Source: an optimization exercise on an open RTL-to-GDS flow (aim: small area). Production flows keep margins and buffers that such runs may drop. Where RTL was checked, it was by simulation tests only, not by an equivalence proof against the original. The series may have gaps, and a smaller design here may also do less where the tests do not look. For runs 2, 9 and 10, only the layout was checked, not whether the RTL still works.

--- flow/design.v: outline only ---
// module Cordic: 5136 lines
// module FA: 6 lines
// module XO: 5 lines
// module HA: 6 lines
module Cordic(clk,rst,phase_step,xin,yin,xout,yout);
  // ...
==> flow/run.sh <==
#!/bin/bash
# synth_recipe.tcl (not shown) runs the flow's synth.tcl, then flattens the netlist and writes it again
# the make line also repeats each setting of config.mk as NAME=value (left out here)
make -C /OpenROAD-flow-scripts/flow DESIGN_CONFIG=/design/flow/config.mk WORK_HOME=/design/flow/orfs CLKGATE_MAP_FILE= SYNTH_SCRIPT=/design/flow/synth_recipe.tcl finish
==> flow/config.mk <==
export PLATFORM = sky130hd
export DESIGN_NAME = Cordic
export DESIGN_NICKNAME = Cordic
export VERILOG_FILES = /design/flow/design.v
export SDC_FILE = /design/flow/constraint.sdc
export NUM_CORES = 4
export LEC_CHECK = 0
export CAP_MARGIN = 20
export CORE_MARGIN = 2
export CORE_UTILIZATION = 70
export CTS_CLUSTER_DIAMETER = 80
export CTS_CLUSTER_SIZE = 25
export SLEW_MARGIN = 20
export SYNTH_HIERARCHICAL = 1
export SYNTH_MINIMUM_KEEP_SIZE = 0
==> flow/constraint.sdc <==
create_clock -name core_clock -period 5.0 [get_ports {clk}]
set_input_delay 1.0000 -clock core_clock [delete_from_list [all_inputs] [get_ports {clk}]]
set_output_delay 1.0000 -clock core_clock [all_outputs]
set_load 0.01 [all_outputs]
==> run_1/met4.png <==
Bar = 100 um.
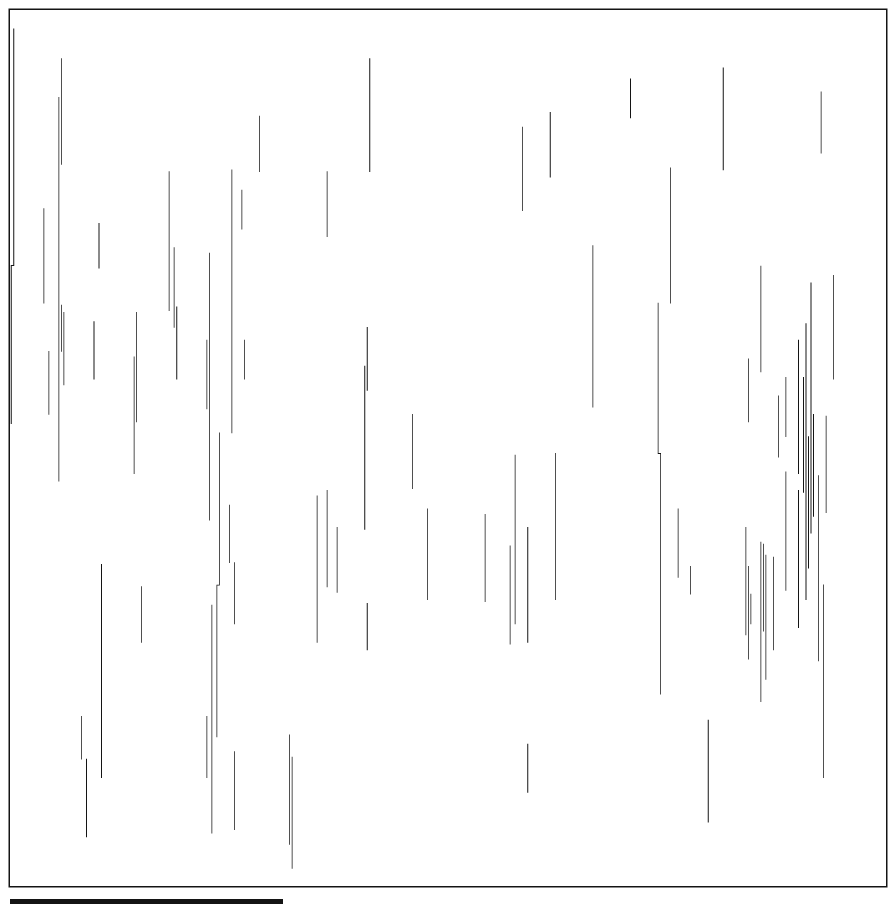
share of all routed wire = 2.7%
longest straight run = 141 um

==> run_1/gate_families.png <==
Bar = 100 um.
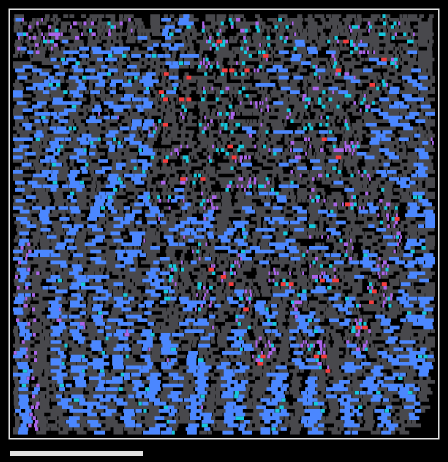
AND and OR gates -> cyan  # cells 340, where widely spread
multiplexers -> red  # cells 43
adder and majority cells -> blue  # cells 1208, where widely spread
NOR gates -> purple  # cells 436, where widely spread

==> run_1/port_nets.png <==
Bar = 100 um.
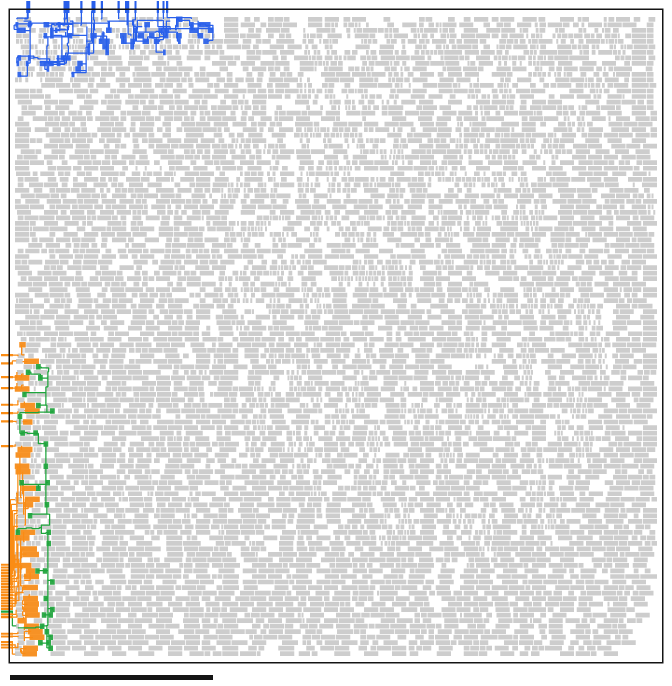
`phase_step` -> orange  # bits 32, direction input, end cells 32, wire 605 um
`yin` -> blue  # bits 16, direction input, end cells 62, wire 791 um
`rst` -> green  # bits 1, direction input, end cells 32, wire 304 um
IO Count: 110
count of buffers from port buffering: 109

==> summary.txt, run 1 <==
| Parameter | This run |
| --- | --- |
| Final Hold Fails | 0 |
| Total placed cells including tap cells | 7158 |
| Fraction of final layout cells with drive strength greater than 1 | 9.622% |
| Fin cells | 7285 |
| TritonCTS Buffers | 68 |
| CP Depth | 14 |
| Peak per-stage delay on the critical path | 0.48 ns |
| Run status | timing/DRC/antenna clean |
| Critical path capture point type | flop |
| Share of synthesized cell area in and, or, nand and nor gates | 8.794% |
| Cells on Worst Hold Path | 0 |
| Number of buffers and inverters on the critical path | 1 |
| Number of warnings printed during yosys synthesis | 7 |
| CTS tree | done |
| Tightest Hold Check Type | reg -> reg |
| Detailed-routing iteration count for the pre-antenna-repair pass | 6 |
| Routability congestion estimate | 0.8908 |
| Number of setup violations in the final report | 0 |
| Final worst-path cycle share | 97.25% |
| Fraction of synthesized area in multiplexers | 0.6403% |
| Initial core utilization | 70.54% |
| Most common cell type on the critical path | fa_1 |
| Final Critical Period | 4.863 ns |
| Max-slew violation count | 0 |
| Sum of negative setup slack | 0 ns |
| Core Area | 100000 um2 |
| Detail Placement HPWL | 102.8 mm |
| Clock sink total | 1409 |
| CP Launch Type | flop |
| Top FF cell, synth | dfxtp_1 |
| Routed length per instance | 17.71 um |
| Compound-gate portion of the synthesized area | 3.514% |
| Worst-path fanout max | 7 |
| Max frequency | 205.6 MHz |
| Number of H-tree branching levels | 3 |
| Area of the die | 103300 um2 |
| Count of nets left with antenna violations after detail routing | 0 |
| Proportion of register bits with asynchronous set or reset after synthesis | 0% |
| Area overhead of the layout relative to synthesis | 9.322% |
| Via count of the first global-routing pass | 42260 |
| Slowest library cell on the worst path | dfxtp_4 |
| Filler Cell Count | 6469 |
| Synthesized cell area | 70540 um2 |
| Critical path required time | 5.59 ns |
| Count of state elements after synthesis | 1409 |
| Clock-pin slew on the worst setup and hold paths | 0.09 ns |
| Remaining Overflow, GRT | 0 |
| Max Cap Viol | 0 |
| Top library cells by usage in the layout, fill and taps aside | 1385 x dfxtp_1, 877 x xor2_1, 679 x fa_1 |
| Number of cells produced by synthesis | 5709 |
| Footprint of the multi-input gates | 42010 um2 |
| Post-Route Utilization | 77.12% |
| Sequential-to-total area share from yosys stat | 39.99% |
| Total track usage | 25.93% |
| Arrival time worst endpoint | 5.45 ns |
| CTS max path bufs | 3 |
| Cell-by-cell listing of the critical path | xnor2_2 -> fa_1 -> fa_1 -> fa_1 -> fa_1 -> fa_1 -> fa_1 -> fa_1 -> or3_1 -> nor3_1 -> a31oi_1 -> a2111oi_2 -> buf_4 -> xor2_1 |
| Total vias in the final route | 39960 |
| Arithmetic-cell share of the synthesized area counting full adders, half adders and majority gates | 30.00% |
| Number of synthesized flops with an enable pin | 0 |
| Mean number of vias per cell | 5.485 |
| Largest family of logic cells by synthesized area | adder cells |
| Largest net degree at the start of global routing | 60 |
| Commonest non-fill, non-tap cell in the layout | dfxtp_1 |
| Final critical-path setup slack | 0.1373 ns |
| Number of rows created at floorplan | 116 |
| DRC viols | 0 |
| Max-slew headroom | 35.07% |
| Number of design-rule violations left by the first detailed-router iteration | 2053 |
| Hold-fix buffer count after cts | 0 |
| Largest clock skew in the final design | 0.02473 ns |
| Clock latency on the worst-skew pair | 0.66 ns |
| Wire length of the first global-routing pass | 214.2 mm |
| Post-synth cell types | 81 |
| Vertical die dimension | 321.5 um |
| CTS Root Cell | clkbuf_16 |
| Slew at the pin closest to its max-slew limit | 0.9707 ns |
| Flip-flop count of the largest register after layout | 32 |
| Setup Slack @ Placement | -0.7326 ns |
| Final net count | 7236 |
| Kind of cell adding the most delay to the critical path | adder cells |
| Number of antenna violations at the first check in global routing | 0 |
| Per-instance average area after synthesis | 12.36 um2 |
| Critical Setup Path Class | reg -> reg |
| Wire length reported by the detailed router | 129.0 mm |
| Xor and xnor area share after synthesis | 15.40% |
| Storage element area | 28280 um2 |
| Width of the die | 321.5 um |
| Depth of the worst register-to-register path | 14 |
run 1: metrics by stage:
| stage | hold WS (ns) | cell area, um2 |
|---|---|---|
| finish | 0.3239 | 77120 |
| global placement | 0.3096 | 74650 |
| floorplan | 0.3096 | 71590 |
| CTS | 0.3288 | 76610 |
| detailed placement | 0.3121 | 74650 |
| global route | 0.3332 | 77120 |
run 1: metal layers:
layer | global-route usage [%] | share of wire (%) | vias to the layer above
met5 | 0 | 0 | -
met4 | 7.300 | 2.7 | 0
met3 | 3.138 | 4.1 | 175
met2 | 44.92 | 50 | 677
met1 | 34.53 | 43 | 19690
li1 | - | - | 19420
run 1: Yosys cell counts (all sizes together), types with 37 or more instances:
cell type / count / area share, %
dfxtp: 1409 / 40
xor2: 882 / 11
fa: 806 / 23
ha: 402 / 7.1
xnor2: 351 / 4.4
nor2: 252 / 1.3
inv: 174 / 0.93
a21oi: 137 / 0.98
nand3: 131 / 0.93
nand2: 128 / 0.68
nor3: 97 / 0.70
or3: 84 / 0.75
and4: 80 / 0.99
buf: 63 / 0.43
nand4: 60 / 0.53
and3: 59 / 0.52
o21ai: 55 / 0.39
and2: 53 / 0.47
clkbuf: 52 / 0.28
nor2b: 42 / 0.37
a31oi: 39 / 0.35
or4: 37 / 0.39
run 1: area by class of cell:
class | count | area share [%]
repair buffers | 288 | 3.305
well taps | 1298 | 2.106
diodes | 1 | 0.003245
inverters | 178 | 0.9394
clock inverters | 11 | 0.1184
flip-flops and latches | 1409 | 36.68
clock buffers | 83 | 2.375
multi-input cells | 4017 | 54.48
run 1: worst register-to-register path, delay by kind of cell, from the launching register on:
family | cells | cell delay [ns]
flip-flops | 1 | 0.48
AO/OA/AOI/OAI | 2 | 0.50
buffers and inverters | 1 | 0.19
XOR/XNOR | 2 | 0.32
adder cells (fa/ha/maj) | 7 | 2.77
AND/OR/NAND/NOR | 2 | 0.52
run 1: what timing repair did:
item                                    in CTS  in global routing
gates resized for setup                      6                 50
pin swaps                                    0                 11
endpoints found under the setup margin      14                123
gates cloned                                 0                  2
setup buffers                                2                 28
==> run 2: too many edits to list; what changed since run 1 <==
flow/design.v: 5153 -> 5339 lines; modules unchanged: 3
  Cordic: edited, 5136 -> 5322 lines
==> run 2 against run 1 <==
  * Highest routed layer unchanged
  * Setup slack gained 0.0081 ns
  * Global-route usage shrank 0.78 points
  * Synthesized cell count grew 1.7%
  * Register-to-register slack is essentially flat
  * Wire length shrank 2.3%
  * Critical endpoint is now DX6
  * Fmax grew 0.17%
  * Non-clock buffer count shrank 11
  * Area after synthesis grew 1.6%
  * Via count grew 0.79%
==> summary.txt, run 2 <==
| Parameter | This run | Change |
| --- | --- | --- |
| Routed length per instance | 16.94 um | -4.3% |
| Clock latency on the worst-skew pair | 0.67 ns | about the same |
| Number of design-rule violations left by the first detailed-router iteration | 1664 | -19% |
| Critical Setup Path Class | reg -> reg |  |
| Number of setup violations in the final report | 0 | unchanged |
| Commonest non-fill, non-tap cell in the layout | dfxtp_1 |  |
| Sum of negative setup slack | 0 ns | unchanged |
| Detailed-routing iteration count for the pre-antenna-repair pass | 5 | -1 |
| Largest clock skew in the final design | 0.02246 ns | -0.002271 ns |
| Post-Route Utilization | 76.73% | -0.39 points |
| Wire length reported by the detailed router | 126.0 mm | -2.3% |
| Cells on Worst Hold Path | 0 | unchanged |
| Core Area | 101600 um2 | +1.6% |
| Max-slew violation count | 0 | unchanged |
| Mean number of vias per cell | 5.415 | -1.3% |
| Setup Slack @ Placement | -0.7196 ns | +0.01300 ns |
| Detail Placement HPWL | 102.7 mm | -0.14% |
| Count of state elements after synthesis | 1430 | +1.5% |
| Per-instance average area after synthesis | 12.35 um2 | about the same |
| Proportion of register bits with asynchronous set or reset after synthesis | 0% | unchanged |
| Number of cells produced by synthesis | 5804 | +1.7% |
| Clock sink total | 1430 | +1.5% |
| DRC viols | 0 | unchanged |
| Flip-flop count of the largest register after layout | 32 | unchanged |
| Sequential-to-total area share from yosys stat | 39.95% | about the same |
| Fraction of final layout cells with drive strength greater than 1 | 7.926% | -1.7 points |
| Remaining Overflow, GRT | 0 | unchanged |
| Total placed cells including tap cells | 7329 | +2.4% |
| Final worst-path cycle share | 97.09% | -0.16 points |
| Ranking of synthesized cells by area | dfxtp_1 40%, fa_1 23%, xor2_1 11% |  |
| Width of the die | 324.0 um | +0.78% |
| Number of antenna violations at the first check in global routing | 0 | unchanged |
| Final Hold Fails | 0 | unchanged |
| Total vias in the final route | 40280 | +0.79% |
| Run status | timing/DRC/antenna clean |  |
| Critical path required time | 5.54 ns | -0.05 ns |
| Total track usage | 25.15% | -0.78 points |
| IO Count | 110 | unchanged |
| Largest net degree at the start of global routing | 50 | -17% |
| Cell-by-cell listing of the critical path | ha_1 -> fa_1 -> fa_2 -> fa_1 -> fa_1 -> fa_1 -> fa_1 -> fa_1 -> a41oi_2 -> nor2_1 -> and4_1 -> a31o_2 -> ha_1 -> ha_2 -> xor2_1 |  |
| Final Critical Period | 4.855 ns | -0.008075 ns |
| Top library cells by usage in the layout, fill and taps aside | 1402 x dfxtp_1, 886 x xor2_1, 753 x fa_1 |  |
| Vertical die dimension | 324.0 um | +0.78% |
| Most instantiated library cell after synthesis | dfxtp_1 |  |
| Max Cap Viol | 0 | unchanged |
| Wire length of the first global-routing pass | 210.5 mm | -1.7% |
| Depth of the worst register-to-register path | 15 | +1 |
| Slew at the pin closest to its max-slew limit | 0.9294 ns | -0.04137 ns |
| Number of synthesized flops with an enable pin | 0 | unchanged |
| Max frequency | 206.0 MHz | +0.17% |
| CTS max path bufs | 3 | unchanged |
| Via count of the first global-routing pass | 42710 | +1.1% |
| Area overhead of the layout relative to synthesis | 8.784% |  |
| CTS Root Cell | clkbuf_16 |  |
| Fin cells | 7437 | +2.1% |
| Final critical-path setup slack | 0.1454 ns | +0.008075 ns |
| Top FF cell, synth | dfxtp_1 |  |
| Slowest library cell on the worst path | fa_1 |  |
| Area of the die | 104900 um2 | +1.6% |
| Area fraction of the dominant cell type after synthesis | 39.95% | about the same |
| Count of inserted antenna diode cells | 0 | -1 |
| Number of rows created at floorplan | 117 | +0.86% |
| Final std cell area, no fill | 77950 um2 | +1.1% |
| Most common cell type on the critical path | fa_1 |  |
| Most area-hungry cell type in the Yosys netlist | dfxtp_1 |  |
| Post-synth cell types | 79 | -2.5% |
| Final net count | 7346 | +1.5% |
| Tightest Hold Check Type | reg -> reg |  |
| Routability congestion estimate | 0.8733 | -2.0% |
| TritonCTS Buffers | 68 | unchanged |
| Arrival time worst endpoint | 5.39 ns | -0.06 ns |
| CTS tree | done |  |
| Max-slew headroom | 38.04% | +3.0 points |
| Number of H-tree branching levels | 3 | unchanged |
| Number of warnings printed during yosys synthesis | 7 | unchanged |
| CP Launch Type | flop |  |
| Count of nets left with antenna violations after detail routing | 0 | unchanged |
| Count of buffers from port buffering | 109 | unchanged |
| Worst-path fanout max | 5 | -2 |
| Placed instance area | 75700 um2 | +1.4% |
| Peak per-stage delay on the critical path | 0.53 ns | +0.05 ns |
| Initial core utilization | 70.53% | about the same |
| Critical path capture point type | flop |  |
| Clock-pin slew on the worst setup and hold paths | 0.10 ns | about the same |
| Synthesized cell area | 71660 um2 | +1.6% |
| Top cells by count, synth | 1430 x dfxtp_1, 888 x xor2_1, 820 x fa_1, 414 x ha_1, 355 x xnor2_1 |  |
## run 2: kinds of logic (layout without fill, tap and decap cells)
family	after synthesis	in the layout	share of synthesized area [%]
AO/OA/AOI/OAI	416	416	3.782
XOR/XNOR	1247	1247	15.30
adder cells (fa/ha/maj)	1234	1234	30.14
buffers and inverters	301	556	1.647
flip-flops	1430	1430	39.95
multiplexers	37	37	0.5413
other	1	11	0.005233
AND/OR/NAND/NOR	1138	1138	8.641
## run 2: stage by stage
stage                     hold WS (ns)
after floorplan                 0.3096
after global placement          0.3124
after detailed placement        0.3121
after CTS                       0.3315
after global routing            0.3347
final                           0.3326
## run 2: metal layers
layer  track usage [%]  routed length (um)  share of wire [%]
met1             29.93               51210                 41
met5                 0                   0                  0
met3             2.516                3310                2.6
met2             47.47               67580                 54
met4             8.107                3890                3.1
## run 2: repair_timing
item,in CTS,in global routing
hold buffers,0,0
setup endpoints to repair,5,81
gates cloned,0,0
pin swaps,0,6
setup buffers,0,15
resized for setup,4,39
## run 2: cell type report
class                           instances  area (um2)
Clock buffer                           83        1874
Clock inverter                         10       110.1
Fill cell                            6664       23640
Inverter                              186       743.2
Timing Repair Buffer                  277        2422
Multi-Input combinational cell       4083       42400
Tap cell                             1368        1712
Sequential cell                      1430       28700
## run 2: critical path: cells and delay by family (launching register included)
kind	cells	cell delay, ns
AO/OA/AOI/OAI	2	0.43
XOR/XNOR	1	0.16
flip-flops	1	0.37
AND/OR/NAND/NOR	2	0.31
adder cells (fa/ha/maj)	10	3.44
==> run_2/cell_classes.png <==
Bar = 100 um.
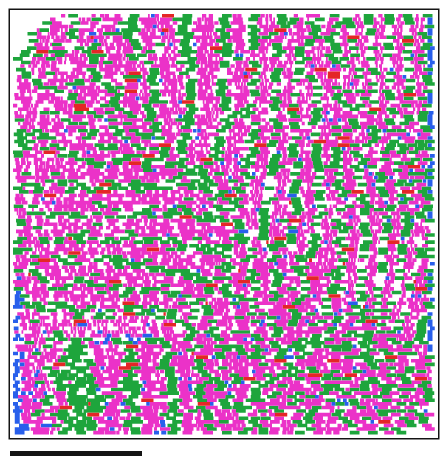
all other logic -> magenta  # cells 4269, share of their area 57%
flip-flops -> green  # cells 1430, share of their area 38%
other buffers and delay cells -> blue  # cells 277, share of their area 3.2%
clock drivers and dummy loads -> red  # cells 93, share of their area 2.6%

==> run_2/port_nets.png <==
Bar = 100 um.
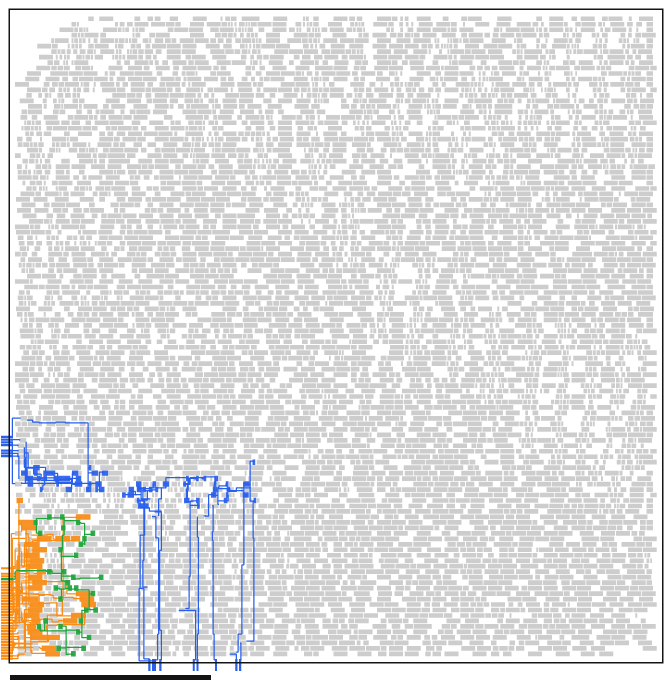
`yin` -> blue  # bits 16, direction input, end cells 61, wire 1430 um
`rst` -> green  # bits 1, direction input, end cells 32, wire 282 um
`phase_step` -> orange  # bits 32, direction input, end cells 32, wire 1060 um

==> run_2/met4.png <==
Bar = 100 um.
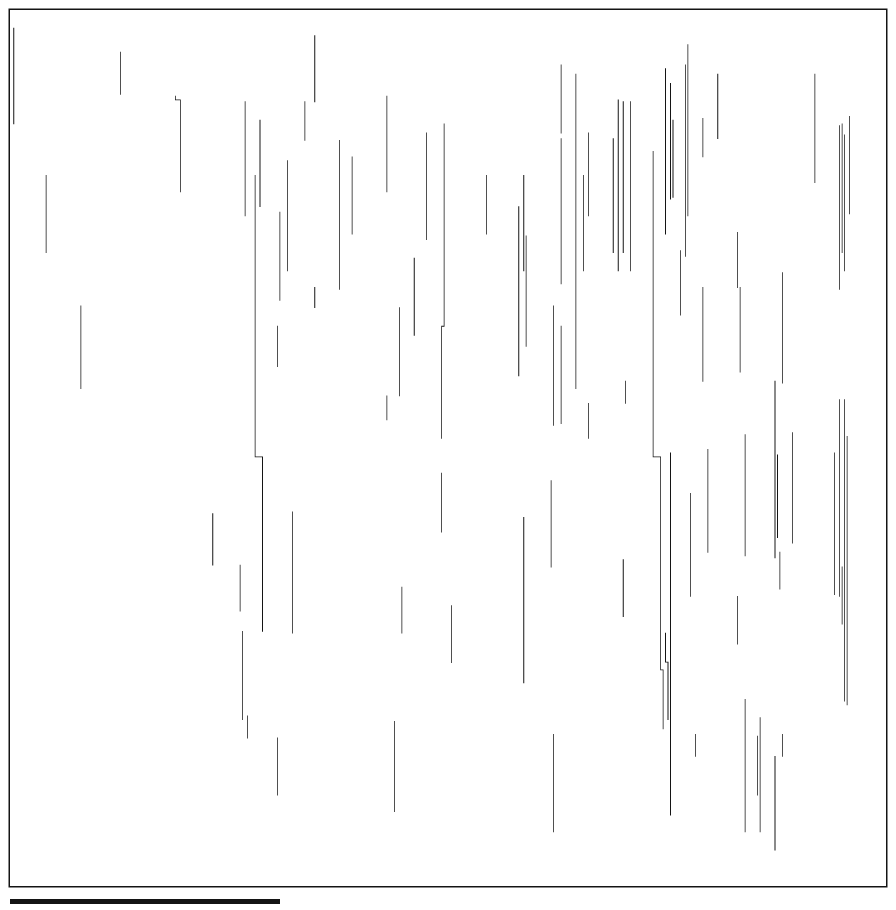
share of all routed wire = 3.1%
longest straight run = 134 um
main direction = vertical
nets with wire on the layer = 65
wire length on this layer = 3890 um

--- run 3: outline of the changes from run 2 ---
flow/design.v: 5339 -> 5234 lines; modules unchanged: 3
  Cordic: edited, 5322 -> 5217 lines
==> flow/flow/run.sh (new file) <==
#!/bin/bash
# The standard layout (standard.sh, standard synthesis) with two changes to how
# cells are sized: the synthesis buffers are removed at floorplan instead of running the
# floorplan-stage timing repair on the unplaced netlist, and after global routing cells on
# paths with positive slack are downsized again (RECOVER_POWER). ORFS writes each step's
# full log under orfs/logs; make's own output goes to flow_make.log here.
set -euo pipefail
bash standard.sh REMOVE_ABC_BUFFERS=1 RECOVER_POWER=100 finish > flow_make.log 2>&1
==> flow/standard.sh (new file) <==
#!/bin/bash
# synth_recipe.tcl (not shown) runs the flow's synth.tcl, then flattens the netlist and writes it again
# the make line also repeats each setting of config.mk as NAME=value (left out here)
make -C /OpenROAD-flow-scripts/flow DESIGN_CONFIG=/design/flow/config.mk WORK_HOME=/design/flow/orfs CLKGATE_MAP_FILE= SYNTH_SCRIPT=/design/flow/synth_recipe.tcl "${@:-finish}"
removed: flow/run.sh
==> run_3/final_all.png <==
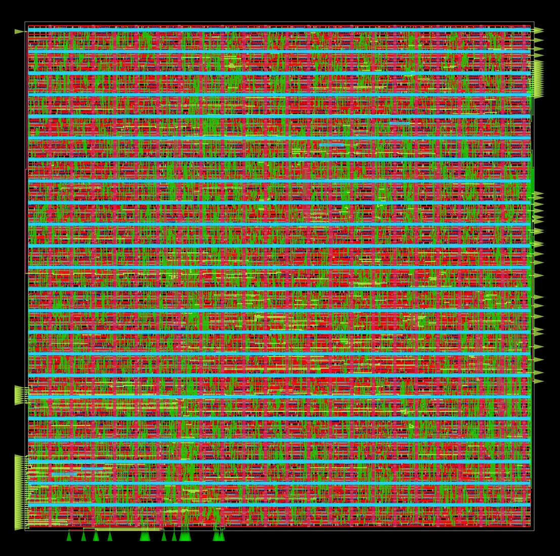
area of the die: 102900 um2
fin cells: 7262
final std cell area, no fill: 75910 um2

==> run_3/gate_families.png <==
Bar = 100 um.
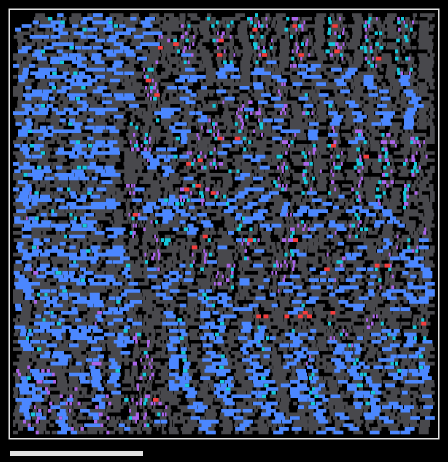
multiplexers -> red  # cells 39
NOR gates -> purple  # cells 433, where widely spread
adder and majority cells -> blue  # cells 1208, where widely spread
AND and OR gates -> cyan  # cells 329, where widely spread
fraction of area in multi-input gates: 54.31%
commonest non-fill, non-tap cell in the layout: dfxtp_1

==> run 3 against run 2 <==
  * Global-route usage increased by 0.89 points
  * Sequential share of layout area increased by 0.14 points
  * Via count decreased by 2.1%
  * Fmax decreased by 0.36%
  * Clock-buffer cell count decreased by 3
  * Cell count decreased by 2.4%
  * Largest cell class unchanged
  * Highest routed layer is now met5
==> summary.txt, run 3 <==
| Parameter | This run | Change |
| --- | --- | --- |
| Detail Placement HPWL | 101.1 mm | -1.6% |
| Critical path capture point type | flop |  |
| Count of nets left with antenna violations after detail routing | 0 | unchanged |
| Max-slew headroom | 39.25% | +1.2 points |
| Minimum hold slack | 0.3295 ns | -0.003128 ns |
| CP Launch Type | flop |  |
| Per-instance average area after synthesis | 12.32 um2 | -0.19% |
| Final net count | 7215 | -1.8% |
| Cells on Worst Hold Path | 0 | unchanged |
| Sequential-to-total area share from yosys stat | 39.89% | -0.062 points |
| Filler Cell Count | 6588 | -1.1% |
| Wire length of the first global-routing pass | 213.8 mm | +1.5% |
| Number of cells produced by synthesis | 5698 | -1.8% |
| TritonCTS Buffers | 67 | -1.5% |
| Number of rows created at floorplan | 116 | -0.85% |
| Top FF cell, synth | dfxtp_1 |  |
| Clock sink total | 1399 | -2.2% |
| Final worst-path cycle share | 97.44% | +0.35 points |
| Tightest Hold Check Type | reg -> reg |  |
| Run status | timing/DRC/antenna clean |  |
| Largest net degree at the start of global routing | 52 | +4.0% |
| Max-slew violation count | 0 | unchanged |
| Total track usage | 26.04% | +0.89 points |
| Detailed-routing iteration count for the pre-antenna-repair pass | 5 | unchanged |
| Max Cap Viol | 0 | unchanged |
| Synthesized cell area | 70210 um2 | -2.0% |
| Final critical-path setup slack | 0.1279 ns | -0.01751 ns |
| Proportion of register bits with asynchronous set or reset after synthesis | 0% | unchanged |
| Final Hold Fails | 0 | unchanged |
| Peak per-stage delay on the critical path | 0.40 ns | -0.13 ns |
| Clock-pin slew on the worst setup and hold paths | 0.10 ns | about the same |
| Critical path required time | 5.52 ns | -0.02 ns |
| Remaining Overflow, GRT | 0 | unchanged |
| IO Count | 110 | unchanged |
| Area fraction of the dominant cell type after synthesis | 39.89% | -0.062 points |
| Core Area | 99710 um2 | -1.9% |
| Slowest library cell on the worst path | fa_1 |  |
| Routability congestion estimate | 0.8805 | +0.82% |
| CTS tree | done |  |
| CTS max path bufs | 3 | unchanged |
| Post-synth cell types | 77 | -2.5% |
| Hold-fix buffer count after cts | 0 | unchanged |
| Max frequency | 205.2 MHz | -0.36% |
| Ranking of synthesized cells by area | dfxtp_1 40%, fa_1 23%, xor2_1 11% |  |
| Most instantiated library cell after synthesis | dfxtp_1 |  |
| Number of synthesized flops with an enable pin | 0 | unchanged |
| Flip-flop count of the largest register after layout | 32 | unchanged |
| Area overhead of the layout relative to synthesis | 8.117% |  |
| Placed instance area | 73750 um2 | -2.6% |
| Arrival time worst endpoint | 5.39 ns | about the same |
| Clock latency on the worst-skew pair | 0.66 ns | about the same |
| Count of state elements after synthesis | 1399 | -2.2% |
| Final Critical Period | 4.872 ns | +0.01751 ns |
| Most common cell type on the critical path | fa_1 |  |
| Number of setup violations in the final report | 0 | unchanged |
| Via count of the first global-routing pass | 42000 | -1.7% |
| Width of the die | 320.7 um | -1.0% |
| Largest clock skew in the final design | 0.02150 ns | -0.0009566 ns |
| Routed length per instance | 17.49 um | +3.2% |
| Vertical die dimension | 320.7 um | -1.0% |
| Number of antenna violations at the first check in global routing | 14 | +14 |
| Top cells by count, synth | 1399 x dfxtp_1, 868 x xor2_1, 806 x fa_1, 402 x ha_1, 348 x xnor2_1 |  |
| Cell-by-cell listing of the critical path | buf_4 -> fa_1 -> fa_1 -> fa_1 -> fa_1 -> fa_2 -> fa_1 -> fa_1 -> and4_1 -> a41oi_2 -> buf_4 -> nor3_2 -> a31o_2 -> and4_1 -> ha_1 -> ha_1 -> xor2_1 |  |
| CTS Root Cell | clkbuf_16 |  |
| Mean number of vias per cell | 5.429 | +0.25% |
| Sum of negative setup slack | 0 ns | unchanged |
| Critical Setup Path Class | reg -> reg |  |
| Slew at the pin closest to its max-slew limit | 0.9082 ns | -0.02121 ns |
| Top library cells by usage in the layout, fill and taps aside | 1376 x dfxtp_1, 868 x xor2_1, 781 x fa_1 |  |
| Count of buffers from port buffering | 109 | unchanged |
| Number of H-tree branching levels | 3 | unchanged |
| Most area-hungry cell type in the Yosys netlist | dfxtp_1 |  |
| Number of warnings printed during yosys synthesis | 7 | unchanged |
| Initial core utilization | 70.42% | -0.12 points |
| Number of design-rule violations left by the first detailed-router iteration | 2006 | +21% |
| Worst-path fanout max | 3 | -2 |
| Depth of the worst register-to-register path | 17 | +2 |
| Setup Slack @ Placement | -0.7015 ns | +0.01812 ns |
| Fraction of final layout cells with drive strength greater than 1 | 6.798% | -1.1 points |
| DRC viols | 0 | unchanged |
==> run_3/met4.png <==
Bar = 100 um.
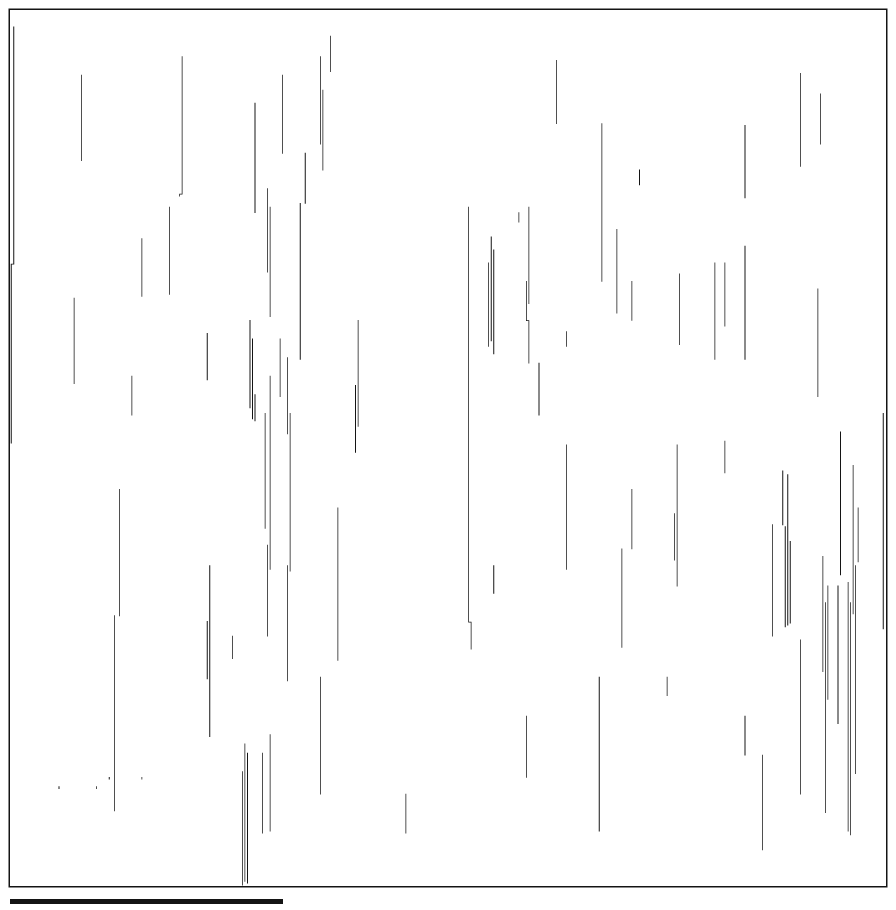
longest straight run = 152 um
nets with wire on the layer = 67
wire length on this layer = 3570 um
main direction = vertical
share of all routed wire = 2.8%
total vias in the final route: 39430
wire length reported by the detailed router: 127.0 mm

[run 3: changes by cell type after synthesis, moves of 4 or more]
| cell | before | now |
|---|---|---|
| buf_2 | 23 | 29 |
| buf_1 | 32 | 24 |
| xor2_1 | 888 | 868 |
| a31oi_1 | 38 | 43 |
| and3_1 | 71 | 56 |
| xnor2_1 | 355 | 348 |
| nor4_1 | 24 | 32 |
| fa_1 | 820 | 806 |
| nor3_1 | 121 | 113 |
| dfxtp_1 | 1430 | 1399 |
| nor3b_1 | 10 | 5 |
| ha_1 | 414 | 402 |
| nor4b_1 | 1 | 6 |
| o21a_1 | 8 | 4 |
[run 3: cell families after synthesis]
| logic type | after synthesis | share of synthesized area, % |
|---|---|---|
| fa+ha+maj | 1208 | 30.14 |
| simple gates | 1117 | 8.609 |
| mux | 39 | 0.5863 |
| compound gates | 410 | 3.746 |
| other cells | 1 | 0.005341 |
| xor+xnor | 1222 | 15.31 |
| flops | 1399 | 39.89 |
| buf+inv | 302 | 1.716 |
[run 3: layout make-up]
class	instances	area [um2]	share of cell area, %
multi-input combinational	4007	41230	54.31
timing repair buffer	279	2387	3.145
clock buffer	80	1841	2.424
clock inverter	6	62.56	0.08241
antenna	6	15.01	0.01978
tap	1298	1624	2.139
inverter	187	701.9	0.9246
sequential	1399	28050	36.95
[run 3: repair_timing]
action | CTS | global route
buffers inserted | 0 | 3
setup endpoints to repair | 8 | 84
resized for setup | 12 | 64
pin swaps | 0 | 9
[run 3: stage by stage]
step / util [%] / cells
floorplan: - / 5593
global placement: 73.97 / 7167
detailed placement: 73.97 / 7167
CTS: 75.92 / 7253
global route: 76.12 / 7258
finish: 76.13 / 7262
[run 3: worst max-delay path: cells and delay by family, from the launching register on]
family / cells / cell delay, ns
adders and majority gates: 9 / 3.03
and+or+nand+nor: 3 / 0.45
xor gates and xnor gates: 1 / 0.16
buffers and inverters: 2 / 0.30
DFF: 1 / 0.34
AOI/OAI and AO/OA: 2 / 0.43
[run 3: metal layers]
metal	global-route usage (%)	vias to the layer above	wire length (um)
met5	0	-	50
met4	6.980	8	3573
met3	4.199	208	5238
met2	42.91	644	60040
met1	36.07	19230	58110
li1	-	19340	-
--- run 4 (diff from run 3) ---
--- a/flow/config.mk
+++ b/flow/config.mk
@@ -10,4 +10,4 @@
 export CORE_UTILIZATION = 70
-export CTS_CLUSTER_DIAMETER = 80
-export CTS_CLUSTER_SIZE = 25
+export CTS_CLUSTER_DIAMETER = 90
+export CTS_CLUSTER_SIZE = 30
 export SLEW_MARGIN = 20
==> run_4/cell_classes.png <==
Bar = 100 um.
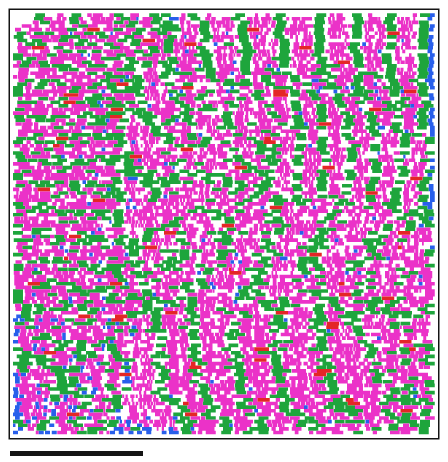
flip-flops -> green  # cells 1399, share of their area 38%
other buffers and delay cells -> blue  # cells 279, share of their area 3.1%
all other logic -> magenta  # cells 4194, share of their area 57%
clock drivers and dummy loads -> red  # cells 71, share of their area 2.2%
Core Area: 99710 um2
number of rows created at floorplan: 116
Post-Route Utilization: 75.79%

==> run_4/gate_families.png <==
Bar = 100 um.
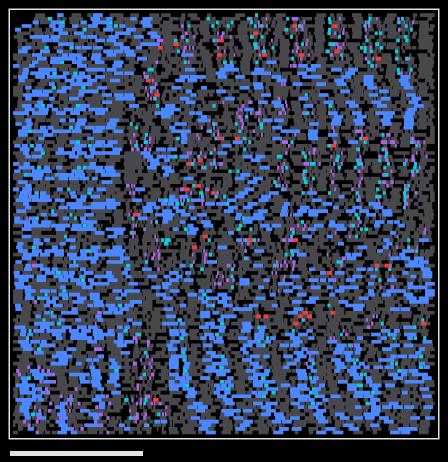
multiplexers -> red  # cells 39
AND and OR gates -> cyan  # cells 329, where widely spread
adder and majority cells -> blue  # cells 1208, where widely spread
NOR gates -> purple  # cells 433, where widely spread

==> run 4 against run 3 <==
  * Now fails the layout checks on capacitance limit, slew limit
  * Critical path type unchanged
  * Non-clock buffer count unchanged
  * Critical path depth unchanged
==> summary.txt, run 4 <==
| Parameter | This run | Change |
| --- | --- | --- |
| Wire length reported by the detailed router | 126.4 mm | -0.50% |
| Final critical-path setup slack | 0.1368 ns | +0.008989 ns |
| Commonest non-fill, non-tap cell in the layout | dfxtp_1 |  |
| Minimum hold slack | 0.3322 ns | +0.002688 ns |
| Critical path required time | 5.59 ns | +0.07 ns |
| Remaining Overflow, GRT | 0 | unchanged |
| Flip-flop count of the largest register after layout | 32 | unchanged |
| Per-instance average area after synthesis | 12.32 um2 | unchanged |
| Sequential-to-total area share from yosys stat | 39.89% | unchanged |
| Post-synth cell types | 77 | unchanged |
| Total vias in the final route | 39320 | -0.26% |
| Number of design-rule violations left by the first detailed-router iteration | 1928 | -3.9% |
| Final net count | 7202 | -0.18% |
| Final worst-path cycle share | 97.26% | -0.18 points |
| Routability congestion estimate | 0.8805 | unchanged |
| Critical path capture point type | flop |  |
| Top FF cell, synth | dfxtp_1 |  |
| Final Hold Fails | 0 | unchanged |
| Fraction of final layout cells with drive strength greater than 1 | 6.175% | -0.62 points |
| Width of the die | 320.7 um | unchanged |
| Filler Cell Count | 6624 | +0.55% |
| Proportion of register bits with asynchronous set or reset after synthesis | 0% | unchanged |
| Number of synthesized flops with an enable pin | 0 | unchanged |
| Total track usage | 25.82% | -0.21 points |
| Arrival time worst endpoint | 5.45 ns | +0.06 ns |
| Ranking of synthesized cells by area | dfxtp_1 40%, fa_1 23%, xor2_1 11% |  |
| TritonCTS Buffers | 54 | -19% |
| Synthesized cell area | 70210 um2 | unchanged |
| Cells on Worst Hold Path | 0 | unchanged |
| Footprint of the multi-input gates | 41210 um2 | about the same |
| Clock latency on the worst-skew pair | 0.70 ns | +0.04 ns |
| Setup Slack @ Placement | -0.7015 ns | unchanged |
| Clock-pin slew on the worst setup and hold paths | 0.11 ns | about the same |
| Mean number of vias per cell | 5.426 | about the same |
| Number of setup violations in the final report | 0 | unchanged |
| Worst-path fanout max | 5 | +2 |
| Cell-by-cell listing of the critical path | inv_2 -> fa_2 -> fa_1 -> fa_1 -> fa_2 -> fa_2 -> fa_1 -> fa_1 -> and4_1 -> a41oi_2 -> buf_4 -> nor3_4 -> a31o_2 -> and4_1 -> ha_1 -> ha_1 -> xor2_1 |  |
| Kind of cell adding the most delay to the critical path | adder cells |  |
| Tightest Hold Check Type | reg -> reg |  |
| Final Critical Period | 4.863 ns | -0.008989 ns |
| Area fraction of the dominant cell type after synthesis | 39.89% | unchanged |
| Count of buffers from port buffering | 109 | unchanged |
| Most area-hungry cell type in the Yosys netlist | dfxtp_1 |  |
| Detailed-routing iteration count for the pre-antenna-repair pass | 5 | unchanged |
| Top library cells by usage in the layout, fill and taps aside | 1377 x dfxtp_1, 868 x xor2_1, 784 x fa_1 |  |
| DRC viols | 0 | unchanged |
| Most common cell type on the critical path | fa_1 |  |
| Largest net degree at the start of global routing | 52 | unchanged |
| Number of H-tree branching levels | 2 | -1 |
| Max-slew headroom | -31.34% | -71 points |
| CP Launch Type | flop |  |
| Sum of negative setup slack | 0 ns | unchanged |
| CP Depth | 17 | unchanged |
| Area overhead of the layout relative to synthesis | 7.634% |  |
| Slowest library cell on the worst path | dfxtp_4 |  |
| Routed length per instance | 17.44 um | -0.30% |
| Initial core utilization | 70.42% | unchanged |
| Slew at the pin closest to its max-slew limit | 1.970 ns | +1.062 ns |
| Max frequency | 205.6 MHz | +0.19% |
| Critical Setup Path Class | reg -> reg |  |
| Number of buffers and inverters on the critical path | 2 | unchanged |
| Count of nets left with antenna violations after detail routing | 0 | unchanged |
| Storage element area | 28050 um2 | about the same |
| Top cells by count, synth | 1399 x dfxtp_1, 868 x xor2_1, 806 x fa_1, 402 x ha_1, 348 x xnor2_1 |  |
| Most instantiated library cell after synthesis | dfxtp_1 |  |
| Wire length of the first global-routing pass | 212.7 mm | -0.49% |
| Area of the die | 102900 um2 | unchanged |
| Violated checks | capacitance limit, slew limit |  |
| CTS tree | done |  |
| Peak per-stage delay on the critical path | 0.39 ns | about the same |
| Via count of the first global-routing pass | 41900 | -0.22% |
| IO Count | 110 | unchanged |
| Vertical die dimension | 320.7 um | unchanged |
| CTS max path bufs | 3 | unchanged |
| Number of warnings printed during yosys synthesis | 7 | unchanged |
| Detail Placement HPWL | 101.1 mm | unchanged |
| Max-slew violation count | 52 | +52 |
| Depth of the worst register-to-register path | 17 | unchanged |
| Run status | finished with violations |  |
| Clock sink total | 1399 | unchanged |
| Number of antenna violations at the first check in global routing | 13 | -1 |
| Number of cells produced by synthesis | 5698 | unchanged |
| Total placed cells including tap cells | 7167 | unchanged |
| CTS Root Cell | clkbuf_16 |  |
| Largest clock skew in the final design | 0.02190 ns | +0.0004039 ns |
| Max Cap Viol | 1 | +1 |
| Fin cells | 7247 | -0.21% |
| Count of state elements after synthesis | 1399 | unchanged |
==> run_4/met4.png <==
Bar = 100 um.
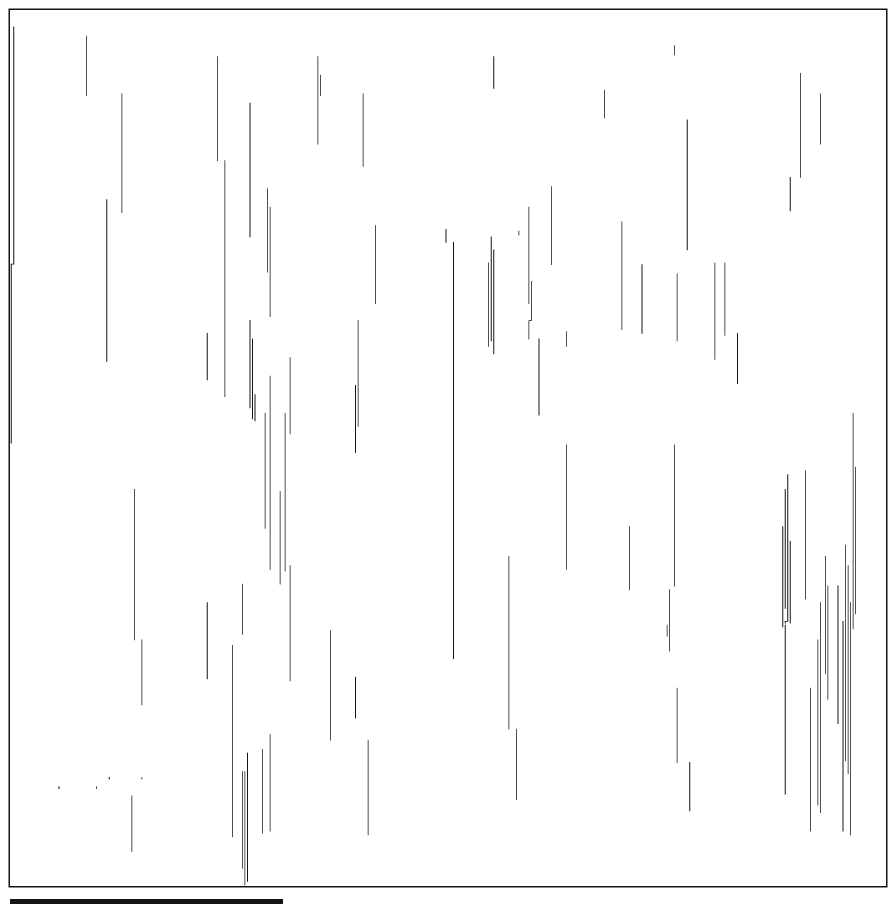
main direction = vertical
wire length on this layer = 3560 um
share of all routed wire = 2.8%
nets with wire on the layer = 64

[run 4: routing by layer]
metal | track usage [%] | part of all wire [%] | vias to the layer above
li1 | - | - | 19300
met1 | 35.85 | 46 | 19210
met2 | 42.72 | 47 | 604
met3 | 3.921 | 4.0 | 200
met4 | 6.792 | 2.8 | 6
met5 | 0 | 0.031 | -
[run 4: cells by family (layout without fill, tap and decap cells)]
| logic type | Yosys count | after routing | share of synthesized area [%] |
|---|---|---|---|
| and+or+nand+nor | 1117 | 1117 | 8.609 |
| adders and majority gates | 1208 | 1208 | 30.14 |
| other | 1 | 17 | 0.005341 |
| AOI/OAI and AO/OA | 410 | 410 | 3.746 |
| muxes | 39 | 39 | 0.5863 |
| xor gates and xnor gates | 1222 | 1222 | 15.31 |
| buffers and inverters | 302 | 537 | 1.716 |
| DFF | 1399 | 1399 | 39.89 |
[run 4: repair_timing]
item / in CTS / in global routing
hold buffers: 0 / 0
cloned: 0 / 0
gates resized for setup: 12 / 63
buffers inserted: 0 / 3
pin swaps: 0 / 7
endpoints found under the setup margin: 9 / 86
[run 4: through the flow]
| stage | util [%] | area (um2) |
|---|---|---|
| after floorplan | - | 69750 |
| after global placement | 73.97 | 73750 |
| after detailed placement | 73.97 | 73750 |
| after CTS | 75.67 | 75450 |
| after global routing | 75.78 | 75560 |
| final | 75.79 | 75580 |
[run 4: area by class of cell]
type                       count  area share, %
sequential                  1399          37.12
clock buffer                  61          1.947
multi-input combinational   4007          54.53
antenna                        6        0.01987
clock inverter                10         0.2434
inverter                     187         0.9288
tap                         1298          2.149
timing repair buffer         279          3.064
--- run 5 (diff from run 4) ---
==> flow/run.sh (new file) <==
#!/bin/bash
# synth_recipe.tcl (not shown) runs the flow's synth.tcl, then flattens the netlist and writes it again
# the make line also repeats each setting of config.mk as NAME=value (left out here)
make -C /OpenROAD-flow-scripts/flow DESIGN_CONFIG=/design/flow/config.mk WORK_HOME=/design/flow/orfs CLKGATE_MAP_FILE= SYNTH_SCRIPT=/design/flow/synth_recipe.tcl finish
--- a/flow/config.mk
+++ b/flow/config.mk
@@ -9,5 +9,5 @@
 export CORE_MARGIN = 2
-export CORE_UTILIZATION = 70
-export CTS_CLUSTER_DIAMETER = 90
-export CTS_CLUSTER_SIZE = 30
+export CORE_UTILIZATION = 80
+export CTS_CLUSTER_DIAMETER = 80
+export CTS_CLUSTER_SIZE = 25
 export SLEW_MARGIN = 20
removed: flow/flow/run.sh
removed: flow/standard.sh
==> run 5 against run 4 <==
  * Now clean on timing, DRC and antenna
  * Global-route usage grew 6.4 points
  * Synthesized cell count is the same
  * Non-clock buffer count shrank 9
  * Via count grew 6.5%
  * Wire length grew 13%
  * Cell count shrank 1.9%
==> summary.txt, run 5 <==
| Parameter | This run | Change |
| --- | --- | --- |
| Run status | timing/DRC/antenna clean |  |
| Slew at the pin closest to its max-slew limit | 1.049 ns | -0.9216 ns |
| Count of state elements after synthesis | 1399 | unchanged |
| IO Count | 110 | unchanged |
| Wire length of the first global-routing pass | 231.1 mm | +8.6% |
| Routed metal-1 wirelength | 53.12 mm | -8.7% |
| Uppermost metal layer occupied by signal nets | met4 |  |
| CTS max path bufs | 3 | unchanged |
| Proportion of register bits with asynchronous set or reset after synthesis | 0% | unchanged |
| Clock-pin slew on the worst setup and hold paths | 0.10 ns | about the same |
| Clock latency on the worst-skew pair | 0.65 ns | -0.05 ns |
| Routed wire length on met2 | 78.79 mm | +32% |
| Detail Placement HPWL | 108.6 mm | +7.4% |
| Largest net degree at the start of global routing | 52 | unchanged |
| CP Launch Type | flop |  |
| Vertical die dimension | 300.3 um | -6.4% |
| Final net count | 7205 | +0.042% |
| Placed instance area | 73630 um2 | -0.17% |
| CTS Root Cell | clkbuf_16 |  |
| Number of rows created at floorplan | 108 | -6.9% |
| Number of cells produced by synthesis | 5698 | unchanged |
| Number of H-tree branching levels | 3 | +1 |
| Core Area | 86890 um2 | -13% |
| DRC viols | 0 | unchanged |
| Total track usage | 32.25% | +6.4 points |
| Synthesized cell area | 70210 um2 | unchanged |
| Top library cells by usage in the layout, fill and taps aside | 1369 x dfxtp_1, 867 x xor2_1, 738 x fa_1 |  |
| Clock sink total | 1399 | unchanged |
| Remaining Overflow, GRT | 0 | unchanged |
| Routability congestion estimate | 0.8957 | +1.7% |
| Most instantiated library cell after synthesis | dfxtp_1 |  |
| Commonest non-fill, non-tap cell in the layout | dfxtp_1 |  |
| Number of warnings printed during yosys synthesis | 7 | unchanged |
| Sequential-to-total area share from yosys stat | 39.89% | unchanged |
| Final Hold Fails | 0 | unchanged |
| Number of setup violations in the final report | 0 | unchanged |
| Per-instance average area after synthesis | 12.32 um2 | unchanged |
| Number of synthesized flops with an enable pin | 0 | unchanged |
| Count of buffers from port buffering | 109 | unchanged |
| Final Critical Period | 4.906 ns | +0.04279 ns |
| Depth of the worst register-to-register path | 15 | -2 |
| Area fraction of the dominant cell type after synthesis | 39.89% | unchanged |
| Top cells by count, synth | 1399 x dfxtp_1, 868 x xor2_1, 806 x fa_1, 402 x ha_1, 348 x xnor2_1 |  |
| Routed length per instance | 20.09 um | +15% |
| Critical path required time | 5.53 ns | -0.06 ns |
| Critical path capture point type | flop |  |
| Met3 WL | 5.186 mm | +3.6% |
| Tightest Hold Check Type | reg -> reg |  |
| Initial core utilization | 80.81% | +10 points |
| Number of antenna violations at the first check in global routing | 7 | -6 |
| Count of nets left with antenna violations after detail routing | 0 | unchanged |
| Top FF cell, synth | dfxtp_1 |  |
| TritonCTS Buffers | 66 | +22% |
| Detailed-routing iteration count for the pre-antenna-repair pass | 6 | +1 |
| Flip-flop count of the largest register after layout | 32 | unchanged |
| Max frequency | 203.8 MHz | -0.87% |
| CTS tree | done |  |
| Most area-hungry cell type in the Yosys netlist | dfxtp_1 |  |
| Max-slew headroom | 30.10% | +61 points |
| Worst-path fanout max | 3 | -2 |
| Largest clock skew in the final design | 0.03363 ns | +0.01173 ns |
| Mean number of vias per cell | 5.894 | +8.6% |
| Via count of the first global-routing pass | 45810 | +9.3% |
| Max-slew violation count | 0 | -100% |
| Critical Setup Path Class | reg -> reg |  |
| Hold-fix buffer count after cts | 0 | unchanged |
| Ranking of synthesized cells by area | dfxtp_1 40%, fa_1 23%, xor2_1 11% |  |
| Total vias in the final route | 41890 | +6.5% |
| Filler Cell Count | 4103 | -38% |
| Cells on Worst Hold Path | 0 | unchanged |
| Number of design-rule violations left by the first detailed-router iteration | 2519 | +31% |
| Arrival time worst endpoint | 5.43 ns | -0.02 ns |
| Fraction of final layout cells with drive strength greater than 1 | 7.837% | +1.7 points |
| Post-synth cell types | 77 | unchanged |
| Area overhead of the layout relative to synthesis | 8.095% |  |
| Width of the die | 300.3 um | -6.4% |
| Max Cap Viol | 0 | -1 |
| Final worst-path cycle share | 98.12% | +0.86 points |
run 5: cell counts after synthesis:
Identical to the previous run, type by type.
run 5: cells by family after synthesis:
family          count (synthesis)  synth area share [%]
buf+inv                       302                 1.716
mux                            39                0.5863
other cells                     1              0.005341
compound gates                410                 3.746
xor+xnor                     1222                 15.31
fa+ha+maj                    1208                 30.14
flops                        1399                 39.89
simple gates                 1117                 8.609
run 5: worst max-delay path, cell delays in order (launching register included):
cell and delay (ns):
dfxtp_4 0.40, clkinvlp_4 0.13, fa_2 0.40, fa_1 0.40
fa_2 0.36, fa_2 0.34, fa_2 0.34, fa_1 0.39
fa_1 0.40, and4_1 0.25, and4_1 0.24, a31o_2 0.27
and4_1 0.24, and4_1 0.21, ha_1 0.22, xor2_1 0.19
run 5: area by class of cell:
type | instances | area, um2 | area share [%]
clock buffers | 78 | 1782 | 2.347
flip-flops and latches | 1399 | 28080 | 37.00
well taps | 1155 | 1445 | 1.904
multi-input cells | 4007 | 41470 | 54.64
repair buffers | 270 | 2315 | 3.050
diodes | 7 | 17.52 | 0.02308
inverters | 187 | 735.7 | 0.9693
clock inverters | 5 | 51.30 | 0.06759
run 5: through the flow:
stage	setup TNS, ns	setup WS [ns]	std cells	hold WS, ns	utilization [%]
4_1_cts	0	0.003103	7077	0.3296	86.91
3_5_place_dp	-7.042	-0.7810	6989	0.3138	84.74
5_1_grt	-0.09996	-0.06688	7107	0.3389	87.35
3_3_place_gp	-4.848	-0.6200	6989	0.3110	84.74
2_1_floorplan	-0.5672	-0.1715	5708	0.3096	-
6_report	0	0.09405	7108	0.3352	87.35
run 5: what timing repair did:
action                                  CTS  global route
gates resized for setup                   6            55
endpoints found under the setup margin   12            84
buffers inserted                          5            24
pin swaps                                 0             8
run 5: routing by layer:
metal / global-route usage [%] / up-vias
li1: - / 19340
met1: 37.05 / 21100
met2: 61.33 / 1086
met3: 3.432 / 366
met4: 12.57 / 0
met5: 0 / -
==> run_5/gate_families.png <==
Bar = 100 um.
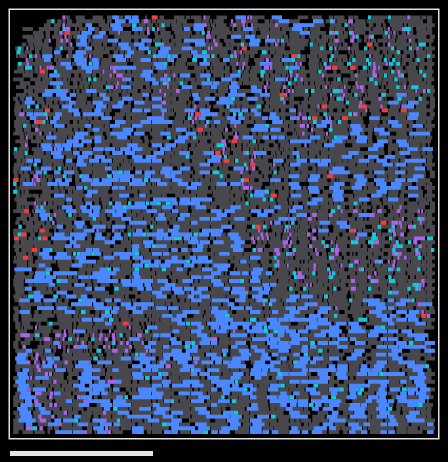
multiplexers -> red  # cells 39
AND and OR gates -> cyan  # cells 329, where widely spread
NOR gates -> purple  # cells 433, where widely spread
adder and majority cells -> blue  # cells 1208, where widely spread
fin cells: 7108
fraction of area in multi-input gates: 54.64%

==> run_5/cell_classes.png <==
Bar = 100 um.
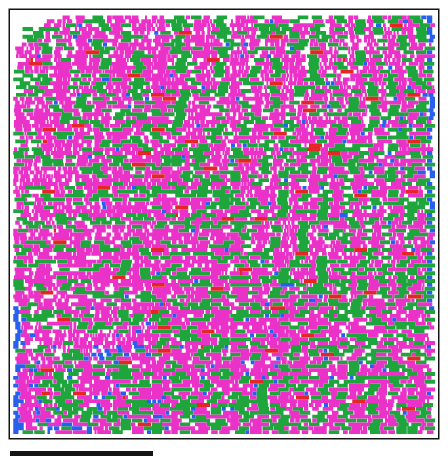
all other logic -> magenta  # cells 4194, share of their area 57%
clock drivers and dummy loads -> red  # cells 83, share of their area 2.5%
flip-flops -> green  # cells 1399, share of their area 38%
other buffers and delay cells -> blue  # cells 270, share of their area 3.1%

==> run_5/final_all.png <==
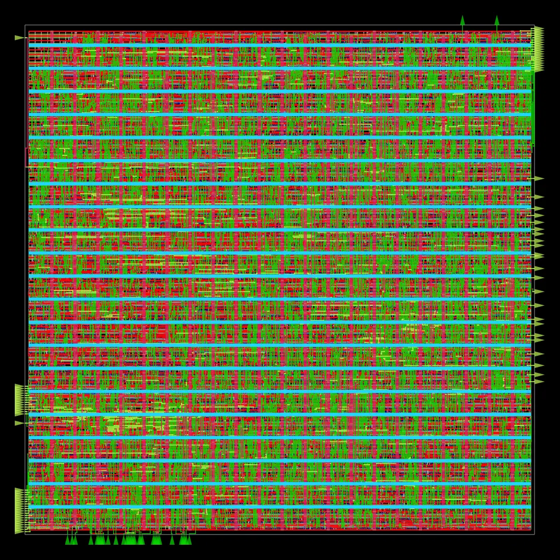
area of the die: 90150 um2
wire length reported by the detailed router: 142.8 mm
final std cell area, no fill: 75900 um2
Post-Route Utilization: 87.35%

--- run 6 (diff from run 5) ---
--- a/flow/config.mk
+++ b/flow/config.mk
@@ -9,3 +9,3 @@
 export CORE_MARGIN = 2
-export CORE_UTILIZATION = 80
+export CORE_UTILIZATION = 70
 export CTS_CLUSTER_DIAMETER = 80
==> run_6/final_all.png <==
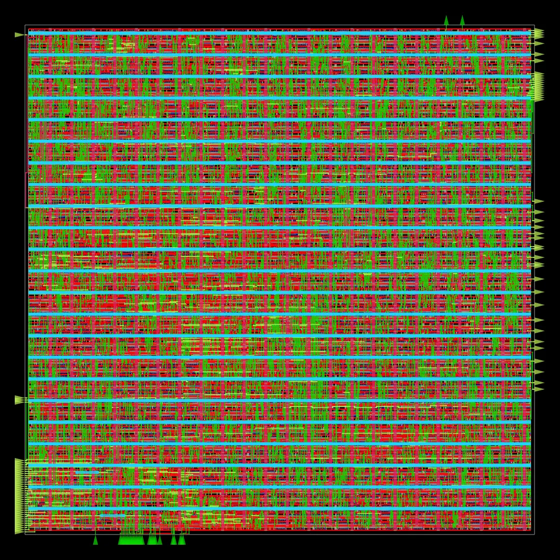
fin cells: 7251
area of the die: 102900 um2
Post-Route Utilization: 76.31%
width of the die: 320.7 um
vertical die dimension: 320.7 um

==> run_6/gate_families.png <==
Bar = 100 um.
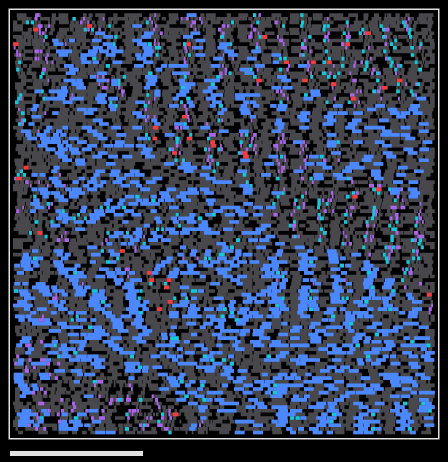
NOR gates -> purple  # cells 433, where widely spread
adder and majority cells -> blue  # cells 1208, where widely spread
AND and OR gates -> cyan  # cells 329, where widely spread
multiplexers -> red  # cells 39

==> run 6 against run 5 <==
  * Worst hold slack got worse by 0.0032 ns
  * Synthesized cell count did not move
==> summary.txt, run 6 <==
| Parameter | This run | Change |
| --- | --- | --- |
| Fraction of final layout cells with drive strength greater than 1 | 7.426% | -0.41 points |
| IO Count | 110 | unchanged |
| CTS max path bufs | 3 | unchanged |
| Total vias in the final route | 39710 | -5.2% |
| Largest clock skew in the final design | 0.02208 ns | -0.01155 ns |
| Commonest non-fill, non-tap cell in the layout | dfxtp_1 |  |
| Count of state elements after synthesis | 1399 | unchanged |
| Number of design-rule violations left by the first detailed-router iteration | 2002 | -21% |
| Final Critical Period | 4.872 ns | -0.03427 ns |
| Final critical-path setup slack | 0.1283 ns | +0.03427 ns |
| Run status | timing/DRC/antenna clean |  |
| Wire length of the first global-routing pass | 211.8 mm | -8.3% |
| Per-instance average area after synthesis | 12.32 um2 | unchanged |
| Number of H-tree branching levels | 3 | unchanged |
| Clock latency on the worst-skew pair | 0.66 ns | about the same |
| Slew at the pin closest to its max-slew limit | 0.8829 ns | -0.1656 ns |
| Via count of the first global-routing pass | 41430 | -9.6% |
| Critical Setup Path Class | reg -> reg |  |
| Clock sink total | 1399 | unchanged |
| Top cells by count, synth | 1399 x dfxtp_1, 868 x xor2_1, 806 x fa_1, 402 x ha_1, 348 x xnor2_1 |  |
| Final net count | 7203 | -0.028% |
| Sequential-to-total area share from yosys stat | 39.89% | unchanged |
| Storage element area | 28070 um2 | about the same |
| Top library cells by usage in the layout, fill and taps aside | 1375 x dfxtp_1, 868 x xor2_1, 745 x fa_1 |  |
| Wire length reported by the detailed router | 127.5 mm | -11% |
| Hold-fix buffer count after cts | 0 | unchanged |
| Arrival time worst endpoint | 5.41 ns | -0.02 ns |
| Area overhead of the layout relative to synthesis | 8.359% |  |
| Number of warnings printed during yosys synthesis | 7 | unchanged |
| Mean number of vias per cell | 5.476 | -7.1% |
| Worst-path fanout max | 4 | +1 |
| Depth of the worst register-to-register path | 15 | unchanged |
| Max Cap Viol | 0 | unchanged |
| TritonCTS Buffers | 67 | +1.5% |
| Synthesized cell area | 70210 um2 | unchanged |
| CTS tree | done |  |
| Total track usage | 25.92% | -6.3 points |
| Largest net degree at the start of global routing | 52 | unchanged |
| Minimum hold slack | 0.3320 ns | -0.003196 ns |
| Number of rows created at floorplan | 116 | +7.4% |
| Count of nets left with antenna violations after detail routing | 0 | unchanged |
| Detailed-routing iteration count for the pre-antenna-repair pass | 5 | -1 |
| Max-slew violation count | 0 | unchanged |
| Routed length per instance | 17.58 um | -13% |
| Max-slew headroom | 40.94% | +11 points |
| CP Launch Type | flop |  |
| Area fraction of the dominant cell type after synthesis | 39.89% | unchanged |
| Ranking of synthesized cells by area | dfxtp_1 40%, fa_1 23%, xor2_1 11% |  |
| Top FF cell, synth | dfxtp_1 |  |
| Filler Cell Count | 6559 | +60% |
| Count of buffers from port buffering | 109 | unchanged |
| Remaining Overflow, GRT | 0 | unchanged |
| Clock-pin slew on the worst setup and hold paths | 0.09 ns | about the same |
| CTS Root Cell | clkbuf_16 |  |
| Critical path capture point type | flop |  |
| Flip-flop count of the largest register after layout | 32 | unchanged |
| Number of setup violations in the final report | 0 | unchanged |
| Max frequency | 205.3 MHz | +0.70% |
| Number of synthesized flops with an enable pin | 0 | unchanged |
| Proportion of register bits with asynchronous set or reset after synthesis | 0% | unchanged |
| Footprint of the multi-input gates | 41390 um2 | -0.19% |
| Initial core utilization | 70.42% | -10 points |
| Routability congestion estimate | 0.8822 | -1.5% |
| Final Hold Fails | 0 | unchanged |
| Tightest Hold Check Type | reg -> reg |  |
| Cells on Worst Hold Path | 0 | unchanged |
| Setup Slack @ Placement | -0.7248 ns | +0.05618 ns |
| Detail Placement HPWL | 103.2 mm | -4.9% |
| Number of antenna violations at the first check in global routing | 6 | -1 |
| Number of cells produced by synthesis | 5698 | unchanged |
| Final worst-path cycle share | 97.43% | -0.69 points |
| Most instantiated library cell after synthesis | dfxtp_1 |  |
| Critical path required time | 5.54 ns | about the same |
| Post-synth cell types | 77 | unchanged |
| Most area-hungry cell type in the Yosys netlist | dfxtp_1 |  |
| Core Area | 99710 um2 | +15% |
| DRC viols | 0 | unchanged |
==> run_6/cell_classes.png <==
Bar = 100 um.
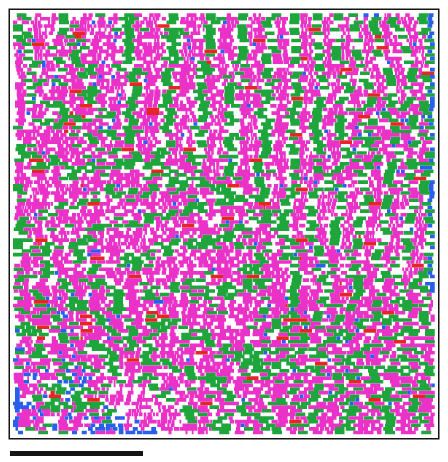
other buffers and delay cells -> blue  # cells 267, share of their area 3.1%
flip-flops -> green  # cells 1399, share of their area 38%
all other logic -> magenta  # cells 4194, share of their area 57%
clock drivers and dummy loads -> red  # cells 92, share of their area 2.6%
final std cell area, no fill: 76080 um2
Seq area share: 36.89%

run 6: logic make-up after synthesis:
kind of cell             after synthesis  share of synthesized area [%]
AO/OA/AOI/OAI                        410                          3.746
buffers and inverters                302                          1.716
XOR/XNOR                            1222                          15.31
flip-flops                          1399                          39.89
adder cells (fa/ha/maj)             1208                          30.14
multiplexers                          39                         0.5863
other                                  1                       0.005341
AND/OR/NAND/NOR                     1117                          8.609
run 6: critical path, cell delays in order (launching register included):
cell        delay, ns
dfxtp_4          0.39
clkinvlp_4       0.12
fa_2             0.35
fa_1             0.41
fa_1             0.39
fa_1             0.38
fa_1             0.39
fa_1             0.39
fa_1             0.43
and4_1           0.25
and4_1           0.22
a31o_2           0.27
and4_1           0.22
ha_1             0.20
ha_1             0.19
xor2_1           0.16
run 6: cell type report:
class                      instances  area share (%)
multi-input combinational       4007           54.40
sequential                      1399           36.89
clock inverter                     8          0.1233
tap                             1298           2.135
inverter                         187          0.9670
timing repair buffer             267           3.046
clock buffer                      84           2.439
antenna                            1        0.003289
run 6: what timing repair did:
action / CTS / global route
endpoints found under the setup margin: 1 / 51
setup buffers: 0 / 18
hold endpoints to repair: 0 / 0
pin swaps: 0 / 6
resized for setup: 1 / 27
run 6: stage by stage:
step / utilization, % / area [um2] / instances / TNS, ns
after floorplan: - / 70600 / 5708 / -0.5672
after global placement: 74.11 / 73890 / 7140 / -5.503
after detailed placement: 74.11 / 73890 / 7140 / -6.197
after CTS: 76.07 / 75850 / 7232 / 0
after global routing: 76.30 / 76080 / 7250 / -0.01168
final: 76.31 / 76080 / 7251 / 0
run 6: layer usage:
layer,share of wire [%],routed length [um],up-vias,track usage (%)
met5,0.020,26,-,0
met4,2.3,2991,4,6.218
met3,3.7,4763,185,3.359
met2,51,65070,629,46.19
met1,43,54640,19560,33.66
li1,-,-,19330,-
--- run 7 (diff from run 6) ---
--- a/flow/config.mk
+++ b/flow/config.mk
@@ -10,4 +10,4 @@
 export CORE_UTILIZATION = 70
-export CTS_CLUSTER_DIAMETER = 80
-export CTS_CLUSTER_SIZE = 25
+export CTS_CLUSTER_DIAMETER = 90
+export CTS_CLUSTER_SIZE = 30
 export SLEW_MARGIN = 20
==> run_7/port_nets.png <==
Bar = 100 um.
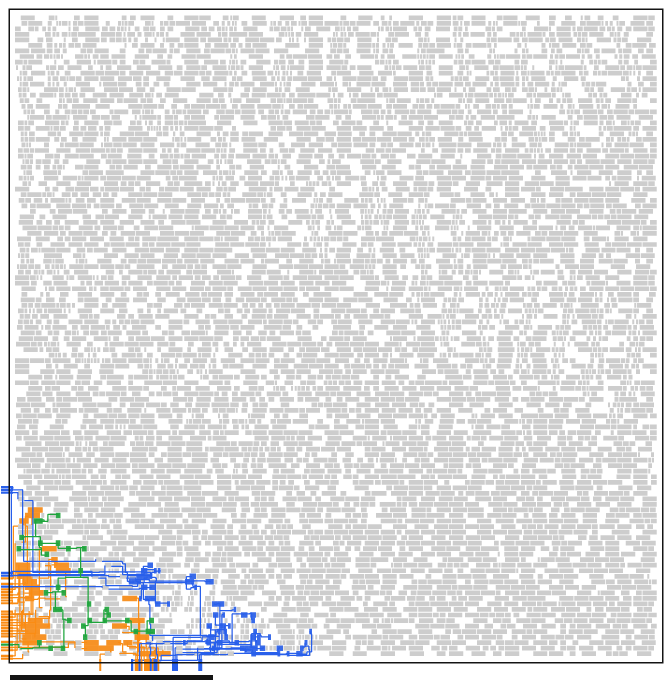
`rst` -> green  # bits 1, direction input, end cells 32, wire 286 um
`yin` -> blue  # bits 16, direction input, end cells 62, wire 1430 um
`phase_step` -> orange  # bits 32, direction input, end cells 32, wire 821 um

==> run_7/final_all.png <==
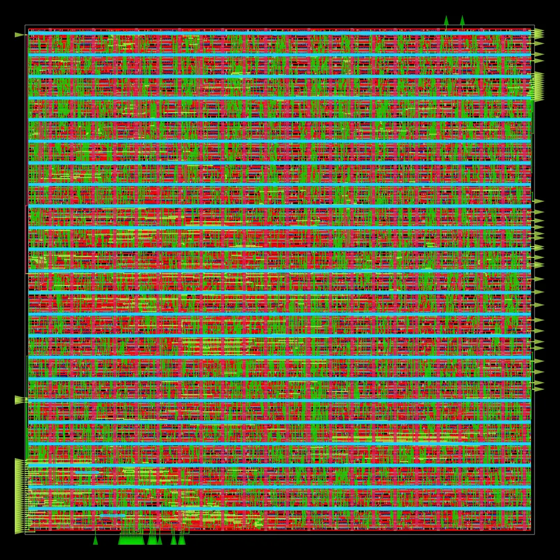
final std cell area, no fill: 75740 um2
Post-Route Utilization: 75.95%
fin cells: 7237

==> run 7 against run 6 <==
  * Still clean
  * Wire length down 0.20%
  * Non-clock buffer count up 2
  * Worst hold slack better by 0.0043 ns
  * Synthesized cell count unchanged
  * Sequential share of layout area up 0.17 points
  * First-iteration DRC count down 7.6%
  * Largest cell class unchanged
  * Area after synthesis unchanged
  * Highest routed layer unchanged
==> summary.txt, run 7 <==
| Parameter | This run | Change |
| --- | --- | --- |
| CP Launch Type | flop |  |
| Cells on Worst Hold Path | 0 | unchanged |
| Critical Setup Path Class | reg -> reg |  |
| CTS Root Cell | clkbuf_16 |  |
| Cell-by-cell listing of the critical path | clkinvlp_4 -> fa_2 -> fa_1 -> fa_1 -> fa_1 -> fa_2 -> fa_1 -> fa_1 -> and4_1 -> and4_1 -> a31o_2 -> and4_1 -> ha_1 -> ha_1 -> xor2_1 |  |
| Largest net degree at the start of global routing | 52 | unchanged |
| Run status | timing/DRC/antenna clean |  |
| Width of the die | 320.7 um | unchanged |
| Proportion of register bits with asynchronous set or reset after synthesis | 0% | unchanged |
| Number of warnings printed during yosys synthesis | 7 | unchanged |
| CP Depth | 15 | unchanged |
| Slew at the pin closest to its max-slew limit | 0.8907 ns | +0.007840 ns |
| Critical path required time | 5.59 ns | +0.05 ns |
| Hold-fix buffer count after cts | 0 | unchanged |
| Largest clock skew in the final design | 0.02520 ns | +0.003115 ns |
| Count of inserted antenna diode cells | 0 | -1 |
| Wire length reported by the detailed router | 127.2 mm | -0.20% |
| Remaining Overflow, GRT | 0 | unchanged |
| Number of buffers and inverters on the critical path | 1 | unchanged |
| Number of rows created at floorplan | 116 | unchanged |
| Setup Slack @ Placement | -0.7248 ns | unchanged |
| Final net count | 7192 | -0.15% |
| Total vias in the final route | 39610 | -0.26% |
| Routed length per instance | 17.58 um | about the same |
| Top library cells by usage in the layout, fill and taps aside | 1375 x dfxtp_1, 868 x xor2_1, 744 x fa_1 |  |
| Largest family of logic cells by synthesized area | adder cells |  |
| Count of state elements after synthesis | 1399 | unchanged |
| Xor and xnor area share after synthesis | 15.31% | unchanged |
| Most area-hungry cell type in the Yosys netlist | dfxtp_1 |  |
| CTS tree | done |  |
| Fraction of synthesized area in multiplexers | 0.5863% | unchanged |
| Critical path capture point type | flop |  |
| Final critical-path setup slack | 0.1479 ns | +0.01961 ns |
| Via count of the first global-routing pass | 41250 | -0.43% |
| Compound-gate portion of the synthesized area | 3.746% | unchanged |
| Clock latency on the worst-skew pair | 0.71 ns | +0.05 ns |
| Ranking of synthesized cells by area | dfxtp_1 40%, fa_1 23%, xor2_1 11% |  |
| TritonCTS Buffers | 54 | -19% |
| Initial core utilization | 70.42% | unchanged |
| Share of synthesized cell area in and, or, nand and nor gates | 8.609% | unchanged |
| Sum of negative setup slack | 0 ns | unchanged |
| Worst-path fanout max | 3 | -1 |
| Total track usage | 25.76% | -0.16 points |
| Mean number of vias per cell | 5.473 | about the same |
| Number of synthesized flops with an enable pin | 0 | unchanged |
| Fraction of final layout cells with drive strength greater than 1 | 7.291% | -0.14 points |
| Wire length of the first global-routing pass | 210.6 mm | -0.60% |
| Most instantiated library cell after synthesis | dfxtp_1 |  |
| IO Count | 110 | unchanged |
| Detailed-routing iteration count for the pre-antenna-repair pass | 7 | +2 |
| Tightest Hold Check Type | reg -> reg |  |
| Arithmetic-cell share of the synthesized area counting full adders, half adders and majority gates | 30.14% | unchanged |
| Setup repair after global routing missed its margin | false |  |
| Filler Cell Count | 6600 | +0.63% |
| Final Critical Period | 4.852 ns | -0.01961 ns |
| Area fraction of the dominant cell type after synthesis | 39.89% | unchanged |
| DRC viols | 0 | unchanged |
| Most common cell type on the critical path | fa_1 |  |
| Detail Placement HPWL | 103.2 mm | unchanged |
| Count of buffers from port buffering | 109 | unchanged |
| Routability congestion estimate | 0.8822 | unchanged |
| Post-synth cell types | 77 | unchanged |
| Depth of the worst register-to-register path | 15 | unchanged |
| Count of nets left with antenna violations after detail routing | 0 | unchanged |
| Top FF cell, synth | dfxtp_1 |  |
| Number of setup violations in the final report | 0 | unchanged |
| Max-slew violation count | 0 | unchanged |
| Arrival time worst endpoint | 5.44 ns | +0.03 ns |
| CTS max path bufs | 3 | unchanged |
| Max frequency | 206.1 MHz | +0.40% |
| Kind of cell adding the most delay to the critical path | adder cells |  |
| Core Area | 99710 um2 | unchanged |
| Peak per-stage delay on the critical path | 0.44 ns | about the same |
| Number of H-tree branching levels | 2 | -1 |
| Synthesized cell area | 70210 um2 | unchanged |
| Clock sink total | 1399 | unchanged |
| Placed instance area | 73890 um2 | unchanged |
| Area of the die | 102900 um2 | unchanged |
| Flip-flop count of the largest register after layout | 32 | unchanged |
| Top cells by count, synth | 1399 x dfxtp_1, 868 x xor2_1, 806 x fa_1, 402 x ha_1, 348 x xnor2_1 |  |
| Final Hold Fails | 0 | unchanged |
| Per-instance average area after synthesis | 12.32 um2 | unchanged |
| Max Cap Viol | 0 | unchanged |
| Number of antenna violations at the first check in global routing | 8 | +2 |
| Commonest non-fill, non-tap cell in the layout | dfxtp_1 |  |
| Number of design-rule violations left by the first detailed-router iteration | 1850 | -7.6% |
| Sequential-to-total area share from yosys stat | 39.89% | unchanged |
| Clock-pin slew on the worst setup and hold paths | 0.11 ns | +0.02 ns |
| Final worst-path cycle share | 97.04% | -0.39 points |
| Slowest library cell on the worst path | fa_1 |  |
| Number of cells produced by synthesis | 5698 | unchanged |
| Vertical die dimension | 320.7 um | unchanged |
| Max-slew headroom | 40.42% | -0.52 points |
| Area overhead of the layout relative to synthesis | 7.862% |  |
==> run_7/cell_classes.png <==
Bar = 100 um.
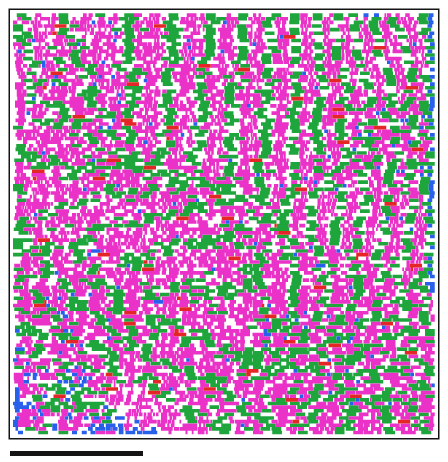
all other logic -> magenta  # cells 4194, share of their area 57%
flip-flops -> green  # cells 1399, share of their area 38%
clock drivers and dummy loads -> red  # cells 77, share of their area 2.2%
other buffers and delay cells -> blue  # cells 269, share of their area 3.1%

[run 7: cell counts after synthesis]
No cell type changed its count.
[run 7: kinds of logic (layout without fill, tap and decap cells)]
family / Yosys count / after routing
flip-flops: 1399 / 1399
XOR/XNOR: 1222 / 1222
adder cells (fa/ha/maj): 1208 / 1208
AND/OR/NAND/NOR: 1117 / 1117
AO/OA/AOI/OAI: 410 / 410
buffers and inverters: 302 / 533
multiplexers: 39 / 39
other: 1 / 11
[run 7: area by class of cell]
| class | count | area (um2) | share of cell area, % |
|---|---|---|---|
| Multi-Input combinational cell | 4007 | 41380 | 54.64 |
| Inverter | 187 | 735.7 | 0.9714 |
| Timing Repair Buffer | 269 | 2332 | 3.079 |
| Clock inverter | 11 | 113.9 | 0.1503 |
| Tap cell | 1298 | 1624 | 2.144 |
| Sequential cell | 1399 | 28070 | 37.06 |
| Clock buffer | 66 | 1480 | 1.954 |
[run 7: repair_timing]
| action | CTS | global route |
|---|---|---|
| setup endpoints to repair | 3 | 48 |
| resized for setup | 0 | 28 |
| setup buffers | 3 | 17 |
| pin swaps | 0 | 6 |
[run 7: worst reg2reg max path: cells and delay by family (launching register included)]
family	cells	cell delay [ns]
adder cells (fa/ha/maj)	9	3.13
AND/OR/NAND/NOR	3	0.70
flip-flops	1	0.40
AO/OA/AOI/OAI	1	0.26
XOR/XNOR	1	0.15
buffers and inverters	1	0.10
[run 7: layer usage]
metal,vias up,wire (um),GRT usage (%)
met5,-,26,0
met4,4,3513,7.094
met3,185,5387,3.334
met2,688,64290,45.74
met1,19420,54010,33.23
li1,19300,-,-
[run 7: stage by stage]
step	std cells	hold WS, ns
4_1_cts	7220	0.3339
2_1_floorplan	5708	0.3096
3_5_place_dp	7140	0.3121
3_3_place_gp	7140	0.3121
6_report	7237	0.3363
5_1_grt	7237	0.3456
--- run 8 (diff from run 7) ---
==> flow/flow/run.sh (new file) <==
#!/bin/bash
# The standard layout (standard.sh, standard synthesis) with one change to how cells
# are sized: the synthesis buffers are removed at floorplan instead of running the
# floorplan-stage timing repair on the unplaced netlist. ORFS writes each step's full log
# under orfs/logs; make's own output goes to flow_make.log here.
set -euo pipefail
bash standard.sh REMOVE_ABC_BUFFERS=1 finish > flow_make.log 2>&1
==> flow/standard.sh (new file) <==
#!/bin/bash
# synth_recipe.tcl (not shown) runs the flow's synth.tcl, then flattens the netlist and writes it again
# the make line also repeats each setting of config.mk as NAME=value (left out here)
make -C /OpenROAD-flow-scripts/flow DESIGN_CONFIG=/design/flow/config.mk WORK_HOME=/design/flow/orfs CLKGATE_MAP_FILE= SYNTH_SCRIPT=/design/flow/synth_recipe.tcl "${@:-finish}"
removed: flow/run.sh
==> run 8 against run 7 <==
  * Still clean
  * Clock skew is 0.0027 ns lower
  * Critical path depth rose by 2
  * Core utilization is 0.075 points lower
  * Cell count grew 0.14%
  * Register-to-register slack lost 0.02 ns
  * Area after synthesis is the same
  * Setup slack worse by 0.016 ns
  * Die area unchanged
  * Critical endpoint is now ZL1[29]
  * Largest cell class unchanged
==> summary.txt, run 8 <==
| Parameter | This run | Change |
| --- | --- | --- |
| DRC viols | 0 | unchanged |
| Total vias in the final route | 39390 | -0.54% |
| Number of cells produced by synthesis | 5698 | unchanged |
| Width of the die | 320.7 um | unchanged |
| Number of setup violations in the final report | 0 | unchanged |
| Setup Slack @ Placement | -0.7015 ns | +0.02327 ns |
| Proportion of register bits with asynchronous set or reset after synthesis | 0% | unchanged |
| Number of antenna violations at the first check in global routing | 13 | +5 |
| Remaining Overflow, GRT | 0 | unchanged |
| Footprint of the multi-input gates | 41220 um2 | -0.39% |
| GRT met1 Usage | 35.85% | +2.6 points |
| Most instantiated library cell after synthesis | dfxtp_1 |  |
| Peak per-stage delay on the critical path | 0.39 ns | -0.05 ns |
| Run status | timing/DRC/antenna clean |  |
| Count of nets left with antenna violations after detail routing | 0 | unchanged |
| Largest clock skew in the final design | 0.02250 ns | -0.002704 ns |
| Commonest non-fill, non-tap cell in the layout | dfxtp_1 |  |
| Post-synth cell types | 77 | unchanged |
| Most area-hungry cell type in the Yosys netlist | dfxtp_1 |  |
| Total placed cells including tap cells | 7167 | +0.38% |
| Storage element area | 28060 um2 | about the same |
| Initial core utilization | 70.42% | unchanged |
| IO Count | 110 | unchanged |
| Critical path required time | 5.59 ns | about the same |
| Area fraction of the dominant cell type after synthesis | 39.89% | unchanged |
| Routed length per instance | 17.45 um | -0.72% |
| Final net count | 7202 | +0.14% |
| Clock latency on the worst-skew pair | 0.70 ns | about the same |
| Number of warnings printed during yosys synthesis | 7 | unchanged |
| Max Cap Viol | 0 | unchanged |
| CTS Root Cell | clkbuf_16 |  |
| Top FF cell, synth | dfxtp_1 |  |
| Largest net degree at the start of global routing | 52 | unchanged |
| Number of rows created at floorplan | 116 | unchanged |
| Per-instance average area after synthesis | 12.32 um2 | unchanged |
| Vertical die dimension | 320.7 um | unchanged |
| GRT met3 Usage | 3.921% | +0.59 points |
| Number of buffers and inverters on the critical path | 2 | +1 |
| Mean number of vias per cell | 5.436 | -0.67% |
| Flip-flop count of the largest register after layout | 32 | unchanged |
| Met2 usage | 42.72% | -3.0 points |
| Cell-by-cell listing of the critical path | inv_2 -> fa_2 -> fa_1 -> fa_1 -> fa_2 -> fa_2 -> fa_1 -> fa_1 -> and4_1 -> a41oi_2 -> buf_4 -> nor3_4 -> a31o_2 -> and4_1 -> ha_1 -> ha_1 -> xor2_1 |  |
| Top library cells by usage in the layout, fill and taps aside | 1375 x dfxtp_1, 868 x xor2_1, 783 x fa_1 |  |
| Max-slew headroom | 39.91% | -0.50 points |
| Final critical-path setup slack | 0.1318 ns | -0.01611 ns |
| Wire length of the first global-routing pass | 212.7 mm | +1.0% |
| Count of state elements after synthesis | 1399 | unchanged |
| TritonCTS Buffers | 54 | unchanged |
| Detailed-routing iteration count for the pre-antenna-repair pass | 5 | -2 |
| Final Hold Fails | 0 | unchanged |
| Tightest Hold Check Type | reg -> reg |  |
| Filler Cell Count | 6599 | -0.015% |
| CTS tree | done |  |
| Core Area | 99710 um2 | unchanged |
| Kind of cell adding the most delay to the critical path | adder cells |  |
| Depth of the worst register-to-register path | 17 | +2 |
| Cells on Worst Hold Path | 0 | unchanged |
| Critical path capture point type | flop |  |
| CP Depth | 17 | +2 |
| Number of H-tree branching levels | 2 | unchanged |
| Fraction of final layout cells with drive strength greater than 1 | 6.596% | -0.69 points |
| Clock-pin slew on the worst setup and hold paths | 0.11 ns | about the same |
| Count of buffers from port buffering | 109 | unchanged |
| Final worst-path cycle share | 97.36% | +0.32 points |
| Total track usage | 25.82% | +0.061 points |
| Busiest layer in global routing | met2 |  |
| Routability congestion estimate | 0.8805 | -0.19% |
| Clock sink total | 1399 | unchanged |
| Final Critical Period | 4.868 ns | +0.01611 ns |
| Slowest library cell on the worst path | dfxtp_4 |  |
| Sequential-to-total area share from yosys stat | 39.89% | unchanged |
| Slew at the pin closest to its max-slew limit | 0.8983 ns | +0.007519 ns |
| Worst-path fanout max | 5 | +2 |
| CP Launch Type | flop |  |
| Critical Setup Path Class | reg -> reg |  |
| Area of the die | 102900 um2 | unchanged |
| Number of synthesized flops with an enable pin | 0 | unchanged |
| Most common cell type on the critical path | fa_1 |  |
| CTS max path bufs | 3 | unchanged |
| Synthesized cell area | 70210 um2 | unchanged |
| Ranking of synthesized cells by area | dfxtp_1 40%, fa_1 23%, xor2_1 11% |  |
| Max frequency | 205.4 MHz | -0.33% |
| Detail Placement HPWL | 101.1 mm | -2.1% |
| Number of design-rule violations left by the first detailed-router iteration | 2047 | +11% |
| Arrival time worst endpoint | 5.46 ns | +0.02 ns |
| Top cells by count, synth | 1399 x dfxtp_1, 868 x xor2_1, 806 x fa_1, 402 x ha_1, 348 x xnor2_1 |  |
| Area overhead of the layout relative to synthesis | 7.755% | about the same |
| Via count of the first global-routing pass | 41900 | +1.6% |
| Max-slew violation count | 0 | unchanged |
## run 8: area by class of cell
cell class / count / share of cell area, %
Clock inverter: 10 / 0.2431
Antenna cell: 6 / 0.01984
Sequential cell: 1399 / 37.08
Inverter: 187 / 0.9277
Multi-Input combinational cell: 4007 / 54.48
Timing Repair Buffer: 279 / 3.155
Clock buffer: 61 / 1.945
Tap cell: 1298 / 2.147
## run 8: cell families (layout without fill, tap and decap cells)
group | Yosys count | in the layout | share of synthesized area, %
DFF | 1399 | 1399 | 39.89
AOI/OAI and AO/OA | 410 | 410 | 3.746
xor gates and xnor gates | 1222 | 1222 | 15.31
and+or+nand+nor | 1117 | 1117 | 8.609
other | 1 | 17 | 0.005341
adders and majority gates | 1208 | 1208 | 30.14
muxes | 39 | 39 | 0.5863
buffers and inverters | 302 | 537 | 1.716
## run 8: layer usage
metal  vias to the layer above  part of all wire [%]
met5                         -                 0.031
met4                         6                   2.9
met3                       208                   4.2
met2                       667                    47
met1                     19210                    46
li1                      19300                     -
## run 8: metrics by stage
stage / instance area [um2] / hold WS, ns / TNS (ns)
4_1_cts: 75450 / 0.3375 / 0
6_report: 75660 / 0.3326 / 0
5_1_grt: 75650 / 0.3374 / -0.02206
3_3_place_gp: 73750 / 0.3119 / -5.149
2_1_floorplan: 69750 / 0.3096 / -66.38
3_5_place_dp: 73750 / 0.3138 / -6.285
## run 8: timing repair
action | CTS | global route
hold buffers | 0 | 0
setup buffers | 0 | 3
gates resized for setup | 12 | 63
pin swaps | 0 | 7
endpoints found under the setup margin | 9 | 86
==> run_8/port_nets.png <==
Bar = 100 um.
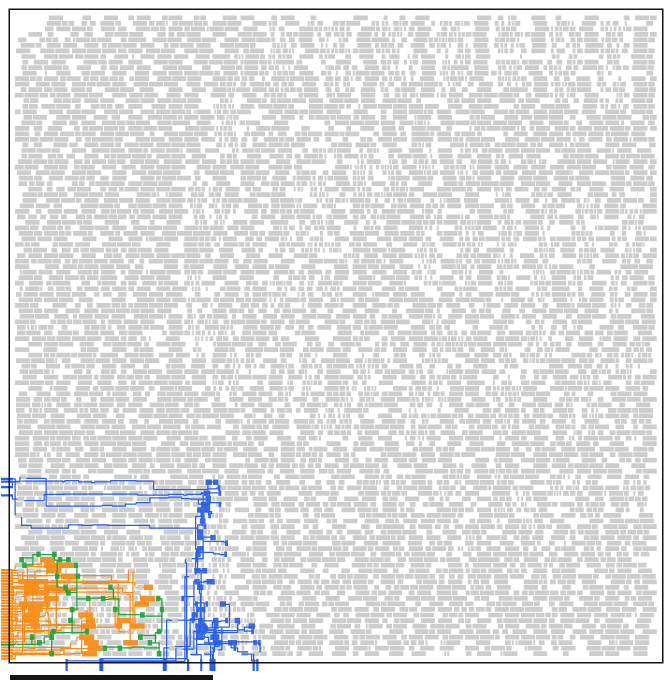
`phase_step` -> orange  # bits 32, direction input, end cells 32, wire 1270 um
`yin` -> blue  # bits 16, direction input, end cells 62, wire 1360 um
`rst` -> green  # bits 1, direction input, end cells 32, wire 291 um

==> run_8/final_all.png <==
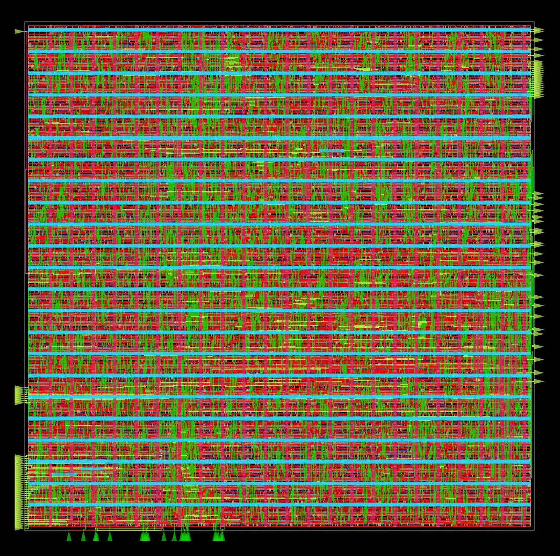
final std cell area, no fill: 75660 um2
wire length reported by the detailed router: 126.5 mm
fin cells: 7247
Post-Route Utilization: 75.88%

==> run_8/cell_classes.png <==
Bar = 100 um.
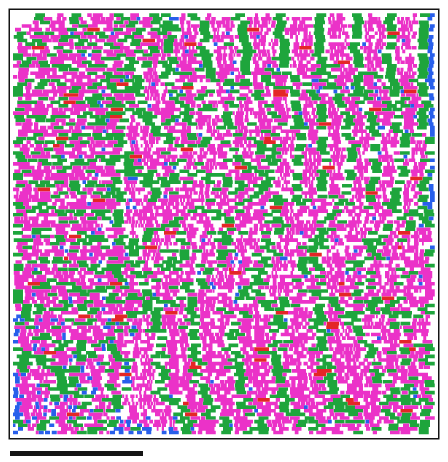
clock drivers and dummy loads -> red  # cells 71, share of their area 2.2%
flip-flops -> green  # cells 1399, share of their area 38%
all other logic -> magenta  # cells 4194, share of their area 57%
other buffers and delay cells -> blue  # cells 279, share of their area 3.2%
Seq area share: 37.08%

## Run 9: large edit since run 8, in outline
flow/design.v: 5234 -> 5116 lines; modules unchanged: 3
  Cordic: edited, 5217 -> 5099 lines
==> flow/run.sh (new file) <==
#!/bin/bash
# synth_recipe.tcl (not shown) runs the flow's synth.tcl, then flattens the netlist and writes it again
# the make line also repeats each setting of config.mk as NAME=value (left out here)
make -C /OpenROAD-flow-scripts/flow DESIGN_CONFIG=/design/flow/config.mk WORK_HOME=/design/flow/orfs CLKGATE_MAP_FILE= SYNTH_SCRIPT=/design/flow/synth_recipe.tcl finish
--- a/flow/config.mk
+++ b/flow/config.mk
@@ -9,6 +9,6 @@
 export CORE_MARGIN = 2
 export CORE_UTILIZATION = 70
-export CTS_CLUSTER_DIAMETER = 90
-export CTS_CLUSTER_SIZE = 30
+export CTS_CLUSTER_DIAMETER = 80
+export CTS_CLUSTER_SIZE = 25
 export SLEW_MARGIN = 20
 export SYNTH_HIERARCHICAL = 1
removed: flow/flow/run.sh
removed: flow/standard.sh
==> run_9/port_nets.png <==
Bar = 100 um.
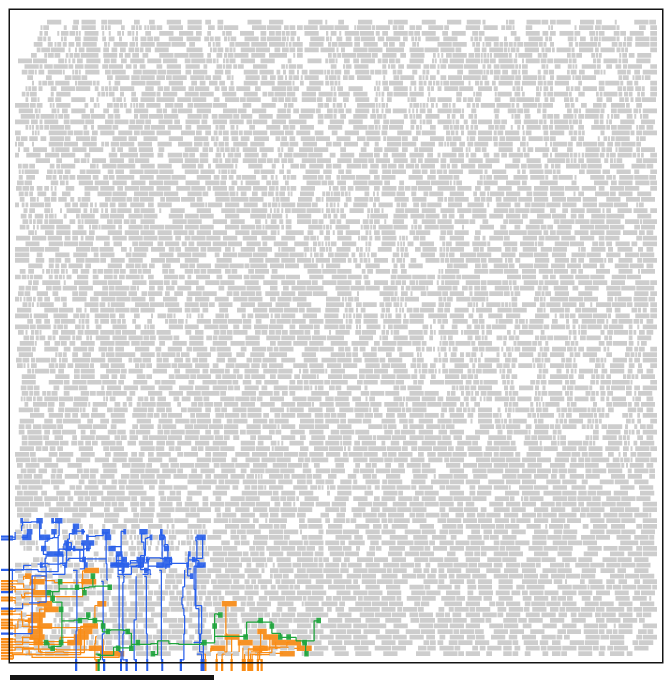
`yin` -> blue  # bits 16, direction input, end cells 64, wire 1200 um
`rst` -> green  # bits 1, direction input, end cells 32, wire 329 um
`phase_step` -> orange  # bits 32, direction input, end cells 32, wire 772 um

==> run_9/cell_classes.png <==
Bar = 100 um.
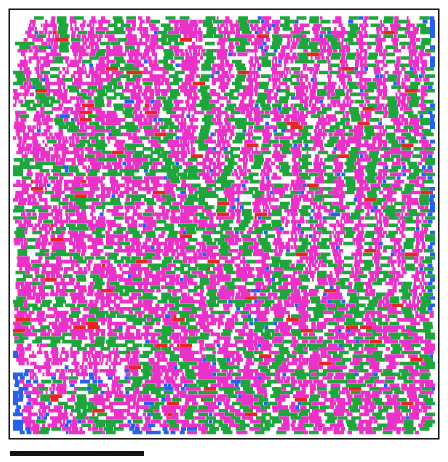
other buffers and delay cells -> blue  # cells 297, share of their area 3.5%
flip-flops -> green  # cells 1399, share of their area 38%
all other logic -> magenta  # cells 4162, share of their area 56%
clock drivers and dummy loads -> red  # cells 91, share of their area 2.6%
Seq area share: 36.83%
number of rows created at floorplan: 115
Core Area: 98710 um2
final std cell area, no fill: 76250 um2
Post-Route Utilization: 77.25%

==> run 9 against run 8 <==
  * Area after synthesis shrank 0.36%
  * Via count increased by 0.68%
  * Sequential share of layout area down 0.25 points
  * Die area decreased by 0.35%
  * Cell count decreased by 0.15%
  * Clock-buffer cell count grew 19
  * Non-clock buffer count up 18
  * Critical endpoint is now ZL2[28]
  * Largest cell class unchanged
  * Highest routed layer is now met4
==> summary.txt, run 9 <==
| Parameter | This run | Change |
| --- | --- | --- |
| Run status | timing/DRC/antenna clean |  |
| Number of warnings printed during yosys synthesis | 7 | unchanged |
| Number of antenna violations at the first check in global routing | 0 | -13 |
| Critical path capture point type | flop |  |
| CTS Root Cell | clkbuf_16 |  |
| Tightest Hold Check Type | reg -> reg |  |
| Final net count | 7182 | -0.28% |
| Proportion of register bits with asynchronous set or reset after synthesis | 0% | unchanged |
| Top cells by count, synth | 1399 x dfxtp_1, 876 x xor2_1, 808 x fa_1, 380 x ha_1, 335 x xnor2_1 |  |
| Number of design-rule violations left by the first detailed-router iteration | 1738 | -15% |
| DRC viols | 0 | unchanged |
| Clock latency on the worst-skew pair | 0.66 ns | -0.04 ns |
| Ranking of synthesized cells by area | dfxtp_1 40%, fa_1 23%, xor2_1 11% |  |
| Top library cells by usage in the layout, fill and taps aside | 1363 x dfxtp_1, 875 x xor2_1, 741 x fa_1 |  |
| Most area-hungry cell type in the Yosys netlist | dfxtp_1 |  |
| Synthesized cell area | 69960 um2 | -0.36% |
| Critical Setup Path Class | reg -> reg |  |
| Clock sink total | 1399 | unchanged |
| Cell-by-cell listing of the critical path | clkinvlp_4 -> buf_6 -> ha_4 -> fa_2 -> fa_2 -> fa_2 -> fa_2 -> fa_2 -> fa_2 -> fa_1 -> a41oi_2 -> nor3_2 -> a31o_2 -> and4_1 -> ha_2 -> ha_1 -> xor2_1 |  |
| Detail Placement HPWL | 99.18 mm | -1.9% |
| Wire length of the first global-routing pass | 207.0 mm | -2.7% |
| Depth of the worst register-to-register path | 17 | unchanged |
| Routability congestion estimate | 0.8793 | -0.14% |
| Clock-pin slew on the worst setup and hold paths | 0.10 ns | about the same |
| Setup Slack @ Placement | -0.6535 ns | +0.04803 ns |
| Per-instance average area after synthesis | 12.34 um2 | +0.11% |
| Sequential-to-total area share from yosys stat | 40.03% | +0.14 points |
| Number of cells produced by synthesis | 5671 | -0.47% |
| Arrival time worst endpoint | 5.41 ns | -0.05 ns |
| Count of inserted antenna diode cells | 0 | -6 |
| Largest clock skew in the final design | 0.03427 ns | +0.01177 ns |
| Slowest library cell on the worst path | fa_1 |  |
| CP Launch Type | flop |  |
| Largest net degree at the start of global routing | 44 | -15% |
| CTS tree | done |  |
| Count of nets left with antenna violations after detail routing | 0 | unchanged |
| Final Critical Period | 4.872 ns | +0.003810 ns |
| Mean number of vias per cell | 5.481 | +0.83% |
| Final Hold Fails | 0 | unchanged |
| Max-slew violation count | 0 | unchanged |
| Final worst-path cycle share | 97.44% | about the same |
| Initial core utilization | 70.88% | +0.46 points |
| Via count of the first global-routing pass | 42220 | +0.75% |
| Count of state elements after synthesis | 1399 | unchanged |
| Slew at the pin closest to its max-slew limit | 1.076 ns | +0.1773 ns |
| Cells on Worst Hold Path | 0 | unchanged |
| Area overhead of the layout relative to synthesis | 8.987% |  |
| Total vias in the final route | 39660 | +0.68% |
| Final critical-path setup slack | 0.1280 ns | -0.003810 ns |
| Max Cap Viol | 0 | unchanged |
| Routed length per instance | 16.80 um | -3.7% |
| Detailed-routing iteration count for the pre-antenna-repair pass | 5 | unchanged |
| Max frequency | 205.3 MHz | about the same |
| Critical path required time | 5.54 ns | -0.05 ns |
| Remaining Overflow, GRT | 0 | unchanged |
| CTS max path bufs | 3 | unchanged |
| Max-slew headroom | 28.30% | -12 points |
| Total track usage | 24.95% | -0.87 points |
| Peak per-stage delay on the critical path | 0.52 ns | +0.13 ns |
| Most common cell type on the critical path | fa_2 |  |
| Fraction of final layout cells with drive strength greater than 1 | 8.640% | +2.0 points |
| Top FF cell, synth | dfxtp_1 |  |
| Worst-path fanout max | 10 | +5 |
| Number of synthesized flops with an enable pin | 0 | unchanged |
| TritonCTS Buffers | 68 | +26% |
| Filler Cell Count | 6359 | -3.6% |
| Flip-flop count of the largest register after layout | 32 | unchanged |
| Number of setup violations in the final report | 0 | unchanged |
| Post-synth cell types | 86 | +12% |
| Count of buffers from port buffering | 109 | unchanged |
| Area fraction of the dominant cell type after synthesis | 40.03% | +0.14 points |
| Number of H-tree branching levels | 3 | +1 |
| Most instantiated library cell after synthesis | dfxtp_1 |  |
==> run_9/final_all.png <==
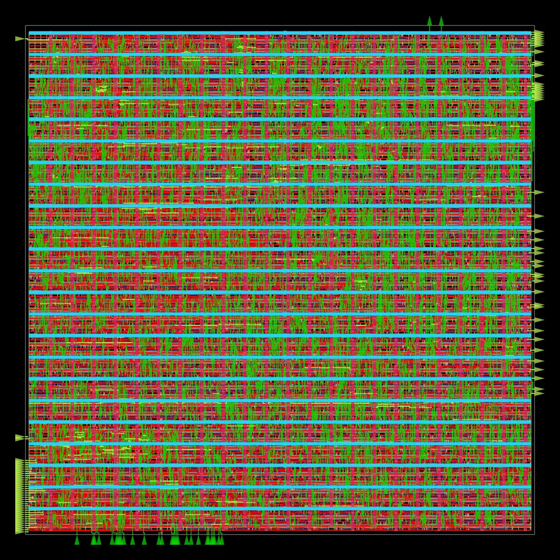
wire length reported by the detailed router: 121.6 mm
width of the die: 320.1 um
fin cells: 7236
area of the die: 102500 um2

-- run 9: cell type report --
cell class              instances  area [um2]  share of cell area (%)
flip-flops and latches       1399       28080                   36.83
inverters                     189       743.2                  0.9747
repair buffers                297        2587                   3.393
multi-input cells            3973       41300                   54.17
clock inverters                11       111.4                  0.1460
clock buffers                  80        1810                   2.374
well taps                    1287        1610                   2.112
-- run 9: layer usage --
| layer | vias up | global-route usage [%] | part of all wire, % | wire length [um] |
|---|---|---|---|---|
| met5 | - | 0 | 0 | 0 |
| li1 | 19290 | - | - | - |
| met4 | 0 | 6.009 | 2.4 | 2884 |
| met3 | 180 | 2.652 | 2.3 | 2857 |
| met1 | 19670 | 29.97 | 41 | 49610 |
| met2 | 514 | 47.68 | 54 | 66250 |
-- run 9: per-stage QoR --
step                      instances  hold WS [ns]  cell area, um2  setup TNS (ns)
after floorplan                5681        0.3096           70460         -0.5672
final                          7236        0.3300           76250               0
after CTS                      7215        0.3386           75800               0
after global placement         7123        0.3111           73870          -4.958
after global routing           7236        0.3410           76250        -0.09087
after detailed placement       7123        0.3138           73870          -5.552
-- run 9: kinds of logic (layout without fill, tap and decap cells) --
logic type      after synthesis  in the layout  share of synthesized area [%]
compound gates              398            398                          3.672
other cells                   1             11                       0.005360
flops                      1399           1399                          40.03
buf+inv                     309            577                          1.762
simple gates               1124           1124                          8.790
fa+ha+maj                  1188           1188                          29.92
xor+xnor                   1215           1215                          15.27
mux                          37             37                         0.5544
-- run 9: worst max-delay path, delay by kind of cell (launching register included) --
family,cells,cell delay (ns)
AO/OA/AOI/OAI,2,0.34
XOR/XNOR,1,0.24
adder cells (fa/ha/maj),10,3.09
buffers and inverters,2,0.24
flip-flops,1,0.38
AND/OR/NAND/NOR,2,0.46
-- run 9: what timing repair did --
action / 4_1_cts / 5_1_grt
setup endpoints to repair: 4 / 153
gates resized for setup: 2 / 74
setup buffers: 1 / 21
pin swaps: 1 / 9
hold buffers: 0 / 0
==> run_9/met4.png <==
Bar = 100 um.
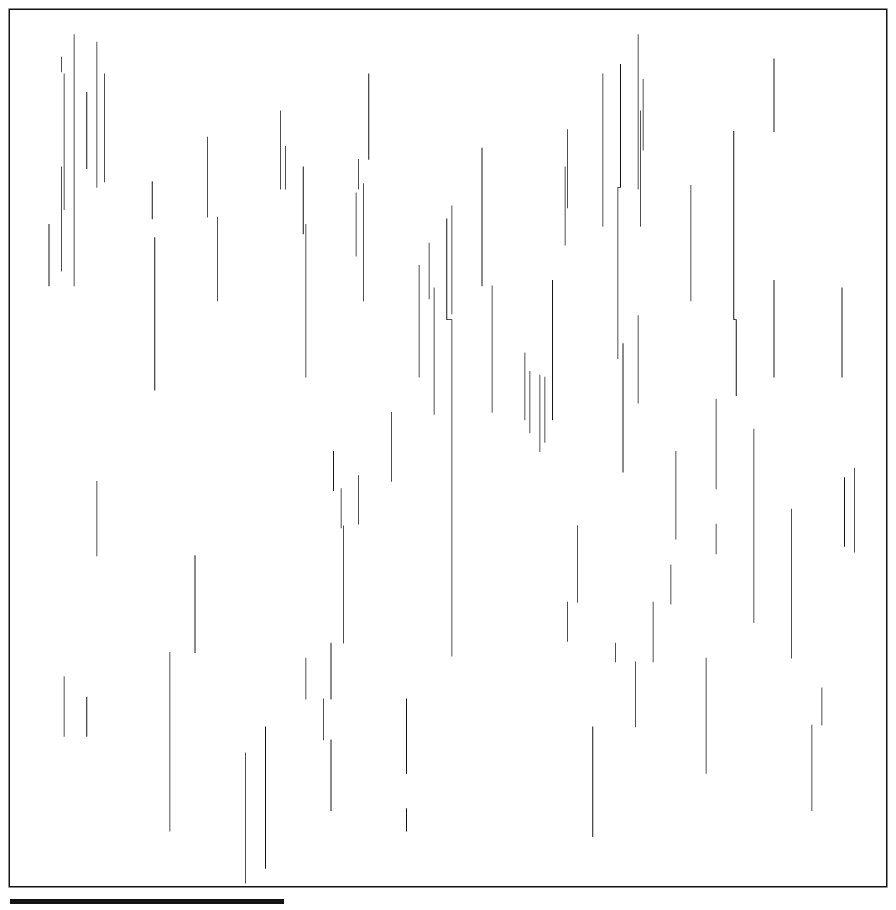

==> run 10: too many edits to list; what changed since run 9 <==
flow/design.v: 5116 -> 5166 lines; modules unchanged: 3
  Cordic: edited, 5099 -> 5149 lines
==> run_10/met4.png <==
Bar = 100 um.
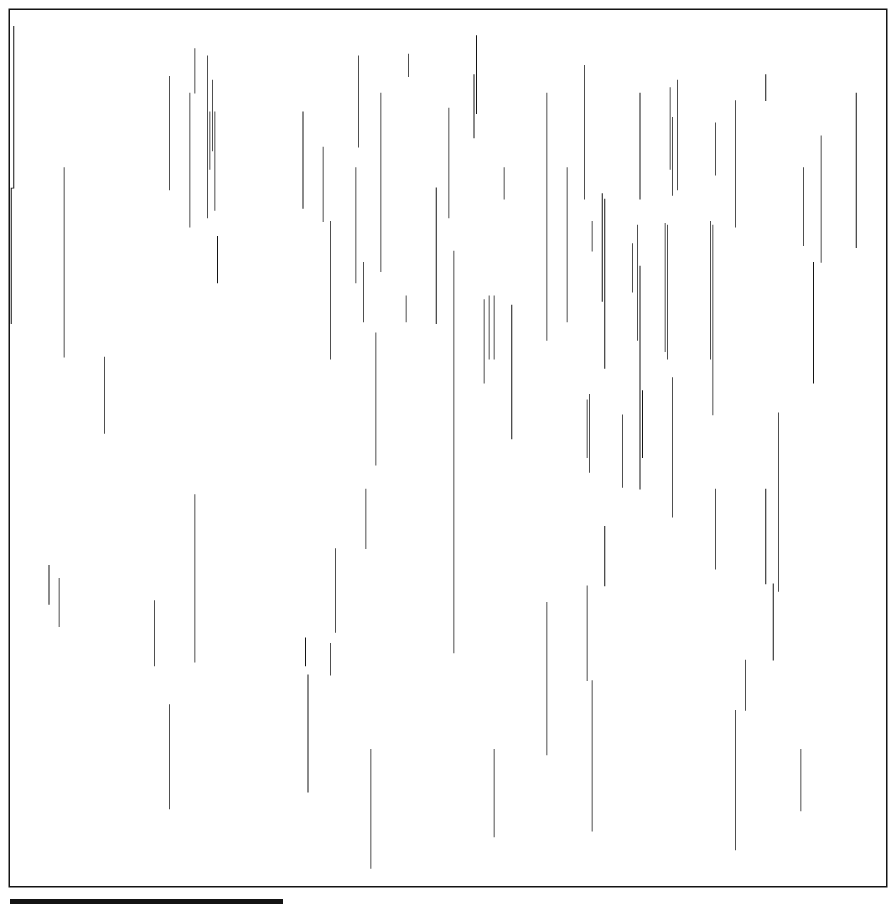
main direction = vertical
longest straight run = 147 um
nets with wire on the layer = 54
share of all routed wire = 2.6%
wire length reported by the detailed router: 123.3 mm
total vias in the final route: 39690

==> run_10/final_all.png <==
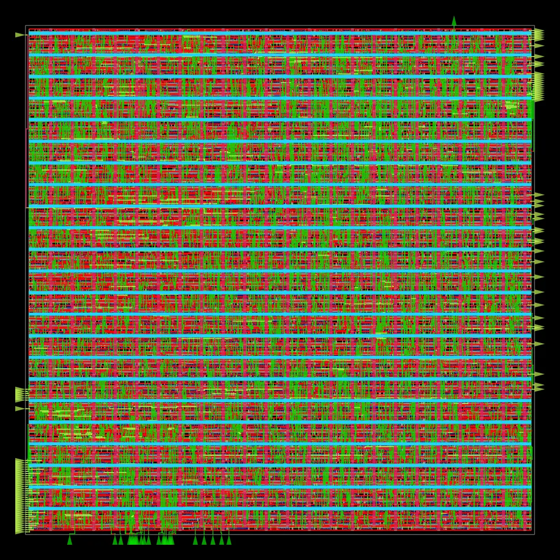
width of the die: 320.5 um
Post-Route Utilization: 76.63%
number of rows created at floorplan: 116

==> run 10 against run 9 <==
  * Via count about the same
  * Sequential cell count unchanged
  * Clock-buffer cell count grew 4
  * Non-clock buffer count shrank 6
  * Cell count grew 0.66%
  * Largest cell class unchanged
==> summary.txt, run 10 <==
| Parameter | This run | Change |
| --- | --- | --- |
| Run status | timing/DRC/antenna clean |  |
| Max-slew violation count | 0 | unchanged |
| Core Area | 99710 um2 | +1.0% |
| Count of state elements after synthesis | 1399 | unchanged |
| Final worst-path cycle share | 97.09% | -0.35 points |
| IO Count | 110 |  |
| Cells on Worst Hold Path | 0 | unchanged |
| CTS Root Cell | clkbuf_16 |  |
| Max-slew headroom | 32.78% | +4.5 points |
| Routed length per instance | 16.93 um | +0.75% |
| Clock sink total | 1399 | unchanged |
| Detailed-routing iteration count for the pre-antenna-repair pass | 6 | +1 |
| Filler Cell Count | 6538 | +2.8% |
| Number of design-rule violations left by the first detailed-router iteration | 1614 | -7.1% |
| Mean number of vias per cell | 5.449 | -0.57% |
| Number of setup violations in the final report | 0 | unchanged |
| Storage element area | 28080 um2 | about the same |
| Minimum hold slack | 0.3342 ns | +0.004195 ns |
| Remaining Overflow, GRT | 0 | unchanged |
| Fraction of final layout cells with drive strength greater than 1 | 8.236% | -0.40 points |
| Slew at the pin closest to its max-slew limit | 1.008 ns | -0.06722 ns |
| Area overhead of the layout relative to synthesis | 8.999% | about the same |
| Largest net degree at the start of global routing | 42 | -4.5% |
| Fin cells | 7284 | +0.66% |
| Placed instance area | 74040 um2 | +0.23% |
| DRC viols | 0 | unchanged |
| Count of nets left with antenna violations after detail routing | 0 | unchanged |
| Total track usage | 25.21% | +0.26 points |
| Flip-flop count of the largest register after layout | 32 | unchanged |
| TritonCTS Buffers | 68 | unchanged |
| Final Critical Period | 4.855 ns | -0.01745 ns |
| Top library cells by usage in the layout, fill and taps aside | 1372 x dfxtp_1, 863 x xor2_1, 723 x fa_1 |  |
| Worst-path fanout max | 6 | -4 |
| Critical path required time | 5.56 ns | +0.02 ns |
| CP Launch Type | flop |  |
| Most area-hungry cell type in the Yosys netlist | dfxtp_1 |  |
| Clock latency on the worst-skew pair | 0.66 ns | about the same |
| Top FF cell, synth | dfxtp_1 |  |
| Critical path capture point type | flop |  |
| Per-instance average area after synthesis | 12.27 um2 | -0.52% |
| Routability congestion estimate | 0.8770 | -0.26% |
| Area of the die | 102700 um2 | +0.20% |
| Ranking of synthesized cells by area | dfxtp_1 40%, fa_1 23%, xor2_1 11% |  |
| Proportion of register bits with asynchronous set or reset after synthesis | 0% | unchanged |
| Wire length of the first global-routing pass | 207.8 mm | +0.38% |
| Final std cell area, no fill | 76410 um2 | +0.21% |
| Hold-fix buffer count after cts | 0 | unchanged |
| Detail Placement HPWL | 100.4 mm | +1.2% |
| Area fraction of the dominant cell type after synthesis | 39.95% | -0.080 points |
| Final Hold Fails | 0 | unchanged |
| Final net count | 7227 | +0.63% |
| Via count of the first global-routing pass | 42000 | -0.52% |
| Number of cells produced by synthesis | 5712 | +0.72% |
| Sequential-to-total area share from yosys stat | 39.95% | -0.080 points |
| Number of antenna violations at the first check in global routing | 0 | unchanged |
| Count of buffers from port buffering | 109 | unchanged |
| Most instantiated library cell after synthesis | dfxtp_1 |  |
| Synthesized cell area | 70100 um2 | +0.20% |
| CTS max path bufs | 3 | unchanged |
| Number of synthesized flops with an enable pin | 0 | unchanged |
| Critical Setup Path Class | reg -> reg |  |
| Commonest non-fill, non-tap cell in the layout | dfxtp_1 |  |
| Post-synth cell types | 80 | -7.0% |
| Max frequency | 206.0 MHz | +0.36% |
| Initial core utilization | 70.31% | -0.57 points |
| CTS tree | done |  |
| Tightest Hold Check Type | reg -> reg |  |
| Footprint of the multi-input gates | 41440 um2 | +0.33% |
| Count of inserted antenna diode cells | 0 | unchanged |
| Largest clock skew in the final design | 0.02636 ns | -0.007908 ns |
| Arrival time worst endpoint | 5.42 ns | about the same |
| Clock-pin slew on the worst setup and hold paths | 0.09 ns | about the same |
| Depth of the worst register-to-register path | 16 | -1 |
| Number of warnings printed during yosys synthesis | 7 | unchanged |
| Top cells by count, synth | 1399 x dfxtp_1, 863 x xor2_1, 807 x fa_1, 391 x ha_1, 347 x xnor2_1 |  |
| Max Cap Viol | 0 | unchanged |
| Total placed cells including tap cells | 7167 | +0.62% |
| Number of H-tree branching levels | 3 | unchanged |
==> run_10/gate_families.png <==
Bar = 100 um.
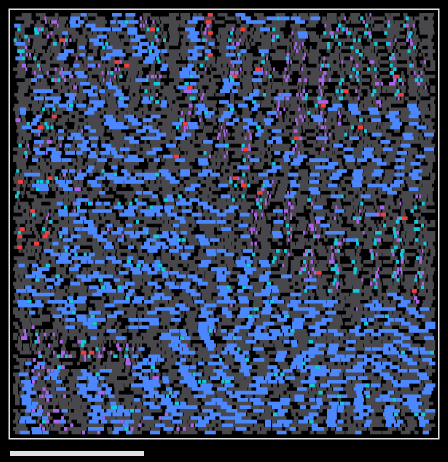
adder and majority cells -> blue  # cells 1198, where widely spread
NOR gates -> purple  # cells 436, where widely spread
multiplexers -> red  # cells 41
AND and OR gates -> cyan  # cells 338, where widely spread

run 10: worst max-delay path, stage by stage, from the launching register on:
cell	delay [ns]
dfxtp_4	0.37
clkinvlp_4	0.20
fa_2	0.41
fa_2	0.34
fa_2	0.34
fa_2	0.35
fa_2	0.34
fa_2	0.34
fa_2	0.35
fa_2	0.36
and4_1	0.20
a41oi_2	0.23
nor3_2	0.07
a31o_2	0.27
and4_1	0.20
ha_1	0.19
xor2_1	0.18
run 10: through the flow:
stage / setup WS [ns] / TNS (ns) / utilization, %
floorplan: -0.2541 / -3.056 / -
global placement: -0.6604 / -4.897 / 74.25
detailed placement: -0.7536 / -6.217 / 74.25
CTS: 0.005022 / 0 / 76.28
global route: -0.02214 / -0.02214 / 76.63
finish: 0.1455 / 0 / 76.63
run 10: area by class of cell:
cell class              instances  area share (%)
multi-input cells            4008           54.23
well taps                    1298           2.125
clock buffers                  84           2.497
clock inverters                 9          0.1408
flip-flops and latches       1399           36.74
repair buffers                291           3.262
inverters                     195           1.002
run 10: repair_timing:
item,CTS,global route
resized for setup,1,48
cloned,0,0
pin swaps,0,5
endpoints found under the hold margin,0,0
setup endpoints to repair,2,88
setup buffers,0,24
run 10: metal layers:
metal / global-route usage [%] / routed length, um / up-vias
met2: 47.75 / 66470 / 533
met4: 6.594 / 3207 / 0
li1: - / - / 19380
met1: 30.25 / 50210 / 19590
met3: 2.898 / 3436 / 190
met5: 0 / 0 / -
run 10: logic make-up (layout without fill, tap and decap cells):
family | after synthesis | count (layout) | synth area share (%)
buf+inv | 315 | 579 | 1.765
compound gates | 401 | 401 | 3.659
flops | 1399 | 1399 | 39.95
xor+xnor | 1212 | 1212 | 15.16
fa+ha+maj | 1198 | 1198 | 30.02
other cells | 1 | 11 | 0.005349
simple gates | 1145 | 1145 | 8.819
mux | 41 | 41 | 0.6122
==> run 11: too many edits to list; what changed since run 10 <==
flow/design.v: 5166 -> 4882 lines; modules unchanged: 0
  Cordic: edited, 5149 -> 4882 lines
  removed: FA, XO, HA
==> flow/config.mk (replaced) <==
export PLATFORM = sky130hd
export DESIGN_NAME = Cordic
export DESIGN_NICKNAME = Cordic
export VERILOG_FILES = /design/flow/design.v
export SDC_FILE = /design/flow/constraint.sdc
export NUM_CORES = 4
export LEC_CHECK = 0
export CAP_MARGIN = 20
export CORE_MARGIN = 2
export CORE_UTILIZATION = 40
export SLEW_MARGIN = 20
==> run_11/cell_classes.png <==
Bar = 100 um.
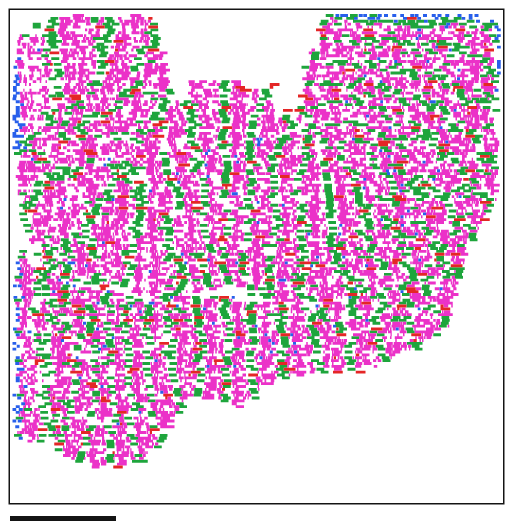
other buffers and delay cells -> blue  # cells 243, share of their area 2.3%
clock drivers and dummy loads -> red  # cells 284, share of their area 5.9%
flip-flops -> green  # cells 1414, share of their area 30%
all other logic -> magenta  # cells 6118, share of their area 61%

==> run_11/port_nets.png <==
Bar = 100 um.
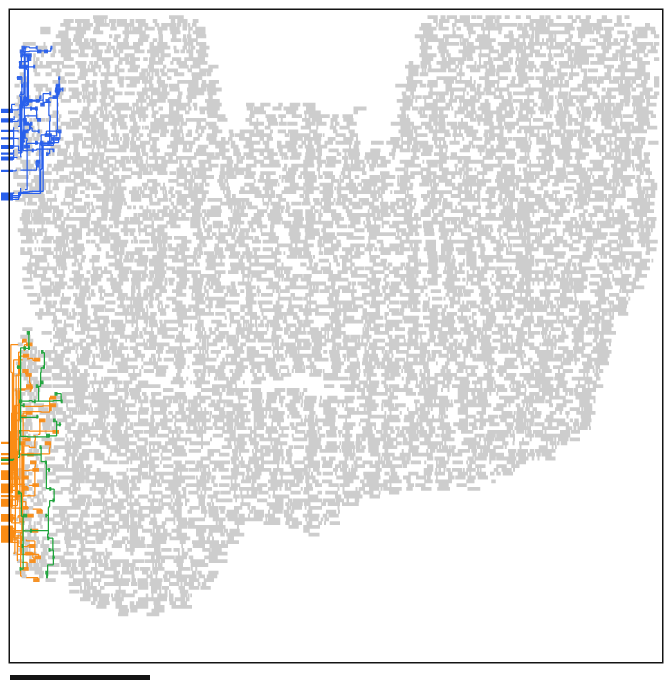
`rst` -> green  # bits 1, direction input, end cells 34, wire 455 um
`phase_step` -> orange  # bits 32, direction input, end cells 33, wire 1830 um
`yin` -> blue  # bits 16, direction input, end cells 61, wire 1120 um

==> run 11 against run 10 <==
  * Still clean
  * Synthesized cell count increased by 33%
  * Via count increased by 19%
  * Clock-buffer cell count increased by 131
  * First-iteration DRC count decreased by 24%
  * Core utilization decreased by 31 points
  * Largest cell class unchanged
==> summary.txt, run 11 <==
| Parameter | This run | Change |
| --- | --- | --- |
| Total vias in the final route | 47180 | +19% |
| Share of synthesized cell area in and, or, nand and nor gates | 6.135% | -2.7 points |
| Post-synth cell types | 72 | -10% |
| Critical Setup Path Class | reg -> reg |  |
| Max frequency | 211.0 MHz | +2.5% |
| Cells on Worst Hold Path | 0 | unchanged |
| Slew at the pin closest to its max-slew limit | 0.9168 ns | -0.09151 ns |
| Tightest Hold Check Type | reg -> reg |  |
| Filler Cell Count | 19620 | +200% |
| Number of buffers and inverters on the critical path | 0 | -1 |
| Count of nets left with antenna violations after detail routing | 0 | unchanged |
| Ranking of synthesized cells by area | dfxtp_1 33%, fa_1 25%, ha_1 12% |  |
| Max-slew violation count | 0 | unchanged |
| Clock latency on the worst-skew pair | 0.80 ns | +0.14 ns |
| Largest family of logic cells by synthesized area | adder cells |  |
| Fraction of synthesized area in multiplexers | 0.3470% | -0.27 points |
| Routability congestion estimate | 0.8703 | -0.76% |
| Wire length of the first global-routing pass | 253.1 mm | +22% |
| Routed length per instance | 13.70 um | -19% |
| Kind of cell adding the most delay to the critical path | adder cells |  |
| CP Depth | 14 | -2 |
| Max Cap Viol | 0 | unchanged |
| Flip-flop count of the largest register after layout | 32 | unchanged |
| Cell-by-cell listing of the critical path | xnor2_1 -> fa_1 -> fa_1 -> fa_1 -> fa_1 -> fa_1 -> fa_1 -> nor4_1 -> a21o_1 -> and3_1 -> and2_1 -> and3_1 -> nand3_1 -> xnor2_1 |  |
| Wire length reported by the detailed router | 149.1 mm | +21% |
| Post-Route Utilization | 45.62% | -31 points |
| Most instantiated library cell after synthesis | inv_1 |  |
| Total placed cells including tap cells | 10590 | +48% |
| Clock sink total | 1414 | +1.1% |
| Largest net degree at the start of global routing | 65 | +55% |
| Top FF cell, synth | dfxtp_1 |  |
| Mean number of vias per cell | 4.336 | -20% |
| Count of state elements after synthesis | 1414 | +1.1% |
| Top library cells by usage in the layout, fill and taps aside | 1508 x inv_1, 1392 x dfxtp_1, 1052 x fa_1 |  |
| Count of buffers from port buffering | 109 | unchanged |
| Number of antenna violations at the first check in global routing | 0 | unchanged |
| Detail Placement HPWL | 123.7 mm | +23% |
| Compound-gate portion of the synthesized area | 2.098% | -1.6 points |
| Fraction of final layout cells with drive strength greater than 1 | 6.477% | -1.8 points |
| Area overhead of the layout relative to synthesis | 13.34% |  |
| Per-instance average area after synthesis | 11.22 um2 | -8.6% |
| Arithmetic-cell share of the synthesized area counting full adders, half adders and majority gates | 36.83% | +6.8 points |
| Most common cell type on the critical path | fa_1 |  |
| Final Hold Fails | 0 | unchanged |
| Number of H-tree branching levels | 4 | +1 |
| CP Launch Type | flop |  |
| DRC viols | 0 | unchanged |
| Most area-hungry cell type in the Yosys netlist | dfxtp_1 |  |
| Number of setup violations in the final report | 0 | unchanged |
| CTS tree | done |  |
| Proportion of register bits with asynchronous set or reset after synthesis | 0% | unchanged |
| Number of warnings printed during yosys synthesis | 1 | -6 |
| Number of design-rule violations left by the first detailed-router iteration | 1227 | -24% |
| Top cells by count, synth | 1524 x inv_1, 1414 x dfxtp_1, 1074 x fa_1, 797 x ha_1, 735 x xor2_1 |  |
| Via count of the first global-routing pass | 51950 | +24% |
| Synthesized cell area | 85450 um2 | +22% |
| CTS Root Cell | clkbuf_16 |  |
| Sequential-to-total area share from yosys stat | 33.13% | -6.8 points |
| Clock-pin slew on the worst setup and hold paths | 0.06 ns | -0.03 ns |
| Xor and xnor area share after synthesis | 14.39% | -0.77 points |
| Run status | timing/DRC/antenna clean |  |
| Critical path required time | 5.66 ns | +0.10 ns |
| IO Count | 110 | unchanged |
| Max-slew headroom | 38.67% | +5.9 points |
| Total track usage | 14.29% | -11 points |
| Peak per-stage delay on the critical path | 0.49 ns | +0.08 ns |
| Slowest library cell on the worst path | dfxtp_2 |  |
| Final net count | 9874 | +37% |
| Hold-fix buffer count after cts | 0 | unchanged |
| Core Area | 212300 um2 | +110% |
| Largest clock skew in the final design | 0.03795 ns | +0.01160 ns |
| Remaining Overflow, GRT | 0 | unchanged |
| Depth of the worst register-to-register path | 14 | -2 |
| Initial core utilization | 40.25% | -30 points |
| Detailed-routing iteration count for the pre-antenna-repair pass | 5 | -1 |
| Worst-path fanout max | 10 | +4 |
| Number of synthesized flops with an enable pin | 0 | unchanged |
| Final worst-path cycle share | 94.77% | -2.3 points |
| CTS max path bufs | 3 | unchanged |
| TritonCTS Buffers | 160 | +140% |
| Critical path capture point type | flop |  |
| Number of cells produced by synthesis | 7616 | +33% |
| Arrival time worst endpoint | 5.40 ns | -0.02 ns |
| Final Critical Period | 4.738 ns | -0.1162 ns |
| Area fraction of the dominant cell type after synthesis | 33.13% | -6.8 points |
| Commonest non-fill, non-tap cell in the layout | inv_1 |  |
| Count of inserted antenna diode cells | 0 | unchanged |
==> run_11/final_all.png <==
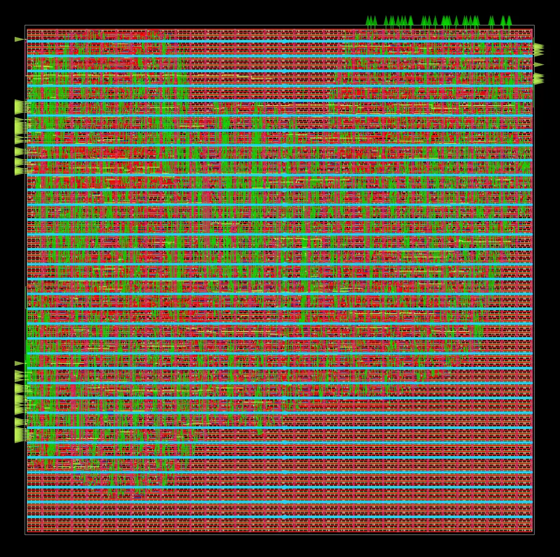
number of rows created at floorplan: 169
fin cells: 10880
area of the die: 217300 um2
width of the die: 466.2 um

## run 11: changes by cell type after synthesis, moves of 87 or more
cell,previous run,this run
fa_1,807,1074
ha_1,391,797
and3_1,67,178
nand2_1,151,286
xor2_1,863,735
inv_1,187,1524
nor2_1,245,138
a21oi_1,141,54
xnor2_1,347,669
## run 11: per-stage QoR
stage          worst slack, ns  TNS, ns  hold WS, ns  cell area, um2
2_1_floorplan          -0.2303   -1.150       0.3345           86130
3_3_place_gp            0.2293        0       0.3498           91260
3_5_place_dp            0.1730        0       0.3527           91260
4_1_cts                 0.1664        0       0.3624           96790
5_1_grt                0.01717        0       0.3700           96850
6_report                0.2617        0       0.3613           96850
## run 11: metal layers
layer | vias up | wire, um | global-route usage, %
met5 | - | 0 | 0
met4 | 0 | 5347 | 5.168
met3 | 296 | 4066 | 2.248
met2 | 482 | 81260 | 27.80
met1 | 22870 | 58430 | 15.38
li1 | 23530 | - | -
## run 11: logic make-up after synthesis
kind of cell,after synthesis
multiplexers,29
buffers and inverters,1608
XOR/XNOR,1404
AO/OA/AOI/OAI,268
flip-flops,1414
adder cells (fa/ha/maj),1871
AND/OR/NAND/NOR,1022
## run 11: area by class of cell
type | instances | area, um2 | share of cell area [%]
Timing Repair Buffer | 243 | 2126 | 2.195
Clock inverter | 69 | 1056 | 1.090
Clock buffer | 215 | 4471 | 4.616
Multi-Input combinational cell | 4594 | 51530 | 53.20
Tap cell | 2821 | 3530 | 3.644
Sequential cell | 1414 | 28360 | 29.29
Inverter | 1524 | 5781 | 5.968
## run 11: repair_timing
action / CTS / global route
gates resized for setup: 0 / 2
setup endpoints to repair: 0 / 3
setup buffers: 0 / 7
hold endpoints to repair: 0 / 0

-- separate check: timing with driven ports --
No port has a modelled driver above. Below, the same layouts with a new extraction and two added sets of constraints.
Step 1, drivers: a clkbuf_16 drives clk and a buf_2 each remaining input, both assumed.
Step 2 times the ports against the registers' clock, not the clock port: input delays grow and output delays shrink by t, the midpoint of the rising clock arrivals with the driver on.
a / b / c = no drivers / after step 1 / after step 2; a / b = the first two.
run	t (ns)	slack for setup (ns)	cell pins on the clock port's net
run 1	0.716	0.137 / 0.137 / -0.398	1
run 2	0.730	0.145 / 0.145 / -0.480	1
run 3	0.716	0.128 / 0.128 / -0.472	1
run 4	0.760	0.137 / 0.137 / -0.563	1
run 5	0.707	0.094 / 0.094 / -0.479	1
run 6	0.720	0.128 / 0.128 / -0.521	1
run 7	0.768	0.148 / 0.148 / -0.540	1
run 8	0.758	0.132 / 0.132 / -0.554	1
run 9	0.720	0.128 / 0.128 / -0.535	1
run 10	0.724	0.145 / 0.145 / -0.471	1
run 11	0.869	0.262 / 0.262 / 0.262	1
For run 4, which loses most, drivers alone change the setup slack by 0.000 ns; drivers and shift together by -0.700 ns.
